Background: an optimization exercise with open tools, aiming at small area. Do not read the settings as production practice. Where RTL was checked, it was by simulation tests only, not by an equivalence proof against the original. Some runs may be left out. An edit can pass the tests and still lose a function that they never use. No functional check of the RTL was part of runs 2 to 8. Power is estimated from default activity; no workload was simulated.

$ cat run.sh
#!/bin/bash
# synth_recipe.tcl (not shown) runs the flow's synth.tcl, then flattens the netlist and writes it again
# the make line also repeats each setting of config.mk as NAME=value (left out here)
make -C /OpenROAD-flow-scripts/flow DESIGN_CONFIG=/design/flow/config.mk WORK_HOME=/design/flow/orfs CLKGATE_MAP_FILE= SYNTH_SCRIPT=/design/flow/synth_recipe.tcl finish
$ cat config.mk
export PLATFORM = sky130hd
export DESIGN_NAME = SPIwithFIFO
export DESIGN_NICKNAME = SPIwithFIFO
export VERILOG_FILES = /design/flow/design.v
export SDC_FILE = /design/flow/constraint.sdc
export NUM_CORES = 4
export LEC_CHECK = 0
export CAP_MARGIN = 20
export CORE_MARGIN = 2
export CORE_UTILIZATION = 40
export SLEW_MARGIN = 20
$ cat constraint.sdc
create_clock -name core_clock -period 5.0 [get_ports {clk}]
set_input_delay 1.0000 -clock core_clock [delete_from_list [all_inputs] [get_ports {clk}]]
set_output_delay 1.0000 -clock core_clock [all_outputs]
set_load 0.01 [all_outputs]
$ cat design.v
`timescale 1ns / 1ps
module FIFO #(
	parameter WIDTH = 8,
	parameter DEPTH = 8
	)(
	input clk,
	input rst_n,
	input [WIDTH - 1:0] writeData,
	input writeEn,
	output [WIDTH - 1:0] readData,
	input readEn,
	output full,
	output empty
	);
	logic [WIDTH - 1:0] readDataReg;
	assign readData = readDataReg;
	logic [$clog2(DEPTH):0] readPtr, writePtr;
	logic [WIDTH - 1:0] mem [DEPTH - 1:0];
	assign full = (writePtr[$clog2(DEPTH) - 1:0] == readPtr[$clog2(DEPTH) - 1:0]) && (writePtr[$clog2(DEPTH)] != readPtr[$clog2(DEPTH)]);
	assign empty = writePtr == readPtr;
	always @(posedge clk) begin
		if (~rst_n) begin
			readPtr <= 0;
			writePtr <= 0;
			readDataReg <= 0;
		end else begin
		if (writeEn) begin  
			writePtr <= writePtr + 1;
			mem[writePtr[$clog2(DEPTH) - 1:0]] <= writeData;
		end
		if (readEn) begin
			readPtr <= readPtr + 1;
			readDataReg <= mem[readPtr[$clog2(DEPTH) - 1:0]];
		end
		end
	end
endmodule
`timescale 1ns / 1ps
module SPIwithFIFO #(
	parameter WIDTH = 8,
	parameter TxFIFODepth = 8,
	parameter RxFIFODepth = 8
	)(
	input clk,
	input rst_n,
    input CS_n,
    input SCLK,
    input MOSI,
    output MISO,
	output [WIDTH - 1:0] RXdata,
	input readEn,
	output RXFIFOempty,
	output RXFIFOfull,
	output TXFIFOempty,
	output TXFIFOfull,
	input [WIDTH - 1:0] TXdata,
	input writeEn
    );
	logic CS_nHist;  
	logic CS_nFallingEdge;
	assign CS_nFallingEdge = {CS_nHist, CS_n} == 2'b10;
    logic [WIDTH - 1:0] shiftIn;
    logic [WIDTH - 1:0] shiftOut;
    assign MISO = shiftOut[WIDTH - 1];
    logic [$clog2(WIDTH):0] rxBitCount;  
	logic [$clog2(WIDTH):0] txBitCount;
    logic prevSCLK;
	logic shiftInFull;  
    assign shiftInFull = rxBitCount == WIDTH;
	logic shiftOutEmpty;  
	assign shiftOutEmpty = txBitCount == 0;
	logic writeRXFIFO;
	FIFO #(.WIDTH(WIDTH), .DEPTH(RxFIFODepth)) RXFIFO (
		.clk(clk),
		.rst_n(rst_n),
		.writeData(shiftIn),
		.writeEn(writeRXFIFO),
		.readData(RXdata),
		.readEn(readEn),
		.full(RXFIFOfull),
		.empty(RXFIFOempty)
	);
	localparam IDLE = 2'b00;
	localparam WAIT_FOR_DATA = 2'b01;
	localparam LOAD_DATA = 2'b10;
	logic readTXFIFO;
	logic [WIDTH - 1:0] TXFIFOdata;
	logic [1:0] TXFIFOReadState;
	FIFO #(.WIDTH(WIDTH), .DEPTH(TxFIFODepth)) TXFIFO (
		.clk(clk),
		.rst_n(rst_n),
		.writeData(TXdata),
		.writeEn(writeEn),
		.readData(TXFIFOdata),
		.readEn(readTXFIFO),
		.full(TXFIFOfull),
		.empty(TXFIFOempty)
	);
    always @ (posedge clk) begin
		CS_nHist <= CS_n;
		if (~rst_n) begin
			shiftIn <= 0;
			shiftOut <= 0;
			rxBitCount <= 0;
			txBitCount <= WIDTH;
			prevSCLK <= 0;
			writeRXFIFO <= 1'b0;
			readTXFIFO <= 1'b0;
			TXFIFOReadState <= IDLE;
		end else begin
		case (TXFIFOReadState)
			IDLE: begin
				if (shiftOutEmpty && ~TXFIFOempty && ~CS_nFallingEdge) begin  
					readTXFIFO <= 1'b1;
					txBitCount <= WIDTH;
					TXFIFOReadState <= WAIT_FOR_DATA;
				end else readTXFIFO <= 1'b0;
			end
			WAIT_FOR_DATA: begin
				TXFIFOReadState <= LOAD_DATA;
				readTXFIFO <= 1'b0;
			end
			LOAD_DATA: begin
				shiftOut <= TXFIFOdata;
				TXFIFOReadState <= IDLE;
			end
			default: TXFIFOReadState <= IDLE;
		endcase
		if (shiftInFull && ~RXFIFOfull && ~CS_nFallingEdge) begin
			writeRXFIFO <= 1'b1;
			rxBitCount <= 0;
		end else begin
			writeRXFIFO <= 1'b0;
		end
    	if (CS_nFallingEdge) begin  
    		prevSCLK <= 0;
    		rxBitCount <= 0;
			txBitCount <= WIDTH;
		end else begin
    		prevSCLK <= SCLK;
    		if ({prevSCLK, SCLK} == 2'b01) begin  
    			shiftIn <= {shiftIn[WIDTH - 2:0], MOSI};
    			rxBitCount <= rxBitCount + 1'd1;
    		end else if ({prevSCLK, SCLK} == 2'b10) begin  
    			shiftOut <= {shiftOut[WIDTH - 2:0], 1'b0};
				txBitCount <= txBitCount - 1'd1;
    		end
    	end
		end
    end
endmodule
==> summary.md, run 1 <==
| Metric | Value |
|---|---|
| Filler instances | 1,594 |
| Placed cells | about 730 |
| DP Area | 7948 sq um |
| Setup crit start | RXFIFO.readPtr[2]$_SDFFE_PN0P_ |
| Top cell category | flip-flops and latches |
| Post-Syn Instances | 489 |
| Antenna-violating nets left | 0 |
| Net Sw Frac | between 20 and 25% |
| Buffer count from post-CTS setup fixing | 0 |
| Most frequent cells in the layout | edfxtp_1, dfxtp_1, nand2_1, mux4_2, nor2_1 |
| Final nets | about 540 |
| Clock group total power | roughly 0.0014 W |
| Iter 0 DRT Violations | about 220 |
| Mapped Avg Cell Area | 15.36 sq um |
| Stages on worst setup path | 3 |
| Area delta synth->final | 14.29% |
| Status | finished clean |
| Period minus WS final | between 3000 and 4000 ps |
| Top layer used by detailed routing | met4 |
| Post-synthesis sequential element count | 190 |
| Clock Buffer Count | 17 |
| Final Skew | around 13 ps |
| Total grt overflow | 0 |
| Post_cts resized | 0 |
| Pwr Density | 371.8 nW/um^2 |
| Worst Setup Slack, final | roughly 1300 ps |
| Reg clk slew, reported paths | about 70 ps |
| Slowest CP cell | dfxtp_1 |
| Synth Area in Adders | 1.332% |
| Die width | between 100 and 150 microns |
| Simple-gate portion of the synthesized area | 9.475% |
| Unrepaired setup endpoints after global routing | false |
| P_comb | approximately 0.00014 W |
| Post-DP HPWL | 9550 microns |
| Pre-CTS setup slack | about 1700 ps |
| Mapped cell area | around 7500 sq um |
| Pre-antenna DRT Iters | 4 |
| Hold Path Cell Cnt | 2 |
| Reg2Reg Setup Slack | between 2000 and 3000 ps |
| Storage cell area | 5085 sq um |
| Number of flip-flops and latches | 190 |
| Clock-cell share of area | about 7.0% |
| CTS tree | done |
| NonClk Buf Share | 3.351% |
| Combinational power share | roughly 4.2% |
| CTS root buffer | clkbuf_16 |
| Most frequent cells after synthesis | edfxtp_1, dfxtp_1, nand2_1 |
**Run 1: logic cells by family**

The bar under the picture is 50 microns long.
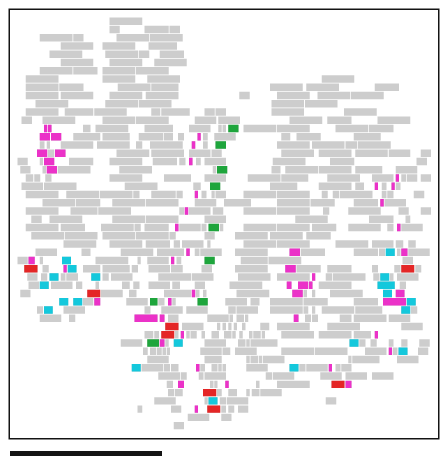
Cyan marks XOR/XNOR gates, cells 20. Green marks AND-OR and OR-AND gates, cells 9, where centre. Magenta marks NOR gates, cells 49. Red marks adder and majority cells, cells 8.

**Run 1: clock network drawn from the DEF**

The bar under the picture is 50 microns long.
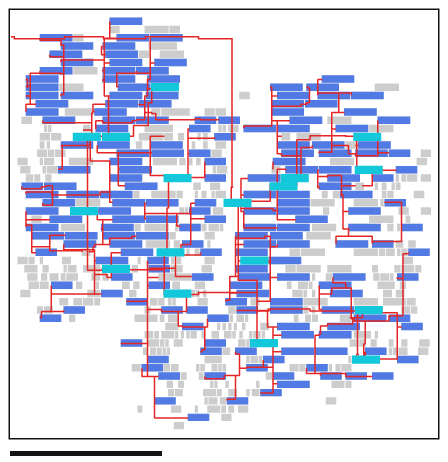
Cyan marks cells driving clock nets, count 17. Red marks clock wires, length 2,110 microns. Blue marks flip-flops, count 190.
Position of the flops: spread over the die.
Worst-Skew Late Latency: 430 ps
Clock Power Share: 42.5%

**Run 1: routing congestion map**

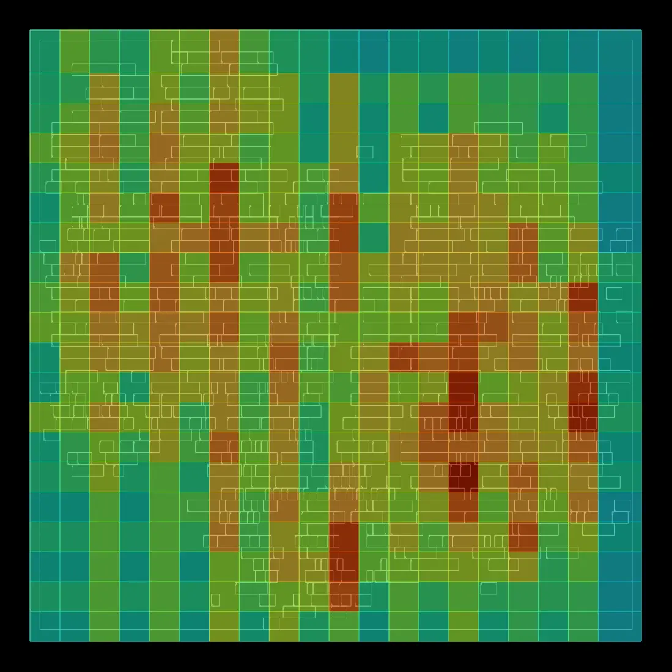
met2 usage: 26.83%
met3 Resource Use GR: 3.736%
GR Util met1: 18.54%
Core Util, Final: 46.22%

**Run 1: a small window of the routed layout**

The bar under the picture is 5 microns long. Window x 61 to 81, y 32 to 52 microns. Cells in grey, sequential cells in the stronger grey; small squares are vias.
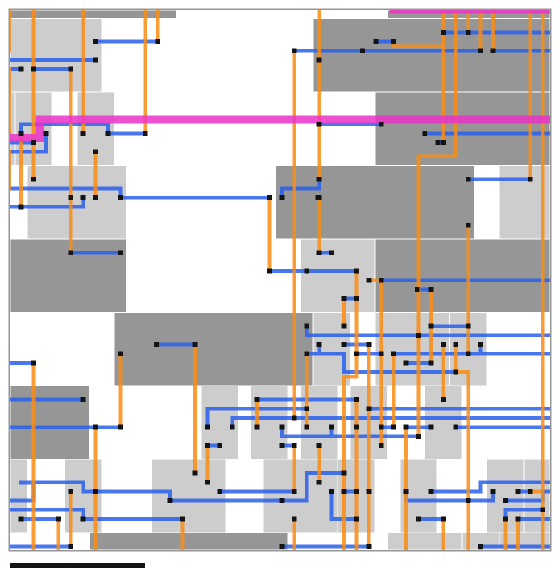
Blue marks met1. Magenta marks met3. Orange marks met2.
Sequential cells in the window: 6. Netlist names of flops here include shiftIn (3), RXFIFO.mem (2). 26 logic cells have their middle in the window. Most frequent: nand2_1 (13), dfxtp_1 (4).

**Run 1: register map, names as in the netlist**

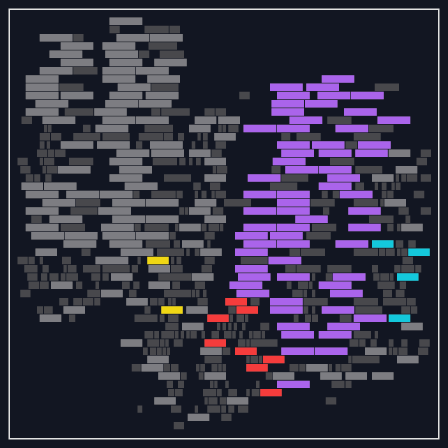

==> run 1 -> run 2 <==
==> design.v (replaced) <==
`timescale 1ns / 1ps
module FIFO #(
	parameter WIDTH = 8,
	parameter DEPTH = 8
	)(
	input clk,
	input rst_n,
	input [WIDTH - 1:0] writeData,
	input writeEn,
	output [WIDTH - 1:0] readData,
	input readEn,
	output full,
	output empty
	);
	localparam AW = $clog2(DEPTH);
	logic [AW:0] lastPtr, writePtr;
	logic [AW:0] readPtr;
	logic [WIDTH - 1:0] mem [DEPTH - 1:0];
	assign readPtr = lastPtr + 1'b1;
	assign readData = mem[lastPtr[AW - 1:0]];
	assign full = (writePtr[AW - 1:0] == readPtr[AW - 1:0]) && (writePtr[AW] != readPtr[AW]);
	assign empty = writePtr == readPtr;
	always @(posedge clk) begin
		if (writeEn)
			mem[writePtr[AW - 1:0]] <= writeData;
		if (~rst_n) begin
			lastPtr <= {(AW + 1){1'b1}};
			writePtr <= 0;
		end else begin
			if (writeEn)
				writePtr <= writePtr + 1'b1;
			if (readEn)
				lastPtr <= readPtr;
		end
	end
endmodule
`timescale 1ns / 1ps
module SPIwithFIFO #(
	parameter WIDTH = 8,
	parameter TxFIFODepth = 8,
	parameter RxFIFODepth = 8
	)(
	input clk,
	input rst_n,
    input CS_n,
    input SCLK,
    input MOSI,
    output MISO,
	output [WIDTH - 1:0] RXdata,
	input readEn,
	output RXFIFOempty,
	output RXFIFOfull,
	output TXFIFOempty,
	output TXFIFOfull,
	input [WIDTH - 1:0] TXdata,
	input writeEn
    );
	localparam RXAW = $clog2(RxFIFODepth);
	localparam CW = $clog2(WIDTH);
	logic CS_nHist;  
	logic prevSCLK;
	logic CS_nFallingEdge;
	logic sclkRise, sclkFall;
	assign CS_nFallingEdge = CS_nHist & ~CS_n;
	assign sclkRise = ~prevSCLK & SCLK;
	assign sclkFall = prevSCLK & ~SCLK;
	always @(posedge clk) begin
		CS_nHist <= CS_n;
		prevSCLK <= SCLK;
	end
	logic [WIDTH - 1:0] shiftIn;
	logic [CW - 1:0] rxBitCount;
	logic rxByteDone;    
	logic writeRXFIFO;   
	always @(posedge clk) begin
		if (sclkRise)
			shiftIn <= {shiftIn[WIDTH - 2:0], MOSI};
		if (~rst_n) begin
			rxBitCount <= 0;
			rxByteDone <= 1'b0;
			writeRXFIFO <= 1'b0;
		end else begin
			writeRXFIFO <= rxByteDone;
			rxByteDone <= sclkRise && (&rxBitCount);
			if (CS_nFallingEdge)
				rxBitCount <= 0;
			else if (sclkRise)
				rxBitCount <= rxBitCount + 1'b1;
		end
	end
	logic [WIDTH - 1:0] rxMem [RxFIFODepth - 1:0];
	logic [RXAW - 1:0] rxLast, rxWrite;
	logic [RXAW - 1:0] rxRead;
	logic rxPending;
	logic rxSevenQueued;
	logic rxMemWrite;
	assign rxRead = rxLast + 1'b1;
	assign RXdata = rxMem[rxLast];
	assign RXFIFOempty = rxWrite == rxRead;
	assign RXFIFOfull = rxPending;
	assign rxSevenQueued = rxWrite == rxLast;
	assign rxMemWrite = writeRXFIFO ? (~rxSevenQueued | readEn) : (rxPending & readEn);
	always @(posedge clk) begin
		if (~rst_n)
			rxMem[RxFIFODepth - 1] <= 0;  
		else if (rxMemWrite)
			rxMem[rxWrite] <= shiftIn;
		if (~rst_n) begin
			rxLast <= RxFIFODepth - 1;
			rxWrite <= 0;
			rxPending <= 1'b0;
		end else begin
			if (readEn)
				rxLast <= rxRead;
			if (rxMemWrite)
				rxWrite <= rxWrite + 1'b1;
			if (rxPending)
				rxPending <= ~readEn;
			else
				rxPending <= writeRXFIFO & rxSevenQueued & ~readEn;
		end
	end
	logic [WIDTH - 1:0] shiftOut;
	logic [CW:0] txBitCount;
	logic readTXFIFO;   
	logic loadTX;       
	logic [WIDTH - 1:0] TXFIFOdata;
	assign MISO = shiftOut[WIDTH - 1];
	FIFO #(.WIDTH(WIDTH), .DEPTH(TxFIFODepth)) TXFIFO (
		.clk(clk),
		.rst_n(rst_n),
		.writeData(TXdata),
		.writeEn(writeEn),
		.readData(TXFIFOdata),
		.readEn(readTXFIFO),
		.full(TXFIFOfull),
		.empty(TXFIFOempty)
	);
	logic startTX;
	assign startTX = ~readTXFIFO & ~loadTX && txBitCount == 0 && ~TXFIFOempty && ~CS_nFallingEdge;
	always @(posedge clk) begin
		if (~rst_n) begin
			shiftOut <= 0;
			txBitCount <= WIDTH;
			readTXFIFO <= 1'b0;
			loadTX <= 1'b0;
		end else begin
			readTXFIFO <= startTX;
			loadTX <= readTXFIFO;
			if (sclkFall)
				shiftOut <= {shiftOut[WIDTH - 2:0], 1'b0};
			else if (loadTX)
				shiftOut <= TXFIFOdata;
			if (sclkFall)
				txBitCount <= txBitCount - 1'b1;
			else if (startTX | CS_nFallingEdge)
				txBitCount <= WIDTH;
		end
	end
endmodule
**Run 2: register map, names as in the netlist**

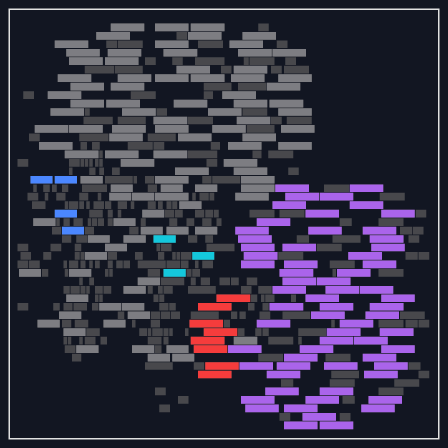
Blue marks TXFIFO.writePtr, placed flops 4, where middle left. Cyan marks rxWrite, placed flops 3. Purple marks rxMem, placed flops 64. Red marks shiftIn, placed flops 8, where bottom centre.

==> summary.md, run 2 <==
| Metric | Value |
|---|---|
| Wire length on met3 | about 430 microns |
| Ys async rst share | 0% |
| Final Skew | 7.359 ps (-6.028 ps) |
| DRC | 0 |
| Num ports | 28 |
| Slowest CP cell | dfxtp_1 |
| Synth Area in Adders | 1.229% (-0.10 points) |
| Filler instances | 1,470 (-7.8%) |
| GR Util met1 | 18.48% (-0.054 points) |
| Hold Path Cell Cnt | 1 (-1) |
| Clock Buffer Count | 20 (+3) |
| Top cell category | flip-flops and latches |
| Post-DP HPWL | 8040 microns (-16%) |
| Die width | 137.5 microns (-2.5%) |
| Met2 usage | 23.58% (-3.3 points) |
| Antenna-violating nets left | 0 (unchanged) |
| Mapped Avg Cell Area | 17.39 sq um (+13%) |
| Final nets | 455 (-15%) |
| Clock Power Share | 39.5% (-3.0 points) |
| Combinational power share | 5.8% (+1.6 points) |
| Sequential Power Share | between 50% and 60% |
| Mapped cell area | 7128 sq um (-5.1%) |
| Post-Syn Instances | 410 (-16%) |
| Crit share post-route | 69.86% |
| Clock-cell share of area | 6.496% (-0.48 points) |
| Largest net degree at the start of global routing | 36 |
| Met3 Resource Use GR | 4.010% (+0.27 points) |
| Storage cell area | 4926 sq um (-3.1%) |
| Simple-gate portion of the synthesized area | 6.144% (-3.3 points) |
| Hold slack | 434.4 ps |
| NonClk Buf Share | 3.654% (+0.30 points) |
| Reg2Reg Setup Slack | 2590 ps (-300 ps) |
| Post-synth top area share | 57.29% |
| Status | finished clean |
| Buffer count from post-CTS setup fixing | 0 (unchanged) |
| Top layer used by detailed routing | met4 |
| Area delta synth->final | 12.41% |
| Clock group total power | 0.00119 W (-13%) |
| Pre-antenna DRT Iters | 4 (unchanged) |
| Placed cells | 639 (-12%) |
| Core Util, Final | 46.16% (-0.051 points) |
| DP Area | 7488 sq um (-5.8%) |
| Total grt overflow | 0 (unchanged) |
| Vias in the first global route | between 3,000 and 4,000 |
| Reg clk slew, reported paths | 60 ps (about the same) |
| Worst Setup Slack, final | 1507 ps (+214.4 ps) |
| Cts hold-fix bufs | 0 |
| Post_cts resized | 0 (unchanged) |
| Via/cell ratio | roughly 5.2 |
| Pwr Density | 375.7 nW/um^2 (+1.0%) |
| CTS tree | done |
| Leakage power total | 2.886 nW |
| P_comb | 0.000175 W (+30%) |
| Stages on worst setup path | 3 (unchanged) |
| Iter 0 DRT Violations | 181 (-19%) |
| Period minus WS final | 3493 ps (-214.4 ps) |
| Slew Viols, Final | 0 |
| Worst-Skew Late Latency | 430 ps (about the same) |
| Unrepaired setup endpoints after global routing | false |
| Crit-path max FO | 16 |
| CTS root buffer | clkbuf_16 |
| Seq power | 0.00165 W |
| Starting density of the core | between 40% and 50% |
| Post-synthesis sequential element count | 178 (-6.3%) |
| Net Sw Frac | 22.04% (-0.73 points) |
| Worst-Margin Slew | a little over 1000 ps |
| Ys Warns | 2 |
| Most frequent cells after synthesis | edfxtp_1, dfxtp_1, mux4_2 |
| Most frequent cells in the layout | edfxtp_1, dfxtp_1, mux4_2, clkdlybuf4s50_1, nand2_1 |
| Pre-CTS setup slack | 1500 ps (-223.9 ps) |
| Number of flip-flops and latches | 178 (-6.3%) |
| Achievable clock frequency | 0.2863 GHz |
| CP startpoint kind | flip-flop |
**Run 2: logic cells by family**

The bar under the picture is 50 microns long.
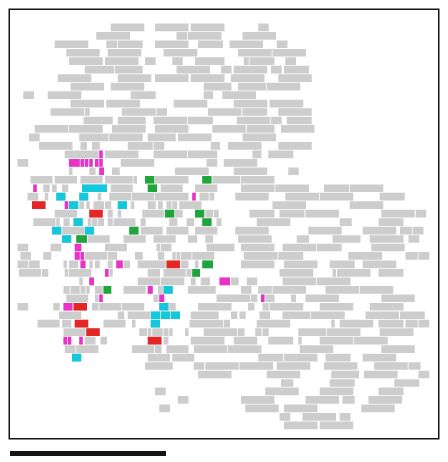
fraction of area in multi-input gates: 24.72%
final instance count without filler cells: 671
most common cell after layout, fill and taps aside: edfxtp_1

**Run 2: routing congestion map**

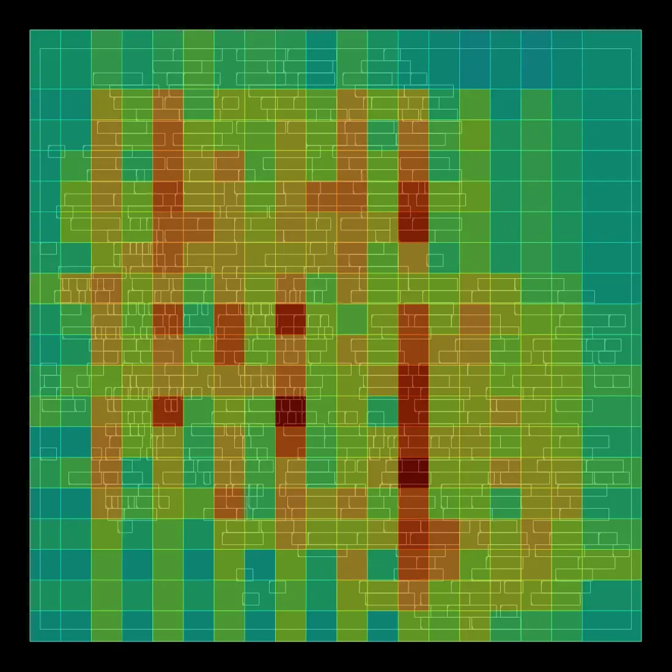

==> run 2 -> run 3 <==
--- a/config.mk
+++ b/config.mk
@@ -5,6 +5,7 @@
 export SDC_FILE = /design/flow/constraint.sdc
 export NUM_CORES = 4
 export LEC_CHECK = 0
+export ABC_AREA = 1
 export CAP_MARGIN = 20
 export CORE_MARGIN = 2
 export CORE_UTILIZATION = 40
**Run 3: routing congestion map**

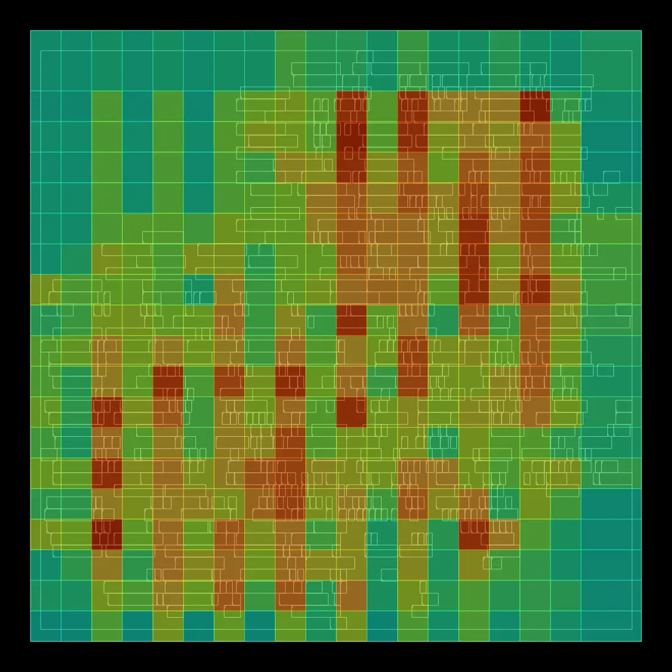
Core Util, Final: 47.48%
GR peak layer: met2

==> summary.md, run 3 <==
| Metric | Value |
|---|---|
| Status | finished clean |
| Most frequent cells after synthesis | edfxtp_1, nor2_1, nand2_1 |
| Combinational power share | 6.0% (+0.2 points) |
| Post-synth top area share | 57.01% (-0.28 points) |
| Clock Power Share | 44.1% (+4.6 points) |
| Number of flip-flops and latches | 178 (unchanged) |
| Post_cts resized | 0 (unchanged) |
| Number of flops mapped to enable cells by yosys | around 140 |
| Slowest CP cell | inv_1 |
| Hold Path Cell Cnt | 2 (+1) |
| Top layer used by detailed routing | met4 |
| Largest family of logic cells by synthesized area | simple AND/OR/NAND/NOR gates |
| Pre-CTS setup slack | 1552 ps (+51.45 ps) |
| Clock-cell share of area | 7.747% (+1.3 points) |
| Largest net degree at the start of global routing | 34 (-5.6%) |
| Portion of netlist area occupied by mux cells | 0% |
| GR Util met1 | 21.93% (+3.5 points) |
| Die Ht | 137.8 microns |
| Worst r2r dst | rxMem[2][0]$_DFFE_PP_ |
| Num ports | 28 (unchanged) |
| Most frequent cells in the layout | edfxtp_1, nor2_1, nand2_1, inv_1, o21ai_0 |
| Clock group total power | 0.00144 W (+21%) |
| Wire length on met3 | 718 microns (+67%) |
| CP endpoint kind | output port |
| Ys Warns | 2 (unchanged) |
| Top cell category | flip-flops and latches |
| Iter 0 DRT Violations | 374 (+110%) |
| Die width | 137.8 microns (+0.24%) |
| Storage cell area | 4927 sq um (about the same) |
| Starting density of the core | 41.13% (+0.060 points) |
| Critical Path RT | 4000 ps |
| Post-synthesis sequential element count | 178 (unchanged) |
| Vias in the first global route | 4,491 (+25%) |
| Slew Viols, Final | 0 (unchanged) |
| Buffer count from post-CTS setup fixing | 0 (unchanged) |
| Setup violators final | 0 |
| Unrepaired setup endpoints after global routing | false |
| Most common cell after layout, fill and taps aside | edfxtp_1 |
| Post-Layout Inst Area | between 8000 and 9000 sq um |
| Worst Setup Slack, final | 996.3 ps (-510.6 ps) |
| Final Skew | 8.071 ps (+0.7123 ps) |
| Synth area leader | edfxtp_1 |
| Area delta synth->final | 15.44% |
| Register fraction of the total cell area | about three fifths |
| Worst-Margin Slew | 1045 ps (+36.57 ps) |
| Cts hold-fix bufs | 0 (unchanged) |
| Net Sw Frac | 22.17% (+0.13 points) |
| Worst VDD drop | 0.0003439 V |
| Met2 usage | 27.25% (+3.7 points) |
| Synth Area in Adders | 1.223% (-0.0060 points) |
| Clock Buffer Count | 18 (-10%) |
| Stages on worst setup path | 7 (+4) |
| Crit share post-route | 80.07% (+10 points) |
| CP startpoint kind | flip-flop |
| Post-Syn Instances | 651 (+59%) |
| Antenna-violating nets left | 0 (unchanged) |
| # Max-Cap Violations | 0 |
| Met3 Resource Use GR | 4.010% (unchanged) |
| Mapped Avg Cell Area | 11.00 sq um (-37%) |
| Slew margin rel. | a little under a third |
| Kind of critical path | reg2out |
| Fraction of area in multi-input gates | 23.14% (-1.6 points) |
| Final nets | 696 (+53%) |
| Gr usage total | 16.76% |
| Mapped cell area | 7163 sq um (+0.49%) |
| Pre-antenna DRT Iters | 5 (+1) |
| Via/cell ratio | 5.231 (about the same) |
| CTS root buffer | clkbuf_16 |
| Global-route wire length before repair | between 20,000 and 25,000 microns |
| Leakage power total | 3.012 nW (+4.4%) |
| Reg2Reg Setup Slack | 2720 ps (+130 ps) |
| P_comb | 0.000195 W (+11%) |
| Post-synthesis sequential area ratio | between 60% and 70% |
| Post-DP HPWL | 9111 microns (+13%) |
| Total power | around 0.0033 W |
| Worst-Skew Late Latency | 430 ps (about the same) |
| Hold slack | 422.1 ps (-12.32 ps) |
| NonClk Buf Share | 3.450% (-0.20 points) |
| Seq power | 0.00163 W (about the same) |
| Achievable clock frequency | 0.2498 GHz (-13%) |
| Synth Area in Compound Gates | between 10 and 15% |
| Ys async rst share | 0% (unchanged) |
| Filler instances | 1,556 (+5.9%) |
| Routability cong. | between 0.7 and 0.8 |
| Period minus WS final | 4004 ps (+510.6 ps) |
| Final instance count without filler cells | 912 (+36%) |
| CTS tree | done |
| Syn nets | just under 700 |
| Predominant post-synthesis flop cell | edfxtp_1 |
| Sequential Power Share | 50.0% (-4.7 points) |
| Crit-path max FO | 33 (+17) |
| Heaviest power group | sequential cells |
| Total grt overflow | 0 (unchanged) |
| Pwr Density | 395.0 nW/um^2 (+5.1%) |
| DP Area | 7624 sq um (+1.8%) |
| DRC | 0 (unchanged) |
| Placed cells | 880 (+38%) |
| Simple-gate portion of the synthesized area | 13.89% (+7.7 points) |
| Reg clk slew, reported paths | 70 ps (about the same) |
**Run 3: clock network drawn from the DEF**

The bar under the picture is 50 microns long.
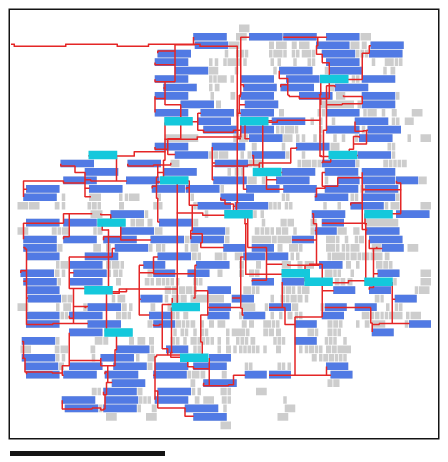
Blue marks flip-flops, count 178. Cyan marks cells driving clock nets, count 17. Red marks clock wires, length 2,000 microns.
Position of the flops: spread over the die. There are 18 routed clock nets.

**Run 3: register map, names as in the netlist**

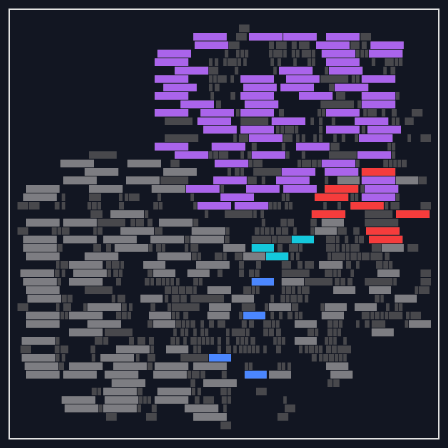

==> run 3 -> run 4 <==
--- a/config.mk
+++ b/config.mk
@@ -5,8 +5,9 @@
 export SDC_FILE = /design/flow/constraint.sdc
 export NUM_CORES = 4
 export LEC_CHECK = 0
-export ABC_AREA = 1
 export CAP_MARGIN = 20
 export CORE_MARGIN = 2
 export CORE_UTILIZATION = 40
+export CTS_BUF_LIST = sky130_fd_sc_hd__clkbuf_8
+export CTS_CLUSTER_SIZE = 24
 export SLEW_MARGIN = 20
**Run 4: register map, names as in the netlist**

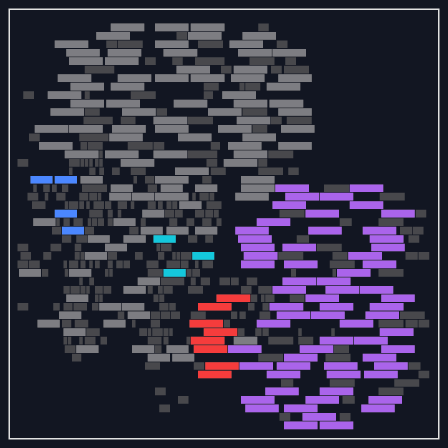
Purple marks rxMem, placed flops 64. Blue marks TXFIFO.writePtr, placed flops 4, where middle left. Cyan marks rxWrite, placed flops 3. Red marks shiftIn, placed flops 8, where bottom centre.

==> summary.md, run 4 <==
| Metric | Value |
|---|---|
| DP Area | 7488 sq um (-1.8%) |
| Ys Warns | 2 (unchanged) |
| NonClk Buf Share | 3.743% (+0.29 points) |
| Predominant post-synthesis flop cell | edfxtp_1 |
| CP endpoint kind | output port |
| Most common cell after layout, fill and taps aside | edfxtp_1 |
| Slowest CP cell | dfxtp_1 |
| Stages on worst setup path | 3 (-4) |
| CTS root buffer | clkbuf_8 |
| Period minus WS final | 3519 ps (-484.8 ps) |
| Crit share post-route | 70.38% (-9.7 points) |
| # Max-Cap Violations | 0 (unchanged) |
| Post-synthesis sequential element count | 178 (unchanged) |
| Number of flops mapped to enable cells by yosys | 136 (unchanged) |
| CP startpoint kind | flip-flop |
| Ys async rst share | 0% (unchanged) |
| Global-route wire length before repair | 19,600 microns (-16%) |
| Kind of critical path | reg2out |
| Vias in the first global route | 3,563 (-21%) |
| Pre-antenna DRT Iters | 4 (-1) |
| Sequential Power Share | 61.7% (+12 points) |
| Area delta synth->final | 9.724% |
| Register fraction of the total cell area | 62.98% (+3.4 points) |
| Antenna-violating nets left | 0 (unchanged) |
| Mapped cell area | 7128 sq um (-0.49%) |
| Clock-cell share of area | 4.207% (-3.5 points) |
| Seq power | 0.00164 W (about the same) |
| Pre-CTS setup slack | 1500 ps (-51.45 ps) |
| Reg2Reg Setup Slack | 2570 ps (-150 ps) |
| Met3 Resource Use GR | 4.121% (+0.11 points) |
| Top layer used by detailed routing | met4 |
| Via/cell ratio | 5.171 (-1.1%) |
| Critical Path RT | 4000 ps (about the same) |
| Die Ht | 137.5 microns (-0.24%) |
| P_comb | 0.000175 W (-10%) |
| Clock Buffer Count | 17 (-1) |
| Achievable clock frequency | 0.2842 GHz (+14%) |
| Status | finished clean |
| Hold Path Cell Cnt | 1 (-1) |
| Post-synth top area share | 57.29% (+0.28 points) |
| Post-DP HPWL | 8040 microns (-12%) |
| Heaviest power group | sequential cells |
| Mapped Avg Cell Area | 17.39 sq um (+58%) |
| Pwr Density | 340.9 nW/um^2 (-14%) |
| Post_cts resized | 0 (unchanged) |
| Worst Setup Slack, final | 1481 ps (+484.8 ps) |
| Routability cong. | 0.7253 (-8.5%) |
| DRC | 0 (unchanged) |
| Share of layout cells above drive strength 1 | between 10% and 20% |
| Syn nets | 432 (-36%) |
| Setup violators final | 0 (unchanged) |
| Die width | 137.5 microns (-0.24%) |
| Leakage power total | 2.811 nW (-6.7%) |
| Post-Layout Inst Area | 7821 sq um (-5.4%) |
| Filler instances | 1,493 (-4.0%) |
| Most frequent cells in the layout | edfxtp_1, dfxtp_1, mux4_2, clkdlybuf4s50_1, nand2_1 |
| Slew margin rel. | 32.65% (+2.6 points) |
| Number of flip-flops and latches | 178 (unchanged) |
| Final nets | 455 (-35%) |
| Worst-Skew Late Latency | 450 ps (+20 ps) |
| Cts hold-fix bufs | 0 (unchanged) |
| Largest family of logic cells by synthesized area | multiplexers |
| Crit-path max FO | 16 (-52%) |
| Combinational power share | 6.6% (+0.6 points) |
| Unrepaired setup endpoints after global routing | false |
| GR peak layer | met2 |
| Portion of netlist area occupied by mux cells | 13.74% (+14 points) |
| Synth Area in Adders | 1.229% (+0.0060 points) |
| Reg clk slew, reported paths | 90 ps (+20 ps) |
| Total power | 0.002667 W (-18%) |
| Post-synthesis sequential area ratio | 69.09% (+0.34 points) |
| Worst r2r dst | rxMem[3][3]$_DFFE_PP_ |
| Slew Viols, Final | 0 (unchanged) |
| Most frequent cells after synthesis | edfxtp_1, dfxtp_1, mux4_2 |
| Num ports | 28 (unchanged) |
| Starting density of the core | 41.07% (-0.060 points) |
| Simple-gate portion of the synthesized area | 6.144% (-7.7 points) |
| Buffer count from post-CTS setup fixing | 0 (unchanged) |
| Total grt overflow | 0 (unchanged) |
| Synth Area in Compound Gates | 4.406% (-6.7 points) |
| Clock Power Share | 31.8% (-12 points) |
| Largest net degree at the start of global routing | 36 (+5.9%) |
| Worst VDD drop | 0.0001526 V (-56%) |
| Wire length on met3 | 393 microns (-45%) |
| CTS tree | done |
| Post-Syn Instances | 410 (-37%) |
| Iter 0 DRT Violations | 148 (-60%) |
| Storage cell area | 4926 sq um (about the same) |
| Clock group total power | 0.000847 W (-41%) |
| Final instance count without filler cells | 671 (-26%) |
**Run 4: routing congestion map**

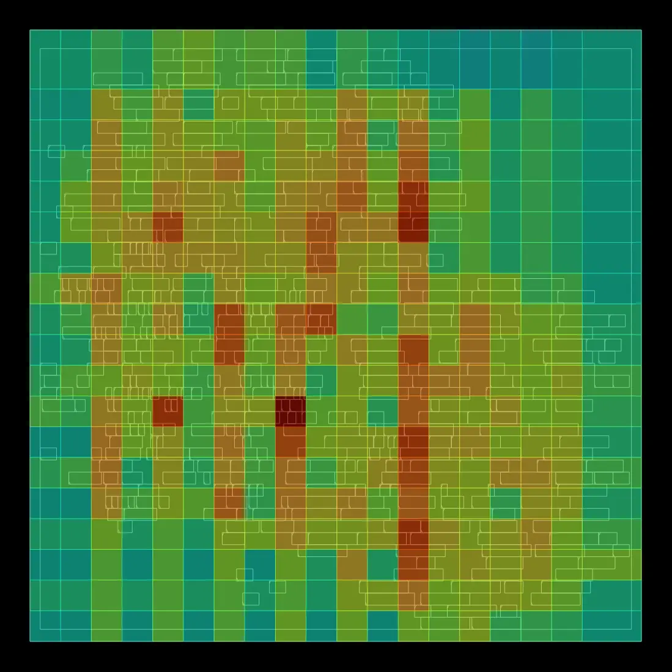
GR Util met1: 18.27%
met2 usage: 23.44%
Core Util, Final: 45.06%
gr usage total: 14.36%

**Run 4: clock network drawn from the DEF**

The bar under the picture is 50 microns long.
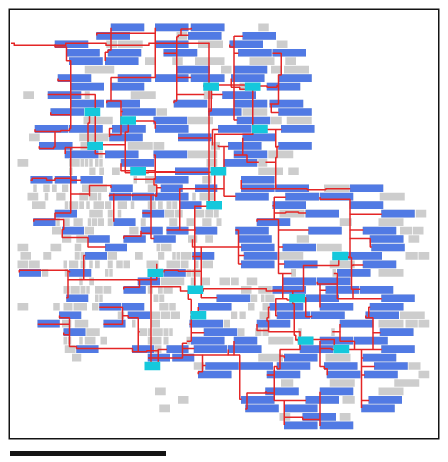

==> run 4 -> run 5 <==
--- a/design.v
+++ b/design.v
@@ -15,14 +15,20 @@
 	localparam AW = $clog2(DEPTH);
 	logic [AW:0] lastPtr, writePtr;
 	logic [AW:0] readPtr;
-	logic [WIDTH - 1:0] mem [DEPTH - 1:0];
+	logic [DEPTH - 1:0][WIDTH - 1:0] mem;  
 	assign readPtr = lastPtr + 1'b1;
 	assign readData = mem[lastPtr[AW - 1:0]];
 	assign full = (writePtr[AW - 1:0] == readPtr[AW - 1:0]) && (writePtr[AW] != readPtr[AW]);
 	assign empty = writePtr == readPtr;
+	genvar i;
+	generate
+		for (i = 0; i < DEPTH; i = i + 1) begin : slot
+			always @(posedge clk)
+				if (writeEn && writePtr[AW - 1:0] == i)
+					mem[i] <= writeData;
+		end
+	endgenerate
 	always @(posedge clk) begin
-		if (writeEn)
-			mem[writePtr[AW - 1:0]] <= writeData;
 		if (~rst_n) begin
 			lastPtr <= {(AW + 1){1'b1}};
 			writePtr <= 0;
@@ -88,7 +94,7 @@
 				rxBitCount <= rxBitCount + 1'b1;
 		end
 	end
-	logic [WIDTH - 1:0] rxMem [RxFIFODepth - 1:0];
+	logic [RxFIFODepth - 1:0][WIDTH - 1:0] rxMem;  
 	logic [RXAW - 1:0] rxLast, rxWrite;
 	logic [RXAW - 1:0] rxRead;
 	logic rxPending;
@@ -100,11 +106,18 @@
 	assign RXFIFOfull = rxPending;
 	assign rxSevenQueued = rxWrite == rxLast;
 	assign rxMemWrite = writeRXFIFO ? (~rxSevenQueued | readEn) : (rxPending & readEn);
+	genvar i;
+	generate
+		for (i = 0; i < RxFIFODepth; i = i + 1) begin : rxSlot
+			always @(posedge clk)
+				if (~rst_n) begin
+					if (i == RxFIFODepth - 1)
+						rxMem[i] <= 0;  
+				end else if (rxMemWrite && rxWrite == i)
+					rxMem[i] <= shiftIn;
+		end
+	endgenerate
 	always @(posedge clk) begin
-		if (~rst_n)
-			rxMem[RxFIFODepth - 1] <= 0;  
-		else if (rxMemWrite)
-			rxMem[rxWrite] <= shiftIn;
 		if (~rst_n) begin
 			rxLast <= RxFIFODepth - 1;
 			rxWrite <= 0;
--- a/config.mk
+++ b/config.mk
@@ -7,7 +7,6 @@
 export LEC_CHECK = 0
 export CAP_MARGIN = 20
 export CORE_MARGIN = 2
-export CORE_UTILIZATION = 40
+export CORE_UTILIZATION = 65
 export CTS_BUF_LIST = sky130_fd_sc_hd__clkbuf_8
-export CTS_CLUSTER_SIZE = 24
 export SLEW_MARGIN = 20
**Run 5: clock network drawn from the DEF**

The bar under the picture is 20 microns long.
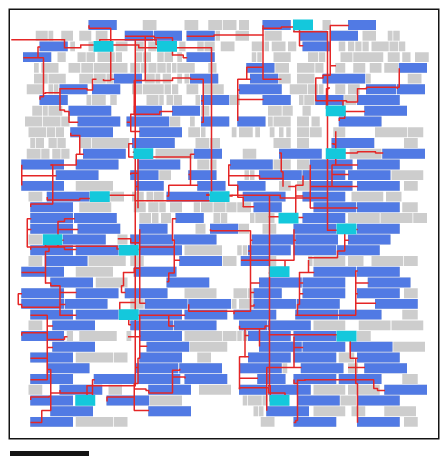
Blue marks flip-flops, count 172. Cyan marks cells driving clock nets, count 17. Red marks clock wires, length 1,670 microns.
Position of the flops: spread over the die.

==> summary.md, run 5 <==
| Metric | Value |
|---|---|
| Period minus WS final | 3598 ps (+79.15 ps) |
| Leakage power total | 2.764 nW (-1.7%) |
| Wire length on met3 | 539 microns (+37%) |
| Die width | 108.5 microns (-21%) |
| Iter 0 DRT Violations | 203 (+37%) |
| Syn nets | 460 (+6.5%) |
| Worst r2r dst | rxMem[6]$_DFFE_PP_ |
| CTS root buffer | clkbuf_8 |
| Mapped Avg Cell Area | 16.59 sq um (-4.6%) |
| Core Util, Final | 72.29% (+27 points) |
| Share of layout cells above drive strength 1 | 15.45% (-0.47 points) |
| Number of flip-flops and latches | 172 (-3.4%) |
| Buffer count from post-CTS setup fixing | 0 (unchanged) |
| Slew margin rel. | 41.84% (+9.2 points) |
| Clock group total power | 0.000828 W (-2%) |
| Top layer used by detailed routing | met4 |
| Reg2Reg Setup Slack | 2450 ps (-120 ps) |
| NonClk Buf Share | 4.059% (+0.32 points) |
| Pwr Density | 339.4 nW/um^2 (-0.46%) |
| Simple-gate portion of the synthesized area | 5.746% (-0.40 points) |
| Synth Area in Adders | 2.996% (+1.8 points) |
| Antenna-violating nets left | 0 (unchanged) |
| Starting density of the core | 66.07% (+25 points) |
| Global-route wire length before repair | 18,740 microns (-4.4%) |
| Gr usage total | 22.35% (+8.0 points) |
| Storage cell area | 4726 sq um (-4.1%) |
| Combinational power share | 8.1% (+1.5 points) |
| Portion of netlist area occupied by mux cells | 15.10% (+1.4 points) |
| Kind of critical path | reg2out |
| Critical Path RT | 4000 ps (about the same) |
| Vias | ~3,600 |
| Stages on worst setup path | 6 (+3) |
| CP startpoint kind | flip-flop |
| P_comb | 0.000213 W (+22%) |
| Predominant post-synthesis flop cell | edfxtp_1 |
| Net Switching | between 0.0006 and 0.0007 W |
| Most frequent cells after synthesis | edfxtp_1, dfxtp_1, nand2_1 |
| Pre-CTS setup slack | 1508 ps (+7.520 ps) |
| Worst Setup Slack, final | 1402 ps (-79.15 ps) |
| Seq power | 0.00159 W (-3%) |
| Post-synthesis sequential element count | 172 (-3.4%) |
| # Max-Cap Violations | 0 (unchanged) |
| Status | finished clean |
| Mapped cell area | 7099 sq um (-0.40%) |
| Slew Viols, Final | 0 (unchanged) |
| Largest family of logic cells by synthesized area | multiplexers |
| Reg clk slew, reported paths | 90 ps (about the same) |
| Post-Syn Instances | 428 (+4.4%) |
| Final instance count without filler cells | 606 (-9.7%) |
| Area delta synth->final | 9.411% |
| Vias in the first global route | 3,577 (+0.39%) |
| Synth Area in Compound Gates | 4.582% (+0.18 points) |
| DP Area | 7426 sq um (-0.84%) |
| Pre-antenna DRT Iters | 4 (unchanged) |
| CTS tree | done |
| Worst-Skew Late Latency | 460 ps (about the same) |
| Setup violators final | 0 (unchanged) |
| Post-synth top area share | 54.14% (-3.2 points) |
| GR peak layer | met2 |
| Most frequent cells in the layout | edfxtp_1, dfxtp_1, nand2_1, clkdlybuf4s50_1, mux2i_1 |
| Worst VDD drop | 0.0003006 V (+97%) |
| Heaviest power group | sequential cells |
| Clock Power Share | 31.4% (-0.4 points) |
| Final nets | 485 (+6.6%) |
| Clock-cell share of area | 4.349% (+0.14 points) |
| Num ports | 28 (unchanged) |
| Total grt overflow | 0 (unchanged) |
| Via/cell ratio | 5.946 (+15%) |
| CP endpoint kind | output port |
| DRC | 0 (unchanged) |
| Post-DP HPWL | 7852 microns (-2.3%) |
| Hold Path Cell Cnt | 1 (unchanged) |
| Most common cell after layout, fill and taps aside | edfxtp_1 |
| Crit-path max FO | 14 (-2) |
| Post_cts resized | 0 (unchanged) |
| Ys async rst share | 0% (unchanged) |
| Unrepaired setup endpoints after global routing | false |
| Crit share post-route | 71.96% (+1.6 points) |
| Die Ht | 108.5 microns (-21%) |
| Clock Buffer Count | 17 (unchanged) |
| Sequential Power Share | 60.5% (-1.2 points) |
| Largest net degree at the start of global routing | 53 (+47%) |
**Run 5: routing congestion map**

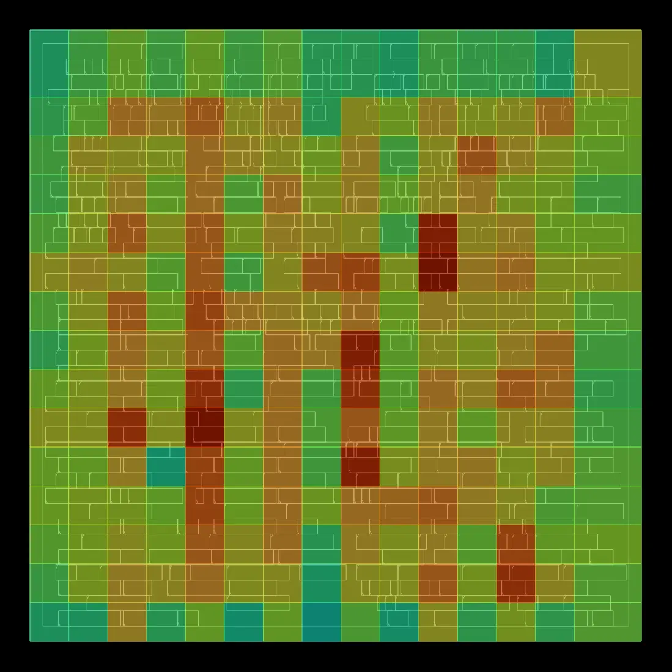
GR Util met1: 27.76%
met3 Resource Use GR: 5.184%
DR WL/cell: 19.26 microns
met2 usage: 37.59%

**Run 5: logic cells by family**

The bar under the picture is 20 microns long.
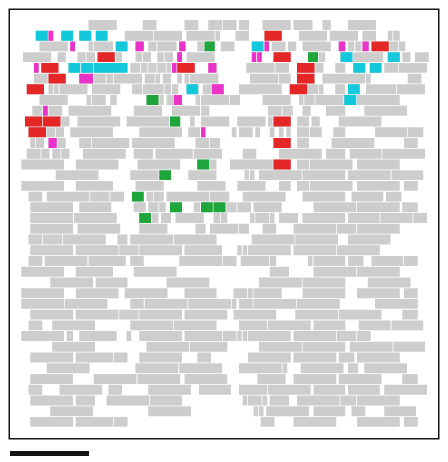

==> run 5 -> run 6 <==
--- a/config.mk
+++ b/config.mk
@@ -8,5 +8,5 @@
 export CAP_MARGIN = 20
 export CORE_MARGIN = 2
 export CORE_UTILIZATION = 65
-export CTS_BUF_LIST = sky130_fd_sc_hd__clkbuf_8
+export CTS_BUF_LIST = sky130_fd_sc_hd__clkbuf_4 sky130_fd_sc_hd__clkbuf_8
 export SLEW_MARGIN = 20
**Run 6: logic cells by family**

The bar under the picture is 20 microns long.
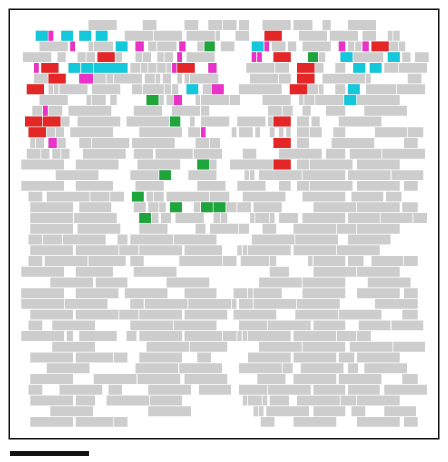
Magenta marks NOR gates, cells 19. Red marks adder and majority cells, cells 17. Cyan marks XOR/XNOR gates, cells 16. Green marks AND-OR and OR-AND gates, cells 11.
fraction of area in multi-input gates: 27.99%
final instance count without filler cells: 606

**Run 6: a small window of the routed layout**

The bar under the picture is 5 microns long. Window x 44 to 64, y 23 to 43 microns. Cells in grey, sequential cells in the stronger grey; small squares are vias.
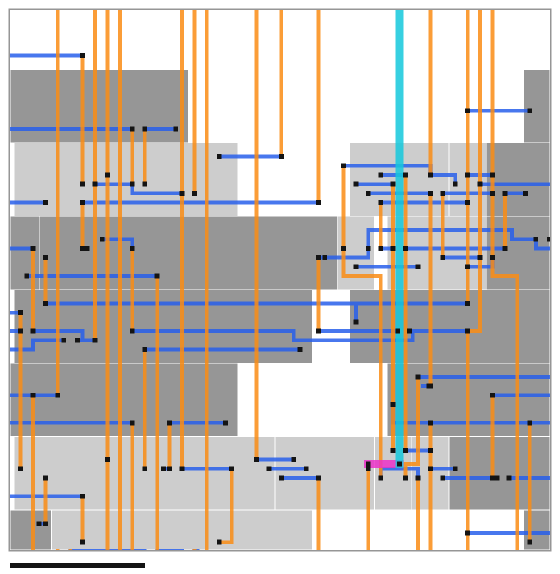

==> summary.md, run 6 <==
| Metric | Value |
|---|---|
| Met2 usage | 37.59% (unchanged) |
| Global-route wire length before repair | 18,740 microns (unchanged) |
| Die width | 108.5 microns (unchanged) |
| Reg clk slew, reported paths | 90 ps (about the same) |
| Mapped Avg Cell Area | 16.59 sq um (unchanged) |
| Starting density of the core | 66.07% (unchanged) |
| Via/cell ratio | 5.969 (+0.39%) |
| Synth Area in Compound Gates | 4.582% (unchanged) |
| Reg2Reg Setup Slack | 2450 ps (about the same) |
| Total grt overflow | 0 (unchanged) |
| Core Util, Final | 72.36% (about the same) |
| Status | finished clean |
| Most common cell after layout, fill and taps aside | edfxtp_1 |
| Largest family of logic cells by synthesized area | multiplexers |
| Sequential Power Share | 60.2% (-0.3 points) |
| Die Ht | 108.5 microns (unchanged) |
| CTS root buffer | clkbuf_8 |
| Clock-cell share of area | 4.442% (+0.092 points) |
| GR Util met1 | 27.76% (unchanged) |
| Gr usage total | 22.35% (unchanged) |
| Seq power | 0.00160 W (about the same) |
| Pwr Density | 340.7 nW/um^2 (+0.39%) |
| Simple-gate portion of the synthesized area | 5.746% (unchanged) |
| Antenna-violating nets left | 0 (unchanged) |
| Top layer used by detailed routing | met4 |
| Crit-path max FO | 14 (unchanged) |
| Vias | 3,617 (+0.39%) |
| GR peak layer | met2 |
| Wire length on met3 | 598 microns (+11%) |
| Most frequent cells in the layout | edfxtp_1, dfxtp_1, nand2_1, clkdlybuf4s50_1, mux2i_1 |
| Predominant post-synthesis flop cell | edfxtp_1 |
| DP Area | 7426 sq um (unchanged) |
| Pre-CTS setup slack | 1508 ps (unchanged) |
| Largest net degree at the start of global routing | 53 (unchanged) |
| Post-synth top area share | 54.14% (unchanged) |
| Clock Power Share | 31.8% (+0.4 points) |
| Combinational power share | 8.0% (about the same) |
| Leakage power total | 2.763 nW (about the same) |
| Post-synthesis sequential element count | 172 (unchanged) |
| Post-Syn Instances | 428 (unchanged) |
| Worst Setup Slack, final | 1404 ps (+2.510 ps) |
| Vias in the first global route | 3,577 (unchanged) |
| Most frequent cells after synthesis | edfxtp_1, dfxtp_1, nand2_1 |
| Stages on worst setup path | 6 (unchanged) |
| Pre-antenna DRT Iters | 4 (unchanged) |
| Slew margin rel. | 41.95% (+0.12 points) |
| Syn nets | 460 (unchanged) |
| Period minus WS final | 3596 ps (-2.510 ps) |
| Mapped cell area | 7099 sq um (unchanged) |
| Crit share post-route | 71.91% (about the same) |
| Worst VDD drop | 0.0003006 V (unchanged) |
| CP endpoint kind | output port |
| DR WL/cell | 19.22 microns (-0.24%) |
| Worst r2r dst | rxMem[6]$_DFFE_PP_ |
| Slew Viols, Final | 0 (unchanged) |
| Num ports | 28 (unchanged) |
| Clock Buffer Count | 19 (+2) |
| Hold Path Cell Cnt | 1 (unchanged) |
| Unrepaired setup endpoints after global routing | false |
| Heaviest power group | sequential cells |
| Net Switching | 0.0006181 W (-0.34%) |
| Number of flip-flops and latches | 172 (unchanged) |
| Iter 0 DRT Violations | 203 (unchanged) |
| Post-DP HPWL | 7852 microns (unchanged) |
| Critical Path RT | 4000 ps (about the same) |
**Run 6: register map, names as in the netlist**

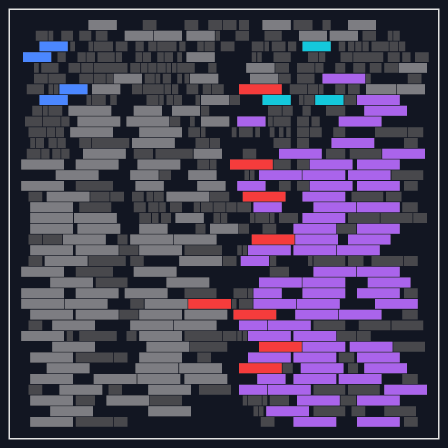

## Run 7: files that changed since run 6, shown whole
==> design.v <==
`timescale 1ns / 1ps
module FIFO #(
	parameter WIDTH = 8,
	parameter DEPTH = 8
	)(
	input clk,
	input rst_n,
	input [WIDTH - 1:0] writeData,
	input writeEn,
	output [WIDTH - 1:0] readData,
	input readEn,
	output full,
	output empty
	);
	logic [2:0] lastPtr, writePtr;  
	logic [2:0] readPtr, writeNext;
	logic wrapped;  
	logic [DEPTH - 1:0][WIDTH - 1:0] mem;
	logic [WIDTH - 1:0] readMux;
	assign readPtr = {lastPtr[1:0], ~(lastPtr[2] ^ (lastPtr[1] & ~lastPtr[0]))};
	assign writeNext = {writePtr[1:0], ~(writePtr[2] ^ (writePtr[1] & ~writePtr[0]))};
	assign full = (writePtr == readPtr) & wrapped;
	assign empty = (writePtr == readPtr) & ~wrapped;
	always_comb begin
		readMux = 0;
		for (int j = 0; j < DEPTH; j = j + 1)
			readMux = readMux | (mem[j] & {WIDTH{lastPtr == j}});
	end
	assign readData = readMux;
	genvar i;
	generate
		for (i = 0; i < DEPTH; i = i + 1) begin : slot
			always @(posedge clk)
				if (writeEn && writePtr == i)
					mem[i] <= writeData;
		end
	endgenerate
	always @(posedge clk) begin
		if (~rst_n) begin
			lastPtr <= 3'b100;
			writePtr <= 3'b000;
			wrapped <= 1'b0;
		end else begin
			if (writeEn)
				writePtr <= writeNext;
			if (readEn)
				lastPtr <= readPtr;
			if (writeEn | readEn)
				wrapped <= writeEn;
		end
	end
endmodule
`timescale 1ns / 1ps
module SPIwithFIFO #(
	parameter WIDTH = 8,
	parameter TxFIFODepth = 8,
	parameter RxFIFODepth = 8
	)(
	input clk,
	input rst_n,
    input CS_n,
    input SCLK,
    input MOSI,
    output MISO,
	output [WIDTH - 1:0] RXdata,
	input readEn,
	output RXFIFOempty,
	output RXFIFOfull,
	output TXFIFOempty,
	output TXFIFOfull,
	input [WIDTH - 1:0] TXdata,
	input writeEn
    );
	logic CS_nHist;  
	logic prevSCLK;
	logic CS_nFallingEdge;
	logic sclkRise, sclkFall;
	assign CS_nFallingEdge = CS_nHist & ~CS_n;
	assign sclkRise = ~prevSCLK & SCLK;
	assign sclkFall = prevSCLK & ~SCLK;
	always @(posedge clk) begin
		CS_nHist <= CS_n;
		prevSCLK <= SCLK;
	end
	logic [WIDTH - 1:0] shiftIn;
	logic [2:0] rxBitCount;   
	logic rxByteDone;    
	logic writeRXFIFO;   
	always @(posedge clk) begin
		if (sclkRise)
			shiftIn <= {shiftIn[WIDTH - 2:0], MOSI};
		if (~rst_n) begin
			rxBitCount <= 3'b000;
			rxByteDone <= 1'b0;
			writeRXFIFO <= 1'b0;
		end else begin
			writeRXFIFO <= rxByteDone;
			rxByteDone <= sclkRise && rxBitCount == 3'b100;  
			if (CS_nFallingEdge)
				rxBitCount <= 3'b000;
			else if (sclkRise)
				rxBitCount <= {rxBitCount[1:0], ~(rxBitCount[2] ^ (rxBitCount[1] & ~rxBitCount[0]))};
		end
	end
	logic [RxFIFODepth - 1:0][WIDTH - 1:0] rxMem;
	logic [2:0] rxLast, rxWrite;
	logic [2:0] rxRead, rxWriteNext;
	logic rxPending;
	logic rxSevenQueued;
	logic rxMemWrite;
	logic [WIDTH - 1:0] rxMux;
	assign rxRead = {rxLast[1:0], ~(rxLast[2] ^ (rxLast[1] & ~rxLast[0]))};
	assign rxWriteNext = {rxWrite[1:0], ~(rxWrite[2] ^ (rxWrite[1] & ~rxWrite[0]))};
	always_comb begin
		rxMux = 0;
		for (int j = 0; j < RxFIFODepth; j = j + 1)
			rxMux = rxMux | (rxMem[j] & {WIDTH{rxLast == j}});
	end
	assign RXdata = rxMux;
	assign RXFIFOempty = rxWrite == rxRead;
	assign RXFIFOfull = rxPending;
	assign rxSevenQueued = rxWrite == rxLast;
	assign rxMemWrite = writeRXFIFO ? (~rxSevenQueued | readEn) : (rxPending & readEn);
	genvar i;
	generate
		for (i = 0; i < RxFIFODepth; i = i + 1) begin : rxSlot
			always @(posedge clk)
				if (~rst_n) begin
					if (i == 3'b100)
						rxMem[i] <= 0;  
				end else if (rxMemWrite && rxWrite == i)
					rxMem[i] <= shiftIn;
		end
	endgenerate
	always @(posedge clk) begin
		if (~rst_n) begin
			rxLast <= 3'b100;
			rxWrite <= 3'b000;
			rxPending <= 1'b0;
		end else begin
			if (readEn)
				rxLast <= rxRead;
			if (rxMemWrite)
				rxWrite <= rxWriteNext;
			if (rxPending)
				rxPending <= ~readEn;
			else
				rxPending <= writeRXFIFO & rxSevenQueued & ~readEn;
		end
	end
	logic [WIDTH - 1:0] shiftOut;
	logic [3:0] txBitCount;
	logic [3:0] txBitCountDec;
	logic readTXFIFO;   
	logic loadTX;       
	logic [WIDTH - 1:0] TXFIFOdata;
	assign MISO = shiftOut[WIDTH - 1];
	assign txBitCountDec = {txBitCount[2:0],
		txBitCount[2] ? (txBitCount[3] ^ (txBitCount[1] & txBitCount[0])) : ~txBitCount[3]};
	FIFO #(.WIDTH(WIDTH), .DEPTH(TxFIFODepth)) TXFIFO (
		.clk(clk),
		.rst_n(rst_n),
		.writeData(TXdata),
		.writeEn(writeEn),
		.readData(TXFIFOdata),
		.readEn(readTXFIFO),
		.full(TXFIFOfull),
		.empty(TXFIFOempty)
	);
	logic startTX;
	assign startTX = ~readTXFIFO & ~loadTX && txBitCount == 4'b0000 && ~TXFIFOempty && ~CS_nFallingEdge;
	always @(posedge clk) begin
		if (~rst_n) begin
			shiftOut <= 0;
			txBitCount <= 4'b0110;
			readTXFIFO <= 1'b0;
			loadTX <= 1'b0;
		end else begin
			readTXFIFO <= startTX;
			loadTX <= readTXFIFO;
			if (sclkFall)
				shiftOut <= {shiftOut[WIDTH - 2:0], 1'b0};
			else if (loadTX)
				shiftOut <= TXFIFOdata;
			if (sclkFall)
				txBitCount <= txBitCountDec;
			else if (startTX | CS_nFallingEdge)
				txBitCount <= 4'b0110;
		end
	end
endmodule
==> config.mk <==
export PLATFORM = sky130hd
export DESIGN_NAME = SPIwithFIFO
export DESIGN_NICKNAME = SPIwithFIFO
export VERILOG_FILES = /design/flow/design.v
export SDC_FILE = /design/flow/constraint.sdc
export NUM_CORES = 4
export LEC_CHECK = 0
export CAP_MARGIN = 20
export CORE_MARGIN = 2
export CORE_UTILIZATION = 40
export CTS_BUF_LIST = sky130_fd_sc_hd__clkbuf_8
export SLEW_MARGIN = 20
**Run 7: register map, names as in the netlist**

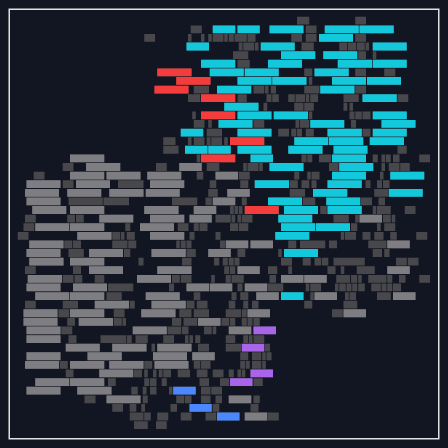
Blue marks TXFIFO.writePtr, placed flops 3. Red marks shiftIn, placed flops 8, where top centre. Purple marks txBitCount, placed flops 4, where bottom centre. Cyan marks rxMem, placed flops 64.

**Run 7: routing congestion map**

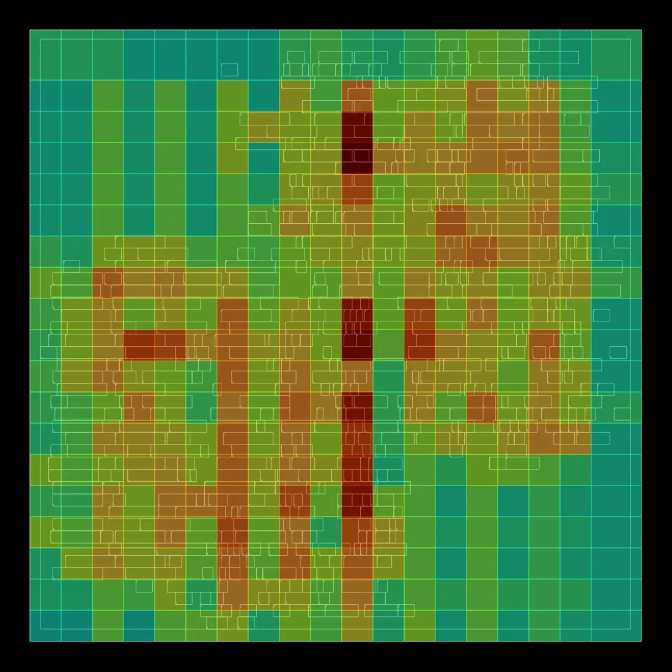
gr usage total: 15.80%
GR Util met1: 20.92%
DR WL/cell: 18.08 microns
met2 usage: 24.84%
met3 Resource Use GR: 4.302%

==> summary.md, run 7 <==
| Metric | Value |
|---|---|
| Status | finished clean |
| Die width | 135.3 microns (+25%) |
| Drt total wl | 13,510 microns |
| Synth Area in Adders | approximately 1.5% |
| Share of layout cells above drive strength 1 | a little under an eighth |
| Number of flops mapped to enable cells by yosys | between 100 and 150 |
| Reg2Reg Setup Slack | 2080 ps (-370 ps) |
| Most frequent cells in the layout | edfxtp_1, dfxtp_1, nand2_1, mux2i_1, clkdlybuf4s50_1 |
| Global-route wire length before repair | 21,670 microns (+16%) |
| Final Skew | 9.886 ps |
| Post-synth top area share | 55.73% (+1.6 points) |
| NonClk Buf Share | under 10% |
| Top layer used by detailed routing | met4 |
| Iter 0 DRT Violations | 250 (+23%) |
| Portion of netlist area occupied by mux cells | between 7 and 8% |
| Buffer count from post-CTS setup fixing | 0 |
| CTS tree | done |
| Worst Setup Slack, final | 557.8 ps (-846.6 ps) |
| Cts hold-fix bufs | 0 |
| Clock-cell share of area | 5.060% (+0.62 points) |
| Clock Power Share | 36.2% (+4.4 points) |
| Most common cell after layout, fill and taps aside | edfxtp_1 |
| Metal2 WL | between 6000 and 7000 microns |
| Reg clk slew, reported paths | 90 ps (about the same) |
| Pre-CTS setup slack | 1091 ps (-417.0 ps) |
| Clock Buffer Count | 17 (-2) |
| P_comb | between 0.0001 and 0.00015 W |
| Worst VDD drop | 0.0002323 V (-23%) |
| Routability cong. | ~0.76 |
| Synth Area in Compound Gates | 9.797% (+5.2 points) |
| Die footprint | 18,310 sq um |
| Die Ht | 135.3 microns (+25%) |
| Achievable clock frequency | about 0.23 GHz |
| Critical Path RT | 4000 ps (about the same) |
| Hold Path Cell Cnt | 1 (unchanged) |
| Post-Syn Instances | 490 (+14%) |
| Kind of critical path | reg2out |
| Storage cell area | 4705 sq um |
| Post-synthesis sequential element count | 171 (-0.58%) |
| WHS Endpoint | writeRXFIFO$_SDFF_PN0_ |
| Vias | 4,000 (+11%) |
| Clock Path Buffers | 2 |
| Num ports | 28 (unchanged) |
| Mapped cell area | 6897 sq um (-2.9%) |
| Cell family with most CP delay | flip-flops |
| Largest family of logic cells by synthesized area | compound AO/OA/AOI/OAI gates |
| Worst r2r dst | txBitCount[1]$_SDFFE_PN1P_ |
| Clock group total power | 0.000954 W |
| Area delta synth->final | 12.23% |
| TritonCTS Buffers | 17 |
| Clock sinks | about 170 |
| Number of flip-flops and latches | 171 (-0.58%) |
| Post-DP HPWL | 9134 microns (+16%) |
| Vias in the first global route | 3,982 (+11%) |
| Unrepaired setup endpoints after global routing | false |
| Fraction of area in multi-input gates | 26.03% (-2.0 points) |
| Leakage power total | 2.638 nW (-4.5%) |
| Seq power | 0.00156 W (-3%) |
| Combinational power share | 4.7% (-3.3 points) |
| Total grt overflow | 0 (unchanged) |
| Most frequent cells after synthesis | edfxtp_1, dfxtp_1, nand2_1 |
| DP Area | 7346 sq um (-1.1%) |
| Net Switching | 0.0006246 W (+1.1%) |
| Port-buffer cells | 27 |
| Mapped Avg Cell Area | 14.07 sq um (-15%) |
| Via/cell ratio | 5.355 (-10%) |
| Starting density of the core | 40.43% (-26 points) |
| Antenna-violating nets left | 0 (unchanged) |
| Final instance count without filler cells | 747 (+23%) |
| Syn nets | 513 (+12%) |
| Crit-path max FO | 20 (+6) |
| Pre-antenna DRT Iters | 5 (+1) |
| Core Util, Final | 45.38% (-27 points) |
| Heaviest power group | sequential cells |
| Stages on worst setup path | 5 (-1) |
| CP endpoint kind | output port |
| Predominant post-synthesis flop cell | edfxtp_1 |
| Slew Viols, Final | 0 (unchanged) |
| CTS root buffer | clkbuf_8 |
| Largest net degree at the start of global routing | 41 (-23%) |
| DRC | 0 |
| N_taps | 225 |
| GR peak layer | met2 |
| Wire length on met3 | 587 microns (-1.8%) |
| Period minus WS final | 4442 ps (+846.6 ps) |
| Most frequent cell after synthesis | edfxtp_1 |
| Post-Layout Inst Area | approximately 7700 sq um |
| Sequential Power Share | 59.2% (-1.0 points) |
| Setup crit start | TXFIFO.lastPtr[2]$_SDFFE_PN1P_ |
| WL met1 | 6074 microns |
| Crit share post-route | 88.84% (+17 points) |
| Simple-gate portion of the synthesized area | 8.835% (+3.1 points) |
| Slew margin rel. | 32.98% (-9.0 points) |
| Hold slack | around 460 ps |
| Setup violators final | 0 |
| Pwr Density | 340.5 nW/um^2 (about the same) |
**Run 7: a small window of the routed layout**

The bar under the picture is 5 microns long. Window x 58 to 78, y 31 to 51 microns. Cells in grey, sequential cells in the stronger grey; small squares are vias.
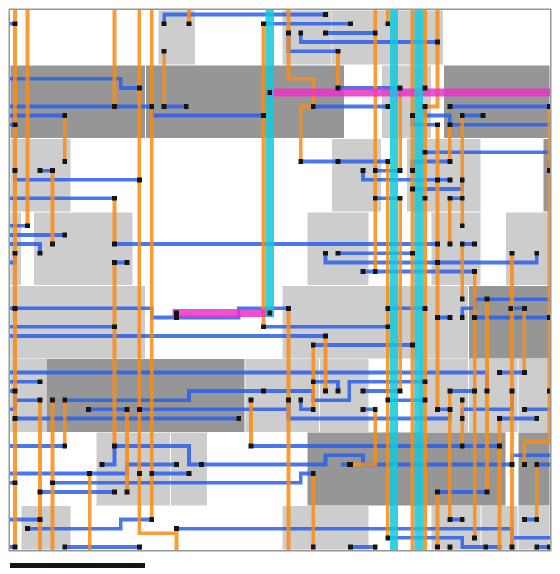

==> run 7 -> run 8 <==
==> design.v (replaced) <==
`timescale 1ns / 1ps
module FIFO #(
	parameter WIDTH = 8,
	parameter DEPTH = 8
	)(
	input clk,
	input rst_n,
	input [WIDTH - 1:0] writeData,
	input writeEn,
	output [WIDTH - 1:0] readData,
	input readEn,
	output full,
	output empty
	);
	localparam AW = $clog2(DEPTH);
	logic [AW:0] count;  
	logic [DEPTH - 1:0][WIDTH - 1:0] mem;
	assign full = count[AW];
	assign empty = count == 0;
	assign readData = mem[count[AW - 1:0]];
	always @(posedge clk) begin
		if (writeEn)
			mem <= {mem[DEPTH - 2:0], writeData};
		if (~rst_n)
			count <= 0;
		else if (writeEn & ~readEn)
			count <= count + 1'b1;
		else if (readEn & ~writeEn)
			count <= count - 1'b1;
	end
endmodule
`timescale 1ns / 1ps
module SPIwithFIFO #(
	parameter WIDTH = 8,
	parameter TxFIFODepth = 8,
	parameter RxFIFODepth = 8
	)(
	input clk,
	input rst_n,
    input CS_n,
    input SCLK,
    input MOSI,
    output MISO,
	output [WIDTH - 1:0] RXdata,
	input readEn,
	output RXFIFOempty,
	output RXFIFOfull,
	output TXFIFOempty,
	output TXFIFOfull,
	input [WIDTH - 1:0] TXdata,
	input writeEn
    );
	localparam RXAW = $clog2(RxFIFODepth);
	logic CS_nHist;  
	logic prevSCLK;
	logic CS_nFallingEdge;
	logic sclkRise, sclkFall;
	assign CS_nFallingEdge = CS_nHist & ~CS_n;
	assign sclkRise = ~prevSCLK & SCLK;
	assign sclkFall = prevSCLK & ~SCLK;
	always @(posedge clk) begin
		CS_nHist <= CS_n;
		prevSCLK <= SCLK;
	end
	logic [WIDTH - 1:0] shiftIn;
	logic [2:0] rxBitCount;
	logic rxByteDone;    
	logic writeRXFIFO;   
	always @(posedge clk) begin
		if (sclkRise)
			shiftIn <= {shiftIn[WIDTH - 2:0], MOSI};
		if (~rst_n) begin
			rxBitCount <= 3'b000;
			rxByteDone <= 1'b0;
			writeRXFIFO <= 1'b0;
		end else begin
			writeRXFIFO <= rxByteDone;
			rxByteDone <= sclkRise && rxBitCount == 3'b100;  
			if (CS_nFallingEdge)
				rxBitCount <= 3'b000;
			else if (sclkRise)
				rxBitCount <= {rxBitCount[1:0], ~(rxBitCount[2] ^ (rxBitCount[1] & ~rxBitCount[0]))};
		end
	end
	logic [RxFIFODepth - 1:0][WIDTH - 1:0] rxMem;
	logic [RXAW - 1:0] rxCount;  
	logic rxPending;
	logic rxShift;
	assign RXdata = rxMem[rxCount];
	assign RXFIFOempty = rxCount == 0;
	assign RXFIFOfull = rxPending;
	assign rxShift = writeRXFIFO ? (~&rxCount | readEn) : (rxPending & readEn);
	always @(posedge clk) begin
		if (~rst_n)
			rxMem[0] <= 0;  
		else if (rxShift)
			rxMem <= {rxMem[RxFIFODepth - 2:0], shiftIn};
		if (~rst_n) begin
			rxCount <= 0;
			rxPending <= 1'b0;
		end else begin
			if (rxShift & ~readEn)
				rxCount <= rxCount + 1'b1;
			else if (readEn & ~rxShift)
				rxCount <= rxCount - 1'b1;
			if (rxPending)
				rxPending <= ~readEn;
			else
				rxPending <= writeRXFIFO & (&rxCount) & ~readEn;
		end
	end
	logic [WIDTH - 1:0] shiftOut;
	logic [3:0] txBitCount;
	logic [3:0] txBitCountDec;
	logic readTXFIFO;   
	logic loadTX;       
	logic [WIDTH - 1:0] TXFIFOdata;
	assign MISO = shiftOut[WIDTH - 1];
	assign txBitCountDec = {txBitCount[2:0],
		txBitCount[2] ? (txBitCount[3] ^ (txBitCount[1] & txBitCount[0])) : ~txBitCount[3]};
	FIFO #(.WIDTH(WIDTH), .DEPTH(TxFIFODepth)) TXFIFO (
		.clk(clk),
		.rst_n(rst_n),
		.writeData(TXdata),
		.writeEn(writeEn),
		.readData(TXFIFOdata),
		.readEn(readTXFIFO),
		.full(TXFIFOfull),
		.empty(TXFIFOempty)
	);
	logic startTX;
	assign startTX = ~readTXFIFO & ~loadTX && txBitCount == 4'b0000 && ~TXFIFOempty && ~CS_nFallingEdge;
	always @(posedge clk) begin
		if (~rst_n) begin
			shiftOut <= 0;
			txBitCount <= 4'b0110;
			readTXFIFO <= 1'b0;
			loadTX <= 1'b0;
		end else begin
			readTXFIFO <= startTX;
			loadTX <= readTXFIFO;
			if (sclkFall)
				shiftOut <= {shiftOut[WIDTH - 2:0], 1'b0};
			else if (loadTX)
				shiftOut <= TXFIFOdata;
			if (sclkFall)
				txBitCount <= txBitCountDec;
			else if (startTX | CS_nFallingEdge)
				txBitCount <= 4'b0110;
		end
	end
endmodule
**Run 8: a small window of the routed layout**

The bar under the picture is 5 microns long. Window x 56 to 76, y 30 to 50 microns. Cells in grey, sequential cells in the stronger grey; small squares are vias.
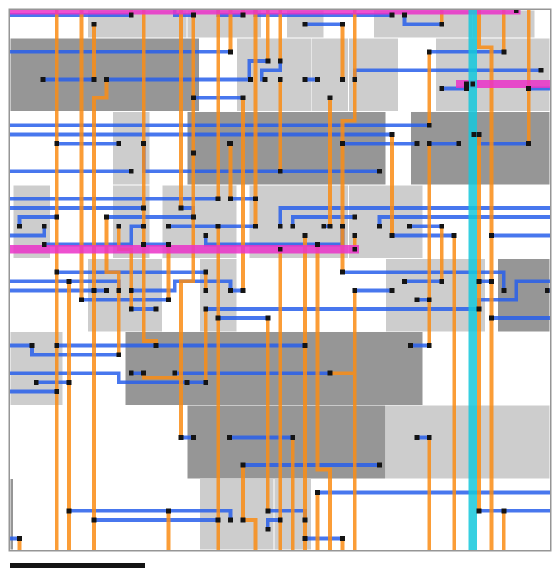
Blue marks met1. Orange marks met2. Magenta marks met3. Cyan marks met4.
21 logic cells have their middle in the window. Netlist names of flops here include shiftOut (3), TXFIFO.mem (1). Sequential cells in the window: 4. Most frequent: nand2_1 (6), nand3b_1 (3), dfxtp_1 (3).

**Run 8: logic cells by family**

The bar under the picture is 50 microns long.
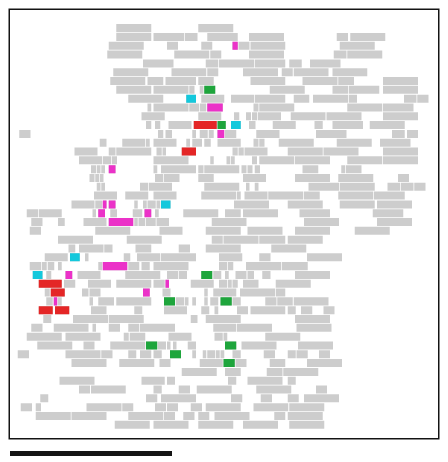
Red marks adder and majority cells, cells 6. Magenta marks NOR gates, cells 14. Cyan marks XOR/XNOR gates, cells 5. Green marks AND-OR and OR-AND gates, cells 9.

==> summary.md, run 8 <==
| Metric | Value |
|---|---|
| Metal2 WL | 4945 microns (-24%) |
| WHS Endpoint | rxMem[54]$_DFFE_PP_ |
| Slowest CP cell | dfxtp_1 |
| Post-Layout Inst Area | 7377 sq um (-4.7%) |
| Cell family with most CP delay | multiplexers |
| P_comb | 0.000247 W (+100%) |
| Worst Setup Slack, final | 1257 ps (+699.1 ps) |
| CP endpoint kind | output port |
| Buffer count from post-CTS setup fixing | 0 (unchanged) |
| WL met1 | 5156 microns (-15%) |
| Number of flops mapped to enable cells by yosys | 128 (unchanged) |
| Row count | 46 |
| Die width | 132.1 microns (-2.4%) |
| Number of flip-flops and latches | 165 (-3.5%) |
| Top layer used by detailed routing | met4 |
| Gr usage total | 13.11% (-2.7 points) |
| Mapped cell area | 6561 sq um (-4.9%) |
| GR peak layer | met2 |
| DP Area | 7013 sq um (-4.5%) |
| Final instance count without filler cells | 653 (-13%) |
| Predominant post-synthesis flop cell | edfxtp_1 |
| Portion of netlist area occupied by mux cells | 13.35% (+5.7 points) |
| DRC | 0 (unchanged) |
| Most common cell after layout, fill and taps aside | edfxtp_1 |
| Share of layout cells above drive strength 1 | 11.21% (-0.66 points) |
| Post-synthesis sequential element count | 165 (-3.5%) |
| Die Ht | 132.1 microns (-2.4%) |
| Combinational power share | 9.2% (+4.5 points) |
| Clock Path Buffers | 2 (unchanged) |
| Vias | 3,333 (-17%) |
| Syn nets | 416 (-19%) |
| Status | finished clean |
| Leakage power total | 2.489 nW (-5.6%) |
| Reg clk slew, reported paths | 80 ps (about the same) |
| Multi-input combinational cell area | 1832 sq um |
| Period minus WS final | 3743 ps (-699.1 ps) |
| Largest net degree at the start of global routing | 65 (+59%) |
| Crit-path max FO | 13 (-35%) |
| Critical Path RT | 4000 ps (about the same) |
| Most frequent cell after synthesis | edfxtp_1 |
| Crit share post-route | 74.86% (-14 points) |
| TritonCTS Buffers | 17 (unchanged) |
| Antenna-violating nets left | 0 (unchanged) |
| CTS tree | done |
| Post-DP HPWL | 6815 microns (-25%) |
| Simple-gate portion of the synthesized area | 7.018% (-1.8 points) |
| Fraction of area in multi-input gates | 24.83% (-1.2 points) |
| Clock group total power | 0.000872 W (-8.6%) |
| Storage cell area | 4586 sq um (-2.5%) |
| Routability cong. | 0.7309 (-3.2%) |
| Worst VDD drop | 0.0001806 V (-22%) |
| Synth Area in Compound Gates | 5.397% (-4.4 points) |
| Post-synth top area share | 58.58% (+2.8 points) |
| CTS root buffer | clkbuf_8 |
| Vias in the first global route | 3,470 (-13%) |
| Total grt overflow | 0 (unchanged) |
| Largest family of logic cells by synthesized area | multiplexers |
| Global-route wire length before repair | 17,970 microns (-17%) |
| Seq power | 0.00156 W (about the same) |
| Setup violators final | 0 (unchanged) |
| Via/cell ratio | 5.104 (-4.7%) |
| Reg2Reg Setup Slack | 2020 ps (-60 ps) |
| Most frequent cells in the layout | edfxtp_1, dfxtp_1, nand2_1, mux2i_1, clkdlybuf4s50_1 |
| Hold Path Cell Cnt | 0 (-1) |
| Pwr Density | 363.6 nW/um^2 (+6.8%) |
| Num ports | 28 (unchanged) |
| Mapped Avg Cell Area | 16.61 sq um (+18%) |
| Clock-cell share of area | 4.936% (-0.12 points) |
| Clock sinks | 165 (-3.5%) |
| Area delta synth->final | 12.43% |
| Wire length on met3 | 418 microns (-29%) |
| Clock Buffer Count | 20 (+3) |
| Cts hold-fix bufs | 0 (unchanged) |
| Met3 Resource Use GR | 3.729% (-0.57 points) |
| GR Util met1 | 17.49% (-3.4 points) |
| Placed cells | 621 |
| Stages on worst setup path | 4 (-1) |
| Port-buffer cells | 27 (unchanged) |
| Net Switching | 0.0006092 W (-2.5%) |
| Synth Area in Adders | 1.373% (-0.078 points) |
| Most frequent cells after synthesis | edfxtp_1, dfxtp_1, nand2_1 |
| Sequential Power Share | 58.3% (-0.9 points) |
| Clock Power Share | 32.5% (-3.7 points) |
| Kind of critical path | reg2out |
| Met2 usage | 20.14% (-4.7 points) |
| N_taps | 216 (-4.0%) |
| Iter 0 DRT Violations | 167 (-33%) |
| Die footprint | 17,440 sq um (-4.7%) |
| Drt total wl | 10,700 microns (-21%) |
| Hold slack | 445.0 ps (-13.84 ps) |
| Setup crit start | rxCount[0]$_SDFFE_PN0P_ |
| Slew Viols, Final | 0 (unchanged) |
| Starting density of the core | 41.16% (+0.72 points) |
| Unrepaired setup endpoints after global routing | false |
| Worst r2r dst | rxCount[2]$_SDFFE_PN0P_ |
| H-tree depth | 4 |
| Pre-CTS setup slack | 1629 ps (+538.7 ps) |
| Final Skew | 7.798 ps (-2.088 ps) |
| Post-Syn Instances | 395 (-19%) |
| Achievable clock frequency | 0.2672 GHz (+19%) |
| Pre-antenna DRT Iters | 5 (unchanged) |
| DR WL/cell | 16.38 microns (-9.4%) |
**Run 8: routing congestion map**

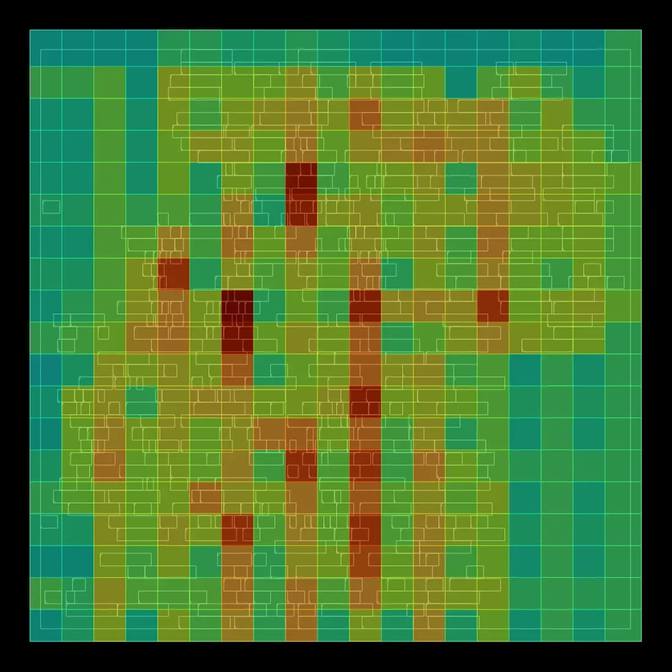

==> run 8 -> run 9 <==
--- a/design.v
+++ b/design.v
@@ -7,7 +7,7 @@
 	input rst_n,
 	input [WIDTH - 1:0] writeData,
 	input writeEn,
-	output [WIDTH - 1:0] readData,
+	output logic [WIDTH - 1:0] readData,
 	input readEn,
 	output full,
 	output empty
@@ -17,7 +17,11 @@
 	logic [DEPTH - 1:0][WIDTH - 1:0] mem;
 	assign full = count[AW];
 	assign empty = count == 0;
-	assign readData = mem[count[AW - 1:0]];
+	always_comb begin
+		readData = 0;
+		for (int j = 0; j < DEPTH; j = j + 1)
+			readData = readData | (mem[j] & {WIDTH{count[AW - 1:0] == j}});
+	end
 	always @(posedge clk) begin
 		if (writeEn)
 			mem <= {mem[DEPTH - 2:0], writeData};
@@ -86,7 +90,13 @@
 	logic [RXAW - 1:0] rxCount;  
 	logic rxPending;
 	logic rxShift;
-	assign RXdata = rxMem[rxCount];
+	logic [WIDTH - 1:0] rxMux;
+	always_comb begin
+		rxMux = 0;
+		for (int j = 0; j < RxFIFODepth; j = j + 1)
+			rxMux = rxMux | (rxMem[j] & {WIDTH{rxCount == j}});
+	end
+	assign RXdata = rxMux;
 	assign RXFIFOempty = rxCount == 0;
 	assign RXFIFOfull = rxPending;
 	assign rxShift = writeRXFIFO ? (~&rxCount | readEn) : (rxPending & readEn);
==> flow/run.sh (new file) <==
#!/bin/bash
export BUFFER_PORTS_ARGS="-buffer_cell sky130_fd_sc_hd__buf_1"
export CTS_ARGS="-sink_clustering_enable -repair_clock_nets -sink_clustering_size 30 -sink_clustering_max_diameter 150 -sink_buffer_max_cap_derate 1.0 -buf_list sky130_fd_sc_hd__clkbuf_8"
bash standard.sh > standard.log 2>&1
==> standard.sh (new file) <==
#!/bin/bash
# synth_recipe.tcl (not shown) runs the flow's synth.tcl, then flattens the netlist and writes it again
# the make line also repeats each setting of config.mk as NAME=value (left out here)
make -C /OpenROAD-flow-scripts/flow DESIGN_CONFIG=/design/flow/config.mk WORK_HOME=/design/flow/orfs CLKGATE_MAP_FILE= SYNTH_SCRIPT=/design/flow/synth_recipe.tcl "${@:-finish}"
removed: run.sh
**Run 9: routing congestion map**

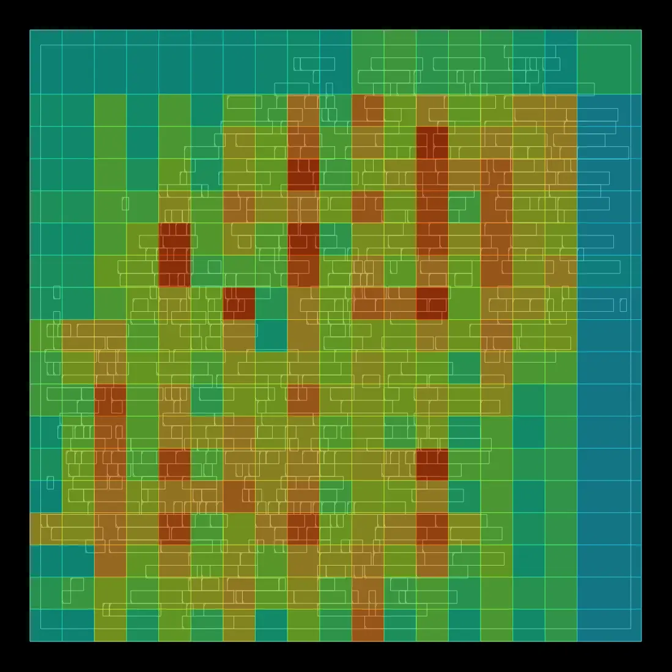
gr usage total: 15.04%
met3 Resource Use GR: 4.302%

==> summary.md, run 9 <==
| Metric | Value |
|---|---|
| Status | finished clean |
| Metal2 WL | 5411 microns (+9.4%) |
| N_taps | 216 (unchanged) |
| P_comb | 0.000263 W (+6%) |
| Die width | 131.1 microns (-0.76%) |
| Vias | 3,607 (+8.2%) |
| Pre-antenna DRT Iters | 6 (+1) |
| Routability cong. | 0.7186 (-1.7%) |
| WL met1 | 5717 microns (+11%) |
| Wire length on met3 | 658 microns (+57%) |
| Antenna-violating nets left | 0 (unchanged) |
| Top layer used by detailed routing | met4 |
| Drt total wl | 11,950 microns (+12%) |
| Slew Viols, Final | 0 (unchanged) |
| Critical Path RT | 4000 ps (about the same) |
| Placed cells | 647 (+4.2%) |
| Setup crit start | rxCount[0]$_SDFFE_PN0P_ |
| Synth Area in Compound Gates | 10.11% (+4.7 points) |
| Clock Power Share | 33.9% (+1.4 points) |
| Worst Setup Slack, final | 1522 ps (+264.6 ps) |
| Post-synthesis sequential element count | 165 (unchanged) |
| Die footprint | 17,180 sq um (-1.5%) |
| Final instance count without filler cells | 679 (+4.0%) |
| Slowest CP cell | a222oi_1 |
| Clock Path Buffers | 2 (unchanged) |
| Worst VDD drop | 0.0001718 V (-4.8%) |
| Starting density of the core | 40.81% (-0.35 points) |
| Num ports | 28 (unchanged) |
| Post-Layout Inst Area | 7161 sq um (-2.9%) |
| Hold slack | 444.5 ps (-0.4970 ps) |
| CTS root buffer | clkbuf_8 |
| Period minus WS final | 3479 ps (-264.6 ps) |
| Setup violators final | 0 (unchanged) |
| Mapped Avg Cell Area | 15.34 sq um (-7.6%) |
| Stages on worst setup path | 6 (+2) |
| Crit-path max FO | 17 (+4) |
| Crit share post-route | 69.57% (-5.3 points) |
| DRC | 0 (unchanged) |
| Cts hold-fix bufs | 0 (unchanged) |
| Simple-gate portion of the synthesized area | 6.935% (-0.082 points) |
| Pre-CTS setup slack | 1575 ps (-54.55 ps) |
| Reg2Reg Setup Slack | 1650 ps (-370 ps) |
| Storage cell area | 4584 sq um (about the same) |
| Post-synth top area share | 59.51% (+0.93 points) |
| DR WL/cell | 17.59 microns (+7.4%) |
| Iter 0 DRT Violations | 328 (+96%) |
| Reg clk slew, reported paths | 90 ps (about the same) |
| Most frequent cell after synthesis | edfxtp_1 |
| Seq power | 0.00155 W (about the same) |
| Number of flip-flops and latches | 165 (unchanged) |
| Leakage power total | 2.396 nW (-3.8%) |
| Row count | 46 (unchanged) |
| DP Area | 6775 sq um (-3.4%) |
| H-tree depth | 4 (unchanged) |
| Via/cell ratio | 5.312 (+4.1%) |
| Global-route wire length before repair | 19,330 microns (+7.6%) |
| Synth Area in Adders | 2.441% (+1.1 points) |
| Clock sinks | 165 (unchanged) |
| Pwr Density | 382.4 nW/um^2 (+5.2%) |
| Achievable clock frequency | 0.2875 GHz (+7.6%) |
| Port-buffer cells | 27 (unchanged) |
| Sequential Power Share | 56.5% (-1.8 points) |
| Buffer count from post-CTS setup fixing | 0 (unchanged) |
| Multi-input combinational cell area | 1732 sq um (-5.5%) |
**Run 9: a small window of the routed layout**

The bar under the picture is 5 microns long. Window x 56 to 76, y 29 to 49 microns. Cells in grey, sequential cells in the stronger grey; small squares are vias.
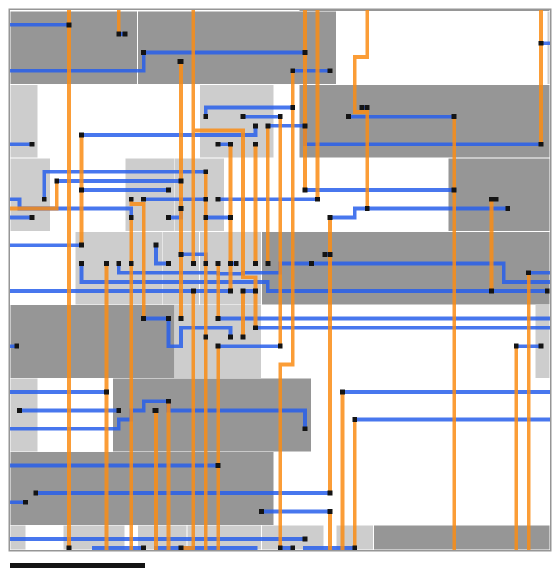
Blue marks met1. Orange marks met2.
14 logic cells have their middle in the window. Most frequent: edfxtp_1 (3), dfxtp_1 (3), a21oi_1 (2). Netlist names of flops here include TXFIFO.mem (3), shiftOut (3). Sequential cells in the window: 6.

**Run 9: register map, names as in the netlist**

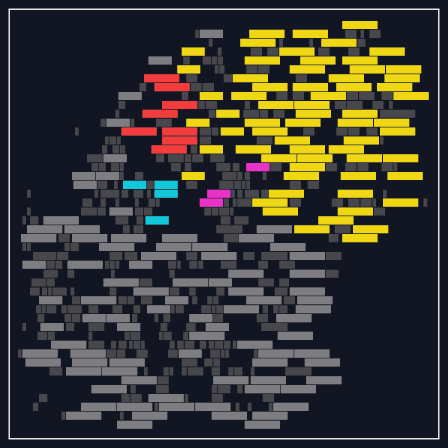

==> run 9 -> run 10 <==
==> flow/run.sh (replaced) <==
#!/bin/bash
export BUFFER_PORTS_ARGS="-buffer_cell sky130_fd_sc_hd__buf_1"
export CTS_ARGS="-repair_clock_nets -buf_list sky130_fd_sc_hd__clkbuf_8"
bash standard.sh > standard.log 2>&1
--- a/config.mk
+++ b/config.mk
@@ -7,6 +7,6 @@
 export LEC_CHECK = 0
 export CAP_MARGIN = 20
 export CORE_MARGIN = 2
-export CORE_UTILIZATION = 40
+export CORE_UTILIZATION = 70
 export CTS_BUF_LIST = sky130_fd_sc_hd__clkbuf_8
 export SLEW_MARGIN = 20
**Run 10: register map, names as in the netlist**

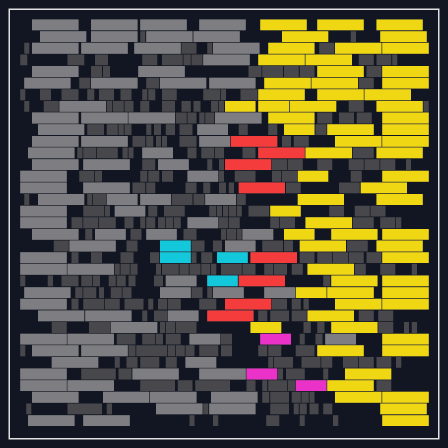
Magenta marks rxCount, placed flops 3. Yellow marks rxMem, placed flops 64. Cyan marks txBitCount, placed flops 4, where centre. Red marks shiftIn, placed flops 8, where centre.
Another 86 sequential cells are not coloured.
Storage cell area: 4584 sq um
register fraction of the total cell area: 65.57%
Seq power: 0.00155 W
Core Util, Final: 76.76%

**Run 10: a small window of the routed layout**

The bar under the picture is 5 microns long. Window x 40 to 60, y 20 to 40 microns. Cells in grey, sequential cells in the stronger grey; small squares are vias.
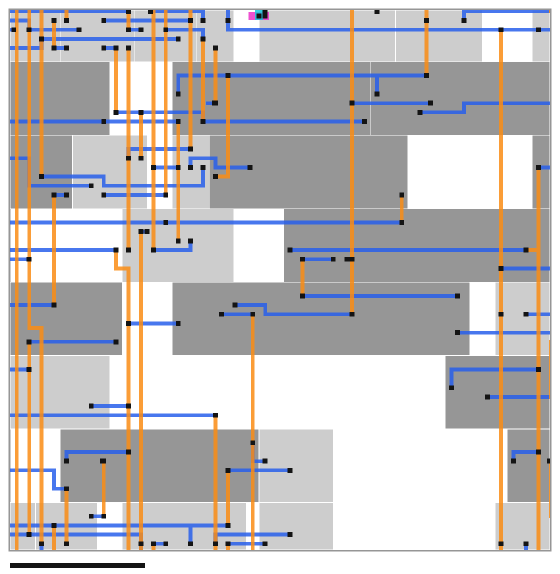
Magenta marks met3. Blue marks met1. Orange marks met2. Cyan marks met4.
25 logic cells have their middle in the window. Netlist names of flops here include shiftIn (3), TXFIFO.count (2). Most frequent: dfxtp_1 (6), edfxtp_1 (3). Sequential cells in the window: 9.

==> summary.md, run 10 <==
| Metric | Value |
|---|---|
| Status | finished clean |
| DRC | 0 (unchanged) |
| Port-buffer cells | 27 (unchanged) |
| Synth Area in Compound Gates | 10.11% (unchanged) |
| DP Area | 6636 sq um (-2.0%) |
| Antenna-violating nets left | 0 (unchanged) |
| Wire length on met3 | 468 microns (-29%) |
| Slowest CP cell | a222oi_1 |
| Drt total wl | 10,420 microns (-13%) |
| Mapped Avg Cell Area | 15.34 sq um (unchanged) |
| Placed cells | 541 (-16%) |
| Simple-gate portion of the synthesized area | 6.935% (unchanged) |
| Crit share post-route | 67.85% (-1.7 points) |
| Hold slack | 450.9 ps (+6.399 ps) |
| Row count | 35 (-24%) |
| Reg clk slew, reported paths | 100 ps (about the same) |
| Period minus WS final | 3392 ps (-86.02 ps) |
| Clock Path Buffers | 2 (unchanged) |
| Clock sinks | 165 (unchanged) |
| Starting density of the core | 70.91% (+30 points) |
| Post-Layout Inst Area | 6992 sq um (-2.4%) |
| N_taps | 111 (-49%) |
| Worst Setup Slack, final | 1608 ps (+86.02 ps) |
| Iter 0 DRT Violations | 243 (-26%) |
| Achievable clock frequency | 0.2948 GHz (+2.5%) |
| H-tree depth | 4 (unchanged) |
| P_comb | 0.000248 W (-6%) |
| CTS root buffer | clkbuf_8 |
| Setup crit start | rxCount[0]$_SDFFE_PN0P_ |
| Slew Viols, Final | 0 (unchanged) |
| Leakage power total | 2.385 nW (-0.45%) |
| Post-synthesis sequential element count | 165 (unchanged) |
| Buffer count from post-CTS setup fixing | 0 (unchanged) |
| Clock Power Share | 32.4% (-1.5 points) |
| Reg2Reg Setup Slack | 1730 ps (+80 ps) |
| Final instance count without filler cells | 573 (-16%) |
| Pre-antenna DRT Iters | 5 (-1) |
| WL met1 | 4655 microns (-19%) |
| Sequential Power Share | 58.3% (+1.8 points) |
| Gr usage total | 22.11% (+7.1 points) |
| Via/cell ratio | 6.312 (+19%) |
| Metal2 WL | 5161 microns (-4.6%) |
| Worst VDD drop | 0.0002562 V (+49%) |
| Multi-input combinational cell area | 1732 sq um (unchanged) |
| Crit-path max FO | 17 (unchanged) |
==> run 10 -> run 11 <==
==> flow/run.sh (replaced) <==
#!/bin/bash
export BUFFER_PORTS_ARGS="-buffer_cell sky130_fd_sc_hd__buf_1"
export CTS_ARGS="-sink_clustering_enable -repair_clock_nets -sink_clustering_levels 1 -sink_clustering_size 30 -sink_clustering_max_diameter 300 -buf_list sky130_fd_sc_hd__clkbuf_8"
bash standard.sh > standard.log 2>&1
**Run 11: clock network drawn from the DEF**

The bar under the picture is 20 microns long.
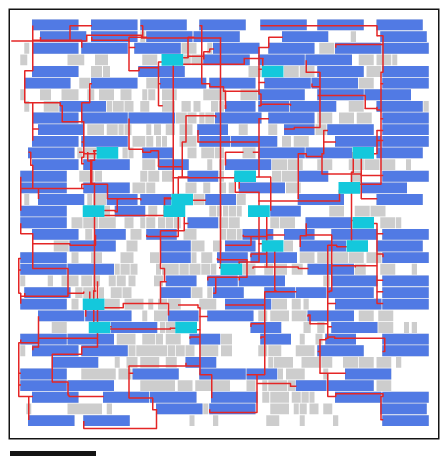
Blue marks flip-flops, count 165. Cyan marks cells driving clock nets, count 17. Red marks clock wires, length 1,670 microns.
There are 18 routed clock nets. Position of the flops: spread over the die.

==> summary.md, run 11 <==
| Metric | Value |
|---|---|
| Status | finished clean |
| Fin. Hold Viols | 0 |
| Iter 0 DRT Violations | 243 (unchanged) |
| Pre-antenna DRT Iters | 5 (unchanged) |
| Clock Power Share | 32.4% (about the same) |
| Setup TNS | 0 ps |
| Clock group total power | 0.000864 W |
| CTS root buffer | clkbuf_8 |
| Pwr Density | 380.8 nW/um^2 |
| H-tree depth | 4 (unchanged) |
| Storage cell area | 4584 sq um (unchanged) |
| Slew Viols, Final | 0 (unchanged) |
| Simple-gate portion of the synthesized area | 6.935% (unchanged) |
| Buffer count from post-CTS setup fixing | 0 (unchanged) |
| Main area contributors after synthesis | edfxtp_1, dfxtp_1, mux2i_1 |
| Hold path startpoint | rxMem[12]$_DFFE_PP_ |
| Logic inverters | 11 |
| Post-Layout Inst Area | 6992 sq um (unchanged) |
| Cts hold-fix bufs | 0 |
| Net Switching | ~0.00068 W |
| Ys Warns | 2 |
| Sequential Power Share | 58.3% (about the same) |
| Worst r2r dst | rxMem[53]$_DFFE_PP_ |
| P_comb | 0.000248 W (about the same) |
| Post-synthesis sequential element count | 165 (unchanged) |
| Mapped Avg Cell Area | 15.34 sq um (unchanged) |
| Seq power | 0.00155 W (about the same) |
| Global-route wire length before repair | 16,980 microns |
| Final nets | 476 |
| Critical-path cell list | inv_1 > ha_1 > a222oi_1 > mux2i_1 > a221o_1 > buf_1 |
| Predominant post-synthesis flop cell | edfxtp_1 |
| Core Util, Final | 76.76% (unchanged) |
| Critical Path RT | about 4000 ps |
| Portion of netlist area occupied by mux cells | ~6.5% |
| Num ports | 28 |
| Worst VDD drop | 0.0002562 V (unchanged) |
| DR WL/cell | between 15 and 20 microns |
| Worst Setup Slack, final | 1608 ps (unchanged) |
| Reg2Reg Setup Slack | 1730 ps (about the same) |
| Non-clock buffer count | 32 |
| Reg clk slew, reported paths | 100 ps (about the same) |
| Leakage power total | 2.385 nW (unchanged) |
| Hold slack | 450.9 ps (unchanged) |
| RR Startpoint | rxCount[0]$_SDFFE_PN0P_ |
| Top layer used by detailed routing | met4 |
| DP Area | 6636 sq um (unchanged) |
| Slowest CP cell | a222oi_1 |
| Crit share post-route | 67.85% (unchanged) |
| Multi-input combinational cell area | 1732 sq um (unchanged) |
| Via/cell ratio | 6.312 (unchanged) |
| Unrepaired setup endpoints after global routing | false |
| Metal2 WL | 5161 microns (unchanged) |
| Achievable clock frequency | 0.2948 GHz (unchanged) |
| Setup crit start | rxCount[0]$_SDFFE_PN0P_ |
| Initial antenna violation count | 0 |
| Register fraction of the total cell area | 65.57% (unchanged) |
| Port-buffer cells | 27 (unchanged) |
| Row count | 35 (unchanged) |
| Gr usage total | 22.11% (unchanged) |
| Die Ht | about 100 microns |
| NonClk Buf Share | around 2.0% |
| Placed cells | 541 (unchanged) |
| Drt total wl | 10,420 microns (unchanged) |
| Kind of critical path | reg2out |
| Worst-Margin Slew | 963.9 ps |
| Ys async rst share | 0% |
| N_taps | 111 (unchanged) |
| Combinational power share | a little under a tenth |
| Clock sinks | 165 (unchanged) |
| DRC | 0 (unchanged) |
| Clock Buffer Count | 17 |
| Net Sw Frac | 25.49% |
| Post-DP HPWL | about 6600 microns |
| Slew margin rel. | a little over a third |
| Crit-path max FO | 17 (unchanged) |
| Starting density of the core | 70.91% (unchanged) |
| Total grt overflow | 0 |
| Wire length on met3 | 468 microns (unchanged) |
| WL met1 | 4655 microns (unchanged) |
| Period minus WS final | 3392 ps (unchanged) |
| Clock Path Buffers | 2 (unchanged) |
| Slowest cell delay on critical path | roughly 480 ps |
| Number of flip-flops and latches | 165 |
| Synth Area in Compound Gates | 10.11% (unchanged) |
| Post_cts resized | 0 |
| XOR/XNOR Fraction of Synth Area | less than 1% |
| Antenna-violating nets left | 0 (unchanged) |
**Run 11: logic cells by family**

The bar under the picture is 20 microns long.
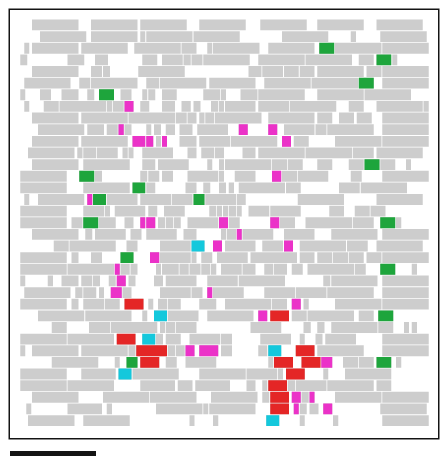
Cyan marks XOR/XNOR gates, cells 6. Magenta marks NOR gates, cells 31. Green marks AND-OR and OR-AND gates, cells 16, where spread over the die. Red marks adder and majority cells, cells 12.
fraction of area in multi-input gates: 24.77%
final instance count without filler cells: 573

**Run 11: routing congestion map**

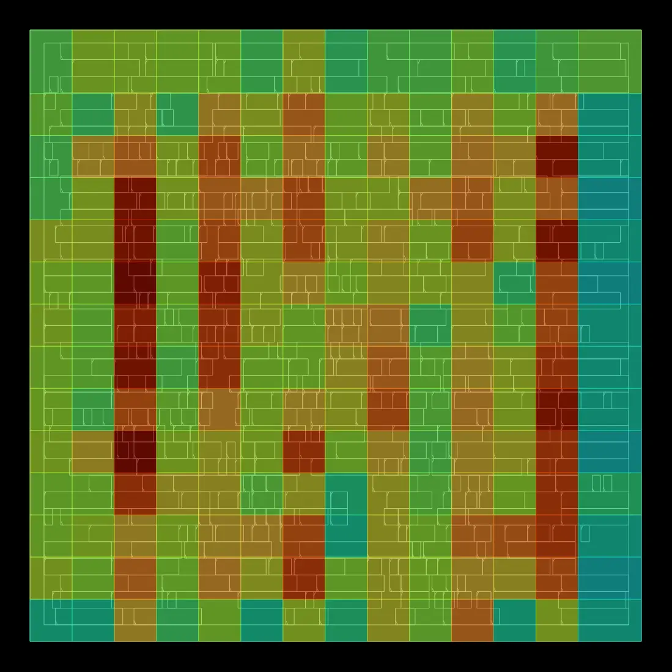

==> run 11 -> run 12 <==
==> run.sh (new file) <==
#!/bin/bash
# synth_recipe.tcl (not shown) runs the flow's synth.tcl, then flattens the netlist and writes it again
# the make line also repeats each setting of config.mk as NAME=value (left out here)
make -C /OpenROAD-flow-scripts/flow DESIGN_CONFIG=/design/flow/config.mk WORK_HOME=/design/flow/orfs CLKGATE_MAP_FILE= SYNTH_SCRIPT=/design/flow/synth_recipe.tcl finish
--- a/config.mk
+++ b/config.mk
@@ -7,6 +7,6 @@
 export LEC_CHECK = 0
 export CAP_MARGIN = 20
 export CORE_MARGIN = 2
-export CORE_UTILIZATION = 70
+export CORE_UTILIZATION = 40
 export CTS_BUF_LIST = sky130_fd_sc_hd__clkbuf_8
 export SLEW_MARGIN = 20
removed: flow/run.sh
removed: standard.sh
**Run 12: routing congestion map**

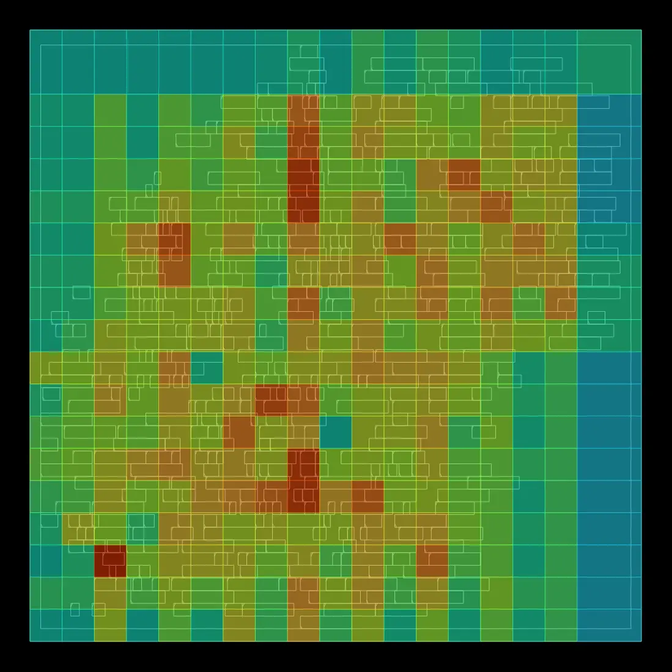
DR WL/cell: 17.23 microns
gr usage total: 14.91%
met3 Resource Use GR: 4.748%

==> summary.md, run 12 <==
| Metric | Value |
|---|---|
| Ys async rst share | 0% (unchanged) |
| Critical-path cell list | inv_1 > ha_1 > a222oi_1 > mux2i_1 > a221o_1 > clkdlybuf4s50_1 |
| Storage cell area | 4584 sq um (unchanged) |
| Period minus WS final | 3795 ps (+402.8 ps) |
| Setup crit start | rxCount[0]$_SDFFE_PN0P_ |
| Slowest CP cell | a222oi_1 |
| RR Startpoint | rxCount[0]$_SDFFE_PN0P_ |
| Top layer used by detailed routing | met4 |
| WL met1 | 5844 microns (+26%) |
| Synth Area in Compound Gates | 10.11% (unchanged) |
| Post-DP HPWL | 7159 microns (+9.2%) |
| CTS root buffer | clkbuf_8 |
| Iter 0 DRT Violations | 287 (+18%) |
| NonClk Buf Share | 4.311% (+2.3 points) |
| Num ports | 28 (unchanged) |
| Worst VDD drop | 0.0002167 V (-15%) |
| Worst r2r dst | rxMem[30]$_DFFE_PP_ |
| Clock sinks | 165 (unchanged) |
| DRC | 0 (unchanged) |
| Non-clock buffer count | 34 (+6.3%) |
| Total grt overflow | 0 (unchanged) |
| Unrepaired setup endpoints after global routing | false |
| DP Area | 6945 sq um (+4.7%) |
| Via/cell ratio | 5.285 (-16%) |
| Metal2 WL | 5224 microns (+1.2%) |
| Kind of critical path | reg2out |
| XOR/XNOR Fraction of Synth Area | 0.8136% (unchanged) |
| Cts hold-fix bufs | 0 (unchanged) |
| Port-buffer cells | 27 (unchanged) |
| Fraction of area in multi-input gates | 23.49% (-1.3 points) |
| Combinational power share | 10.1% (+0.8 points) |
| Slowest cell delay on critical path | 500 ps (+20 ps) |
| Post_cts resized | 0 (unchanged) |
| Placed cells | 648 (+20%) |
| Initial antenna violation count | 0 (unchanged) |
| Core Util, Final | 46.58% (-30 points) |
| Worst Setup Slack, final | 1205 ps (-402.8 ps) |
| Predominant post-synthesis flop cell | edfxtp_1 |
| Clock Power Share | 35.9% (+3.5 points) |
| Reg clk slew, reported paths | 90 ps (about the same) |
| Simple-gate portion of the synthesized area | 6.935% (unchanged) |
| Clock group total power | 0.00103 W (+19%) |
| Logic inverters | 11 (unchanged) |
| Buffer count from post-CTS setup fixing | 0 (unchanged) |
| Number of flip-flops and latches | 165 (unchanged) |
| Fin. Hold Viols | 0 (unchanged) |
| Row count | 46 (+31%) |
| Final instance count without filler cells | 680 (+19%) |
| Pre-antenna DRT Iters | 6 (+1) |
| Seq power | 0.00155 W (about the same) |
| Reg2Reg Setup Slack | 1900 ps (+170 ps) |
| P_comb | 0.000288 W (+16%) |
| Register fraction of the total cell area | 62.19% (-3.4 points) |
| Multi-input combinational cell area | 1732 sq um (unchanged) |
| Slew margin rel. | 38.00% (+2.7 points) |
| H-tree depth | 4 (unchanged) |
| Drt total wl | 11,720 microns (+12%) |
| Ys Warns | 2 (unchanged) |
| Die Ht | 131.1 microns (+31%) |
| Status | finished clean |
| Critical Path RT | 4000 ps (about the same) |
**Run 12: register map, names as in the netlist**

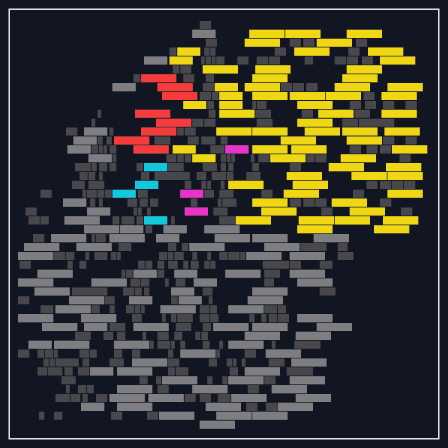
Yellow marks rxMem, placed flops 64. Cyan marks txBitCount, placed flops 4. Magenta marks rxCount, placed flops 3. Red marks shiftIn, placed flops 8.

**Run 12: logic cells by family**

The bar under the picture is 50 microns long.
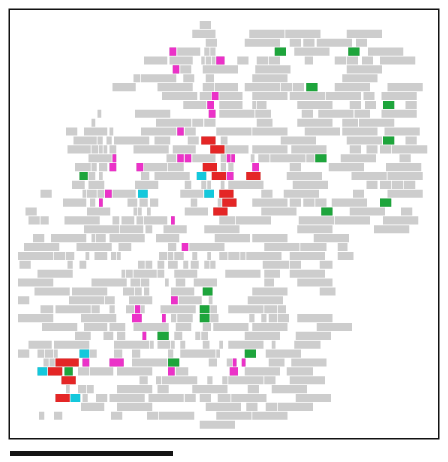

==> run 12 -> run 13 <==
==> flow/run.sh (new file) <==
#!/bin/bash
# Standard layout, with the port buffers made from the smallest buffer cell
# and larger clock tree clusters.
export BUFFER_PORTS_ARGS="-buffer_cell sky130_fd_sc_hd__buf_1"
export CTS_ARGS="-sink_clustering_enable -repair_clock_nets -sink_clustering_size 30 -sink_clustering_max_diameter 150 -buf_list sky130_fd_sc_hd__clkbuf_16"
bash standard.sh > standard.log 2>&1
==> standard.sh (new file) <==
#!/bin/bash
# synth_recipe.tcl (not shown) runs the flow's synth.tcl, then flattens the netlist and writes it again
# the make line also repeats each setting of config.mk as NAME=value (left out here)
make -C /OpenROAD-flow-scripts/flow DESIGN_CONFIG=/design/flow/config.mk WORK_HOME=/design/flow/orfs CLKGATE_MAP_FILE= SYNTH_SCRIPT=/design/flow/synth_recipe.tcl "${@:-finish}"
removed: run.sh
**Run 13: logic cells by family**

The bar under the picture is 50 microns long.
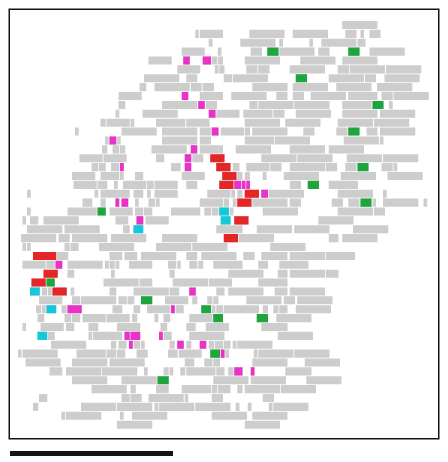
Magenta marks NOR gates, cells 31. Green marks AND-OR and OR-AND gates, cells 16. Red marks adder and majority cells, cells 12, where centre. Cyan marks XOR/XNOR gates, cells 6.

==> summary.md, run 13 <==
| Metric | Value |
|---|---|
| Core area | 15,830 sq um |
| Ys Warns | 2 (unchanged) |
| Simple-gate portion of the synthesized area | 6.935% (unchanged) |
| Slowest cell delay on critical path | 470 ps (-30 ps) |
| Final instance count without filler cells | 679 (-0.15%) |
| Number of flip-flops and latches | 165 (unchanged) |
| XOR/XNOR Fraction of Synth Area | 0.8136% (unchanged) |
| Reg2Reg Setup Slack | 1650 ps (-250 ps) |
| RR Startpoint | rxCount[0]$_SDFFE_PN0P_ |
| Kind of critical path | reg2out |
| Non-clock buffer count | 33 (-2.9%) |
| Die footprint | approximately 17,000 sq um |
| H-tree depth | 4 (unchanged) |
| Crit share post-route | roughly two thirds |
| CTS root buffer | clkbuf_16 |
| Fin. Hold Viols | 0 (unchanged) |
| Slew margin rel. | 36.87% (-1.1 points) |
| Setup crit start | rxCount[0]$_SDFFE_PN0P_ |
| Unrepaired setup endpoints after global routing | false |
| Reg clk slew, reported paths | 70 ps (-20 ps) |
| Top layer used by detailed routing | met4 |
| Most common cell after layout, fill and taps aside | edfxtp_1 |
| Metal2 WL | 5439 microns (+4.1%) |
| Combinational power share | 8.5% (-1.6 points) |
| Sum of buffers and inverters on the critical path | 2 |
| Port-buffer cells | 27 (unchanged) |
| Ys async rst share | 0% (unchanged) |
| Placed cells | 647 (-0.15%) |
| DP Area | 6775 sq um (-2.4%) |
| Period minus WS final | 3433 ps (-362.0 ps) |
| Slowest CP cell | ha_1 |
| Fraction of area in multi-input gates | 23.55% (+0.064 points) |
| Drt total wl | 11,940 microns (+1.9%) |
| P_comb | 0.000262 W (-9.0%) |
| DR WL/cell | 17.58 microns (+2.0%) |
| Die Ht | 131.1 microns (unchanged) |
| Vias in the first global route | approximately 3,600 |
| Via/cell ratio | 5.367 (+1.5%) |
| Num ports | 28 (unchanged) |
| Critical Path RT | 4000 ps (about the same) |
| Synth Area in Compound Gates | 10.11% (unchanged) |
| Status | finished clean |
| Worst Setup Slack, final | 1567 ps (+362.0 ps) |
| Clock Power Share | 41.1% (+5.2 points) |
| Iter 0 DRT Violations | 286 (-0.35%) |
| Predominant post-synthesis flop cell | edfxtp_1 |
| Multi-input combinational cell area | 1732 sq um (unchanged) |
| Register fraction of the total cell area | 62.36% (+0.17 points) |
| Met3 Resource Use GR | 4.221% (-0.53 points) |
| Row count | 46 (unchanged) |
| Critical-path cell list | inv_1 > ha_1 > a222oi_1 > mux2i_1 > a221o_1 > buf_1 |
| Worst VDD drop | 0.0002605 V (+20%) |
| WL met1 | 5738 microns (-1.8%) |
| Logic inverters | 11 (unchanged) |
| Initial antenna violation count | 0 (unchanged) |
| Cell family with most CP delay | compound AO/OA/AOI/OAI gates |
| Core Util, Final | 46.45% (-0.13 points) |
| Post-DP HPWL | 7279 microns (+1.7%) |
| NonClk Buf Share | 2.008% (-2.3 points) |
**Run 13: a small window of the routed layout**

The bar under the picture is 5 microns long. Window x 56 to 76, y 29 to 49 microns. Cells in grey, sequential cells in the stronger grey; small squares are vias.
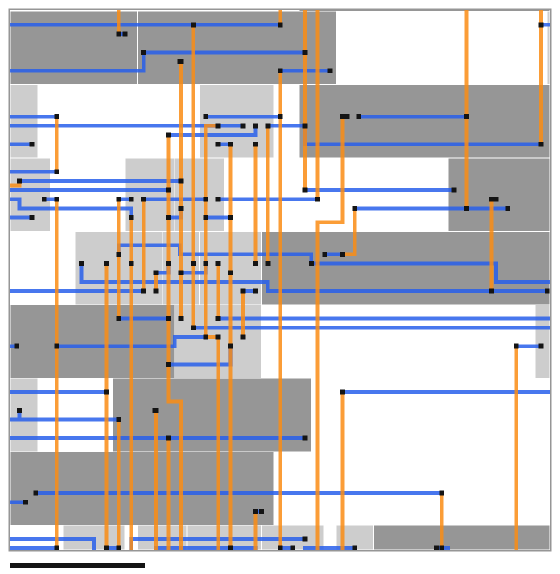
Blue marks met1. Orange marks met2.
Sequential cells in the window: 6. 14 logic cells have their middle in the window. Most frequent: edfxtp_1 (3), dfxtp_1 (3), a21oi_1 (2). Netlist names of flops here include TXFIFO.mem (3), shiftOut (3).

**Run 13: register map, names as in the netlist**

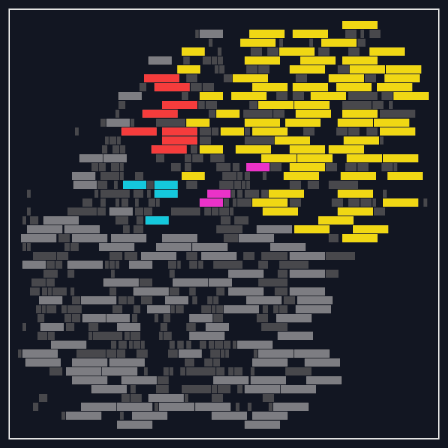

==> run 13 -> run 14 <==
--- a/design.v
+++ b/design.v
@@ -7,7 +7,7 @@
 	input rst_n,
 	input [WIDTH - 1:0] writeData,
 	input writeEn,
-	output logic [WIDTH - 1:0] readData,
+	output [WIDTH - 1:0] readData,
 	input readEn,
 	output full,
 	output empty
@@ -17,11 +17,7 @@
 	logic [DEPTH - 1:0][WIDTH - 1:0] mem;
 	assign full = count[AW];
 	assign empty = count == 0;
-	always_comb begin
-		readData = 0;
-		for (int j = 0; j < DEPTH; j = j + 1)
-			readData = readData | (mem[j] & {WIDTH{count[AW - 1:0] == j}});
-	end
+	assign readData = mem[count[AW - 1:0]];
 	always @(posedge clk) begin
 		if (writeEn)
 			mem <= {mem[DEPTH - 2:0], writeData};
@@ -91,7 +87,7 @@
 	logic rxPending;
 	logic rxShift;
 	logic [WIDTH - 1:0] rxMux;
-	always_comb begin
+	always @* begin
 		rxMux = 0;
 		for (int j = 0; j < RxFIFODepth; j = j + 1)
 			rxMux = rxMux | (rxMem[j] & {WIDTH{rxCount == j}});
==> flow/run.sh (replaced) <==
#!/bin/bash
# The standard layout (standard.sh), except that the input and output
# ports get the smallest buffer cell. Each tool's output goes to the ORFS logs
# under orfs/logs; standard.log holds the make output.
export BUFFER_PORTS_ARGS="-buffer_cell sky130_fd_sc_hd__buf_1"
bash standard.sh > standard.log 2>&1
--- a/config.mk
+++ b/config.mk
@@ -7,6 +7,6 @@
 export LEC_CHECK = 0
 export CAP_MARGIN = 20
 export CORE_MARGIN = 2
-export CORE_UTILIZATION = 40
+export CORE_UTILIZATION = 75
 export CTS_BUF_LIST = sky130_fd_sc_hd__clkbuf_8
 export SLEW_MARGIN = 20
**Run 14: register map, names as in the netlist**

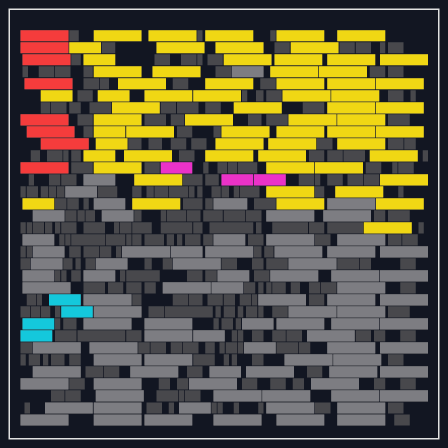
Cyan marks txBitCount, placed flops 4, where lower left. Red marks shiftIn, placed flops 8, where upper left. Yellow marks rxMem, placed flops 64. Magenta marks rxCount, placed flops 3.
Another 86 sequential cells are not coloured.
Seq power: 0.00156 W
Storage cell area: 4586 sq um
Core Util, Final: 84.83%
register fraction of the total cell area: 65.13%

==> summary.md, run 14 <==
| Metric | Value |
|---|---|
| Status | finished clean |
| GR peak layer | met2 |
| Slew Viols, Final | 0 |
| Top cell category | flip-flops and latches |
| Post-DP HPWL | 7261 microns (-0.25%) |
| Initial antenna violation count | 0 (unchanged) |
| Crit-path max FO | 17 |
| Clock sinks | 165 |
| Pre-antenna DRT Iters | 8 |
| Row count | 33 (-28%) |
| Most frequent cells in the layout | edfxtp_1, mux2i_1, dfxtp_1, buf_1, nand2_1 |
| DRC | 0 |
| Antenna-violating nets left | 0 |
| NonClk Buf Share | 2.168% (+0.16 points) |
| Synth Area in Adders | ~2.4% |
| Number of flip-flops and latches | 165 (unchanged) |
| Vias | ~3,600 |
| Met3 Resource Use GR | 8.092% (+3.9 points) |
| Hold slack | 446.4 ps |
| Global-route wire length before repair | 18,820 microns |
| Multi-In Gates | 210 |
| Die width | between 90 and 100 microns |
| Setup violators final | 0 |
| Net Sw Frac | between 20% and 30% |
| Clock Path Buffers | 2 |
| Synth Area in Compound Gates | 8.322% (-1.8 points) |
| Critical-path cell list | inv_1 > ha_1 > a222oi_1 > mux2i_1 > a221o_1 > buf_1 |
| Pre-CTS setup slack | roughly 2000 ps |
| Top layer used by detailed routing | met4 |
| Unrepaired setup endpoints after global routing | false |
| CTS root buffer | clkbuf_8 |
| # Max-Cap Violations | 0 |
| Worst Setup Slack, final | 1471 ps (-96.11 ps) |
| XOR/XNOR Fraction of Synth Area | 0.6758% (-0.14 points) |
| Reg clk slew, reported paths | 80 ps (about the same) |
| Total power | 0.002791 W |
| Via/cell ratio | 6.579 (+23%) |
| Ys Warns | 2 (unchanged) |
| Fin. Hold Viols | 0 (unchanged) |
| Fraction of area in multi-input gates | 24.60% (+1.0 points) |
| Internal Power | 0.002115 W |
| CP arrival | approximately 2500 ps |
| Most common cell after layout, fill and taps aside | edfxtp_1 |
| Cell family with most CP delay | compound AO/OA/AOI/OAI gates |
| Reg2Reg Setup Slack | 2530 ps (+880 ps) |
| Worst VDD drop | 0.0003671 V (+41%) |
| Slowest cell delay on critical path | 540 ps (+70 ps) |
| Num ports | 28 (unchanged) |
| Slowest CP cell | a222oi_1 |
| WL met1 | 4966 microns (-13%) |
| Syn nets | ~430 |
| Core area | 8299 sq um (-48%) |
| H-tree depth | 4 (unchanged) |
| Met2 usage | a little under two fifths |
| Vias in the first global route | 3,562 (-2.3%) |
| Sum of buffers and inverters on the critical path | 2 (unchanged) |
| DP Area | 6595 sq um (-2.7%) |
| Die footprint | 9399 sq um (-45%) |
| Crit share post-route | 70.59% (+1.9 points) |
| Synth area leader | edfxtp_1 |
| Mapped Avg Cell Area | 16.00 sq um |
| Sequential Power Share | a little under three fifths |
| Achievable clock frequency | 0.2833 GHz |
| Predominant post-synthesis flop cell | edfxtp_1 |
| Port-buffer cells | 27 (unchanged) |
| Worst Hold Class | reg2reg |
| RR Startpoint | rxCount[0]$_SDFFE_PN0P_ |
| Cts hold-fix bufs | 0 |
| P_comb | 0.000245 W (-6%) |
| Iter 0 DRT Violations | 369 (+29%) |
| CTS tree | done |
| Stages on worst setup path | 6 |
| Most frequent cell after synthesis | edfxtp_1 |
| Logic inverters | 6 (-5) |
| Drt total wl | 11,880 microns (-0.49%) |
| Ys async rst share | 0% (unchanged) |
| Hold path startpoint | rxByteDone$_SDFF_PN0_ |
| Simple-gate portion of the synthesized area | 6.990% (+0.054 points) |
| Routability cong. | between 0.7 and 0.8 |
| Main area contributors after synthesis | edfxtp_1, dfxtp_1, mux2i_1 |
| Non-clock buffer count | 31 (-6.1%) |
| N_taps | approximately 110 |
| Worst-Margin Slew | ~1100 ps |
| Setup TNS | 0 ps |
| Multi-input combinational cell area | 1732 sq um (unchanged) |
| Period minus WS final | 3529 ps (+96.11 ps) |
| Heaviest power group | sequential cells |
| Gr usage total | 26.08% |
| Metal2 WL | 5639 microns (+3.7%) |
| Post_cts resized | 0 |
| DR WL/cell | 21.63 microns (+23%) |
| Setup crit start | rxCount[0]$_SDFFE_PN0P_ |
| Mapped cell area | around 6500 sq um |
| Critical Path RT | 4000 ps (about the same) |
| CP endpoint kind | output port |
| Die Ht | 96.95 microns (-26%) |
| Placed cells | 516 (-20%) |
| # diodes | 0 |
| Final instance count without filler cells | 549 (-19%) |
| Kind of critical path | reg2out |
| Slew margin rel. | 28.81% (-8.1 points) |
| Combinational power share | 8.8% (+0.3 points) |
| Filler instances | a little over 400 |
| Post-Syn Instances | between 400 and 500 |
**Run 14: clock network drawn from the DEF**

The bar under the picture is 20 microns long.
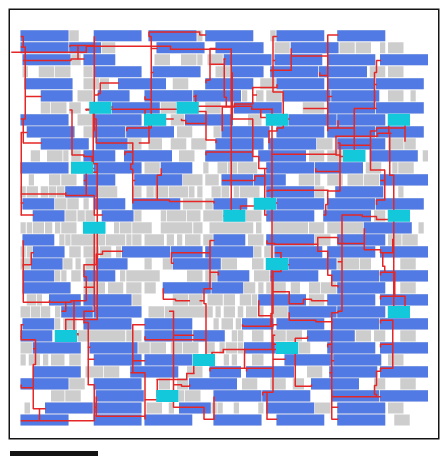
Blue marks flip-flops, count 165. Red marks clock wires, length 1,700 microns. Cyan marks cells driving clock nets, count 17.
There are 18 routed clock nets.
Clock Power Share: 35.3%
Worst-Skew Late Latency: 460 ps
clock group total power: 0.000986 W
Final Skew: 16.55 ps

**Run 14: logic cells by family**

The bar under the picture is 20 microns long.
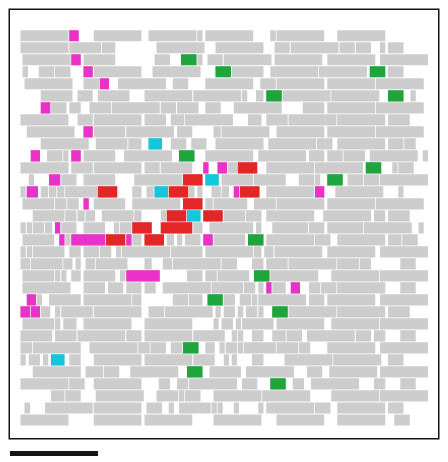

==> run 14 -> run 15 <==
--- a/config.mk
+++ b/config.mk
@@ -5,8 +5,8 @@
 export SDC_FILE = /design/flow/constraint.sdc
 export NUM_CORES = 4
 export LEC_CHECK = 0
-export CAP_MARGIN = 20
+export CAP_MARGIN = 0
 export CORE_MARGIN = 2
 export CORE_UTILIZATION = 75
 export CTS_BUF_LIST = sky130_fd_sc_hd__clkbuf_8
-export SLEW_MARGIN = 20
+export SLEW_MARGIN = 0
**Run 15: logic cells by family**

The bar under the picture is 20 microns long.
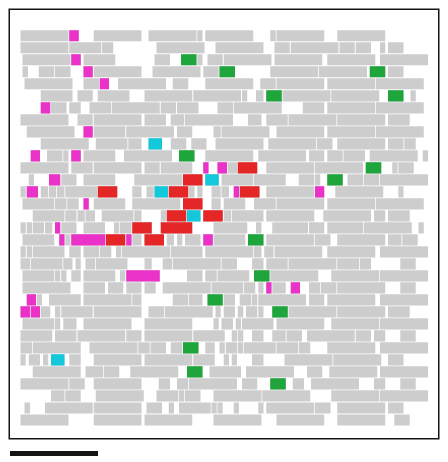
fraction of area in multi-input gates: 24.68%
final instance count without filler cells: 548

==> summary.md, run 15 <==
| Metric | Value |
|---|---|
| Clock sinks | 165 (unchanged) |
| GR peak layer | met2 |
| Die Ht | 96.95 microns (unchanged) |
| Slew Viols, Final | 0 (unchanged) |
| Worst-Skew Late Latency | 460 ps (about the same) |
| Slowest cell delay on critical path | 560 ps (+20 ps) |
| NonClk Buf Share | 1.784% (-0.38 points) |
| RR Startpoint | rxCount[0]$_SDFFE_PN0P_ |
| Filler instances | 409 (+0.99%) |
| Drt total wl | 11,770 microns (-0.92%) |
| Placed cells | 516 (unchanged) |
| Crit-path max FO | 17 (unchanged) |
| Heaviest power group | sequential cells |
| Status | finished clean |
| CP endpoint kind | output port |
| Sequential Power Share | 56.2% (+0.3 points) |
| Non-clock buffer count | 30 (-3.2%) |
| Storage cell area | 4586 sq um (unchanged) |
| Setup TNS | 0 ps (unchanged) |
| Multi-In Gates | 210 (unchanged) |
| P_comb | 0.000233 W (-5%) |
| Predominant post-synthesis flop cell | edfxtp_1 |
| CTS root buffer | clkbuf_8 |
| DRC | 0 (unchanged) |
| Internal Power | 0.002111 W (-0.17%) |
| Cell family with most CP delay | compound AO/OA/AOI/OAI gates |
| Met3 Resource Use GR | 8.092% (unchanged) |
| CTS tree | done |
| Period minus WS final | 3529 ps (-0.8600 ps) |
| Post-Syn Instances | 405 (unchanged) |
| Stages on worst setup path | 6 (unchanged) |
| # Max-Cap Violations | 0 (unchanged) |
| Setup violators final | 0 (unchanged) |
| CP arrival | 2530 ps (about the same) |
| Number of flip-flops and latches | 165 (unchanged) |
| Vias in the first global route | 3,562 (unchanged) |
| N_taps | 105 (unchanged) |
| Hold path startpoint | rxByteDone$_SDFF_PN0_ |
| H-tree depth | 4 (unchanged) |
| Achievable clock frequency | 0.2834 GHz (about the same) |
| Ys async rst share | 0% (unchanged) |
| Vias | 3,572 (-1.1%) |
| Pre-CTS setup slack | 2006 ps (unchanged) |
| Total power | 0.002786 W (-0.18%) |
| Mapped cell area | 6480 sq um (unchanged) |
| Net Sw Frac | 24.22% (about the same) |
| WL met1 | 5049 microns (+1.7%) |
| Syn nets | 432 (unchanged) |
| Clock Power Share | 35.4% (about the same) |
| Sum of buffers and inverters on the critical path | 2 (unchanged) |
| Initial antenna violation count | 0 (unchanged) |
| Synth Area in Compound Gates | 8.322% (unchanged) |
| Clock group total power | 0.000987 W (about the same) |
**Run 15: register map, names as in the netlist**

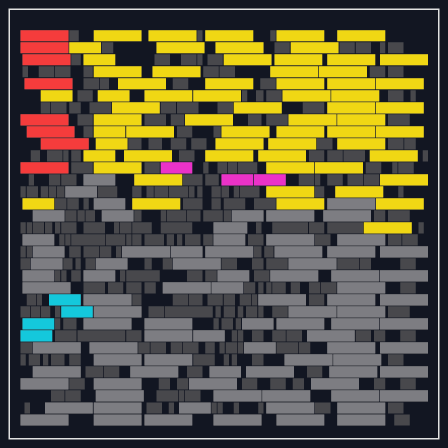
register fraction of the total cell area: 65.40%
Seq power: 0.00157 W
Core Util, Final: 84.49%

## afterwards: timing with drivers on the ports
The results above use ideal ports. As a check the final layouts listed here were re-extracted and re-timed, cells and wires unchanged. Step 1 assumes that a clkbuf_16 drives the clock port and a buf_2 every other input. Step 2 adds t to the input delays and takes it off the output delays; t is the mean of the earliest and latest rising clock arrival at the registers after step 1. Input paths then give back, and output paths get back, about the clock's delay inside the block. a / b / c = no drivers / after step 1 / after step 2; a / b = the first two.
| run | t, ns | setup slack, ns | worst setup path after step 2 | clock arrival spread, ns |
|---|---|---|---|---|
| run 1 | 0.469 | 1.293 / 1.250 / 1.719 | register to output | 0.021 / 0.022 |
| run 2 | 0.470 | 1.507 / 1.461 / 1.546 | input to register | 0.010 / 0.010 |
| run 3 | 0.474 | 0.996 / 0.952 / 1.426 | register to output | 0.008 / 0.009 |
| run 4 | 0.479 | 1.481 / 1.443 / 1.528 | input to register | 0.013 / 0.013 |
| run 5 | 0.491 | 1.402 / 1.368 / 1.859 | register to output | 0.009 / 0.009 |
| run 6 | 0.491 | 1.404 / 1.370 / 1.861 | register to output | 0.009 / 0.008 |
| run 7 | 0.487 | 0.558 / 0.520 / 1.007 | register to output | 0.011 / 0.011 |
| run 8 | 0.480 | 1.257 / 1.221 / 1.616 | input to register | 0.012 / 0.013 |
| run 9 | 0.483 | 1.521 / 1.483 / 1.650 | register to register | 0.016 / 0.017 |
| run 10 | 0.467 | 1.608 / 1.571 / 1.694 | input to register | 0.018 / 0.017 |
| run 11 | 0.467 | 1.608 / 1.571 / 1.694 | input to register | 0.018 / 0.017 |
| run 12 | 0.477 | 1.205 / 1.168 / 1.574 | input to register | 0.016 / 0.016 |
| run 13 | 0.461 | 1.567 / 1.524 / 1.653 | register to register | 0.018 / 0.018 |
| run 14 | 0.484 | 1.471 / 1.436 / 1.920 | register to output | 0.017 / 0.017 |
| run 15 | 0.485 | 1.471 / 1.437 / 1.922 | register to output | 0.018 / 0.018 |
After both steps setup and hold are still met in every run listed.
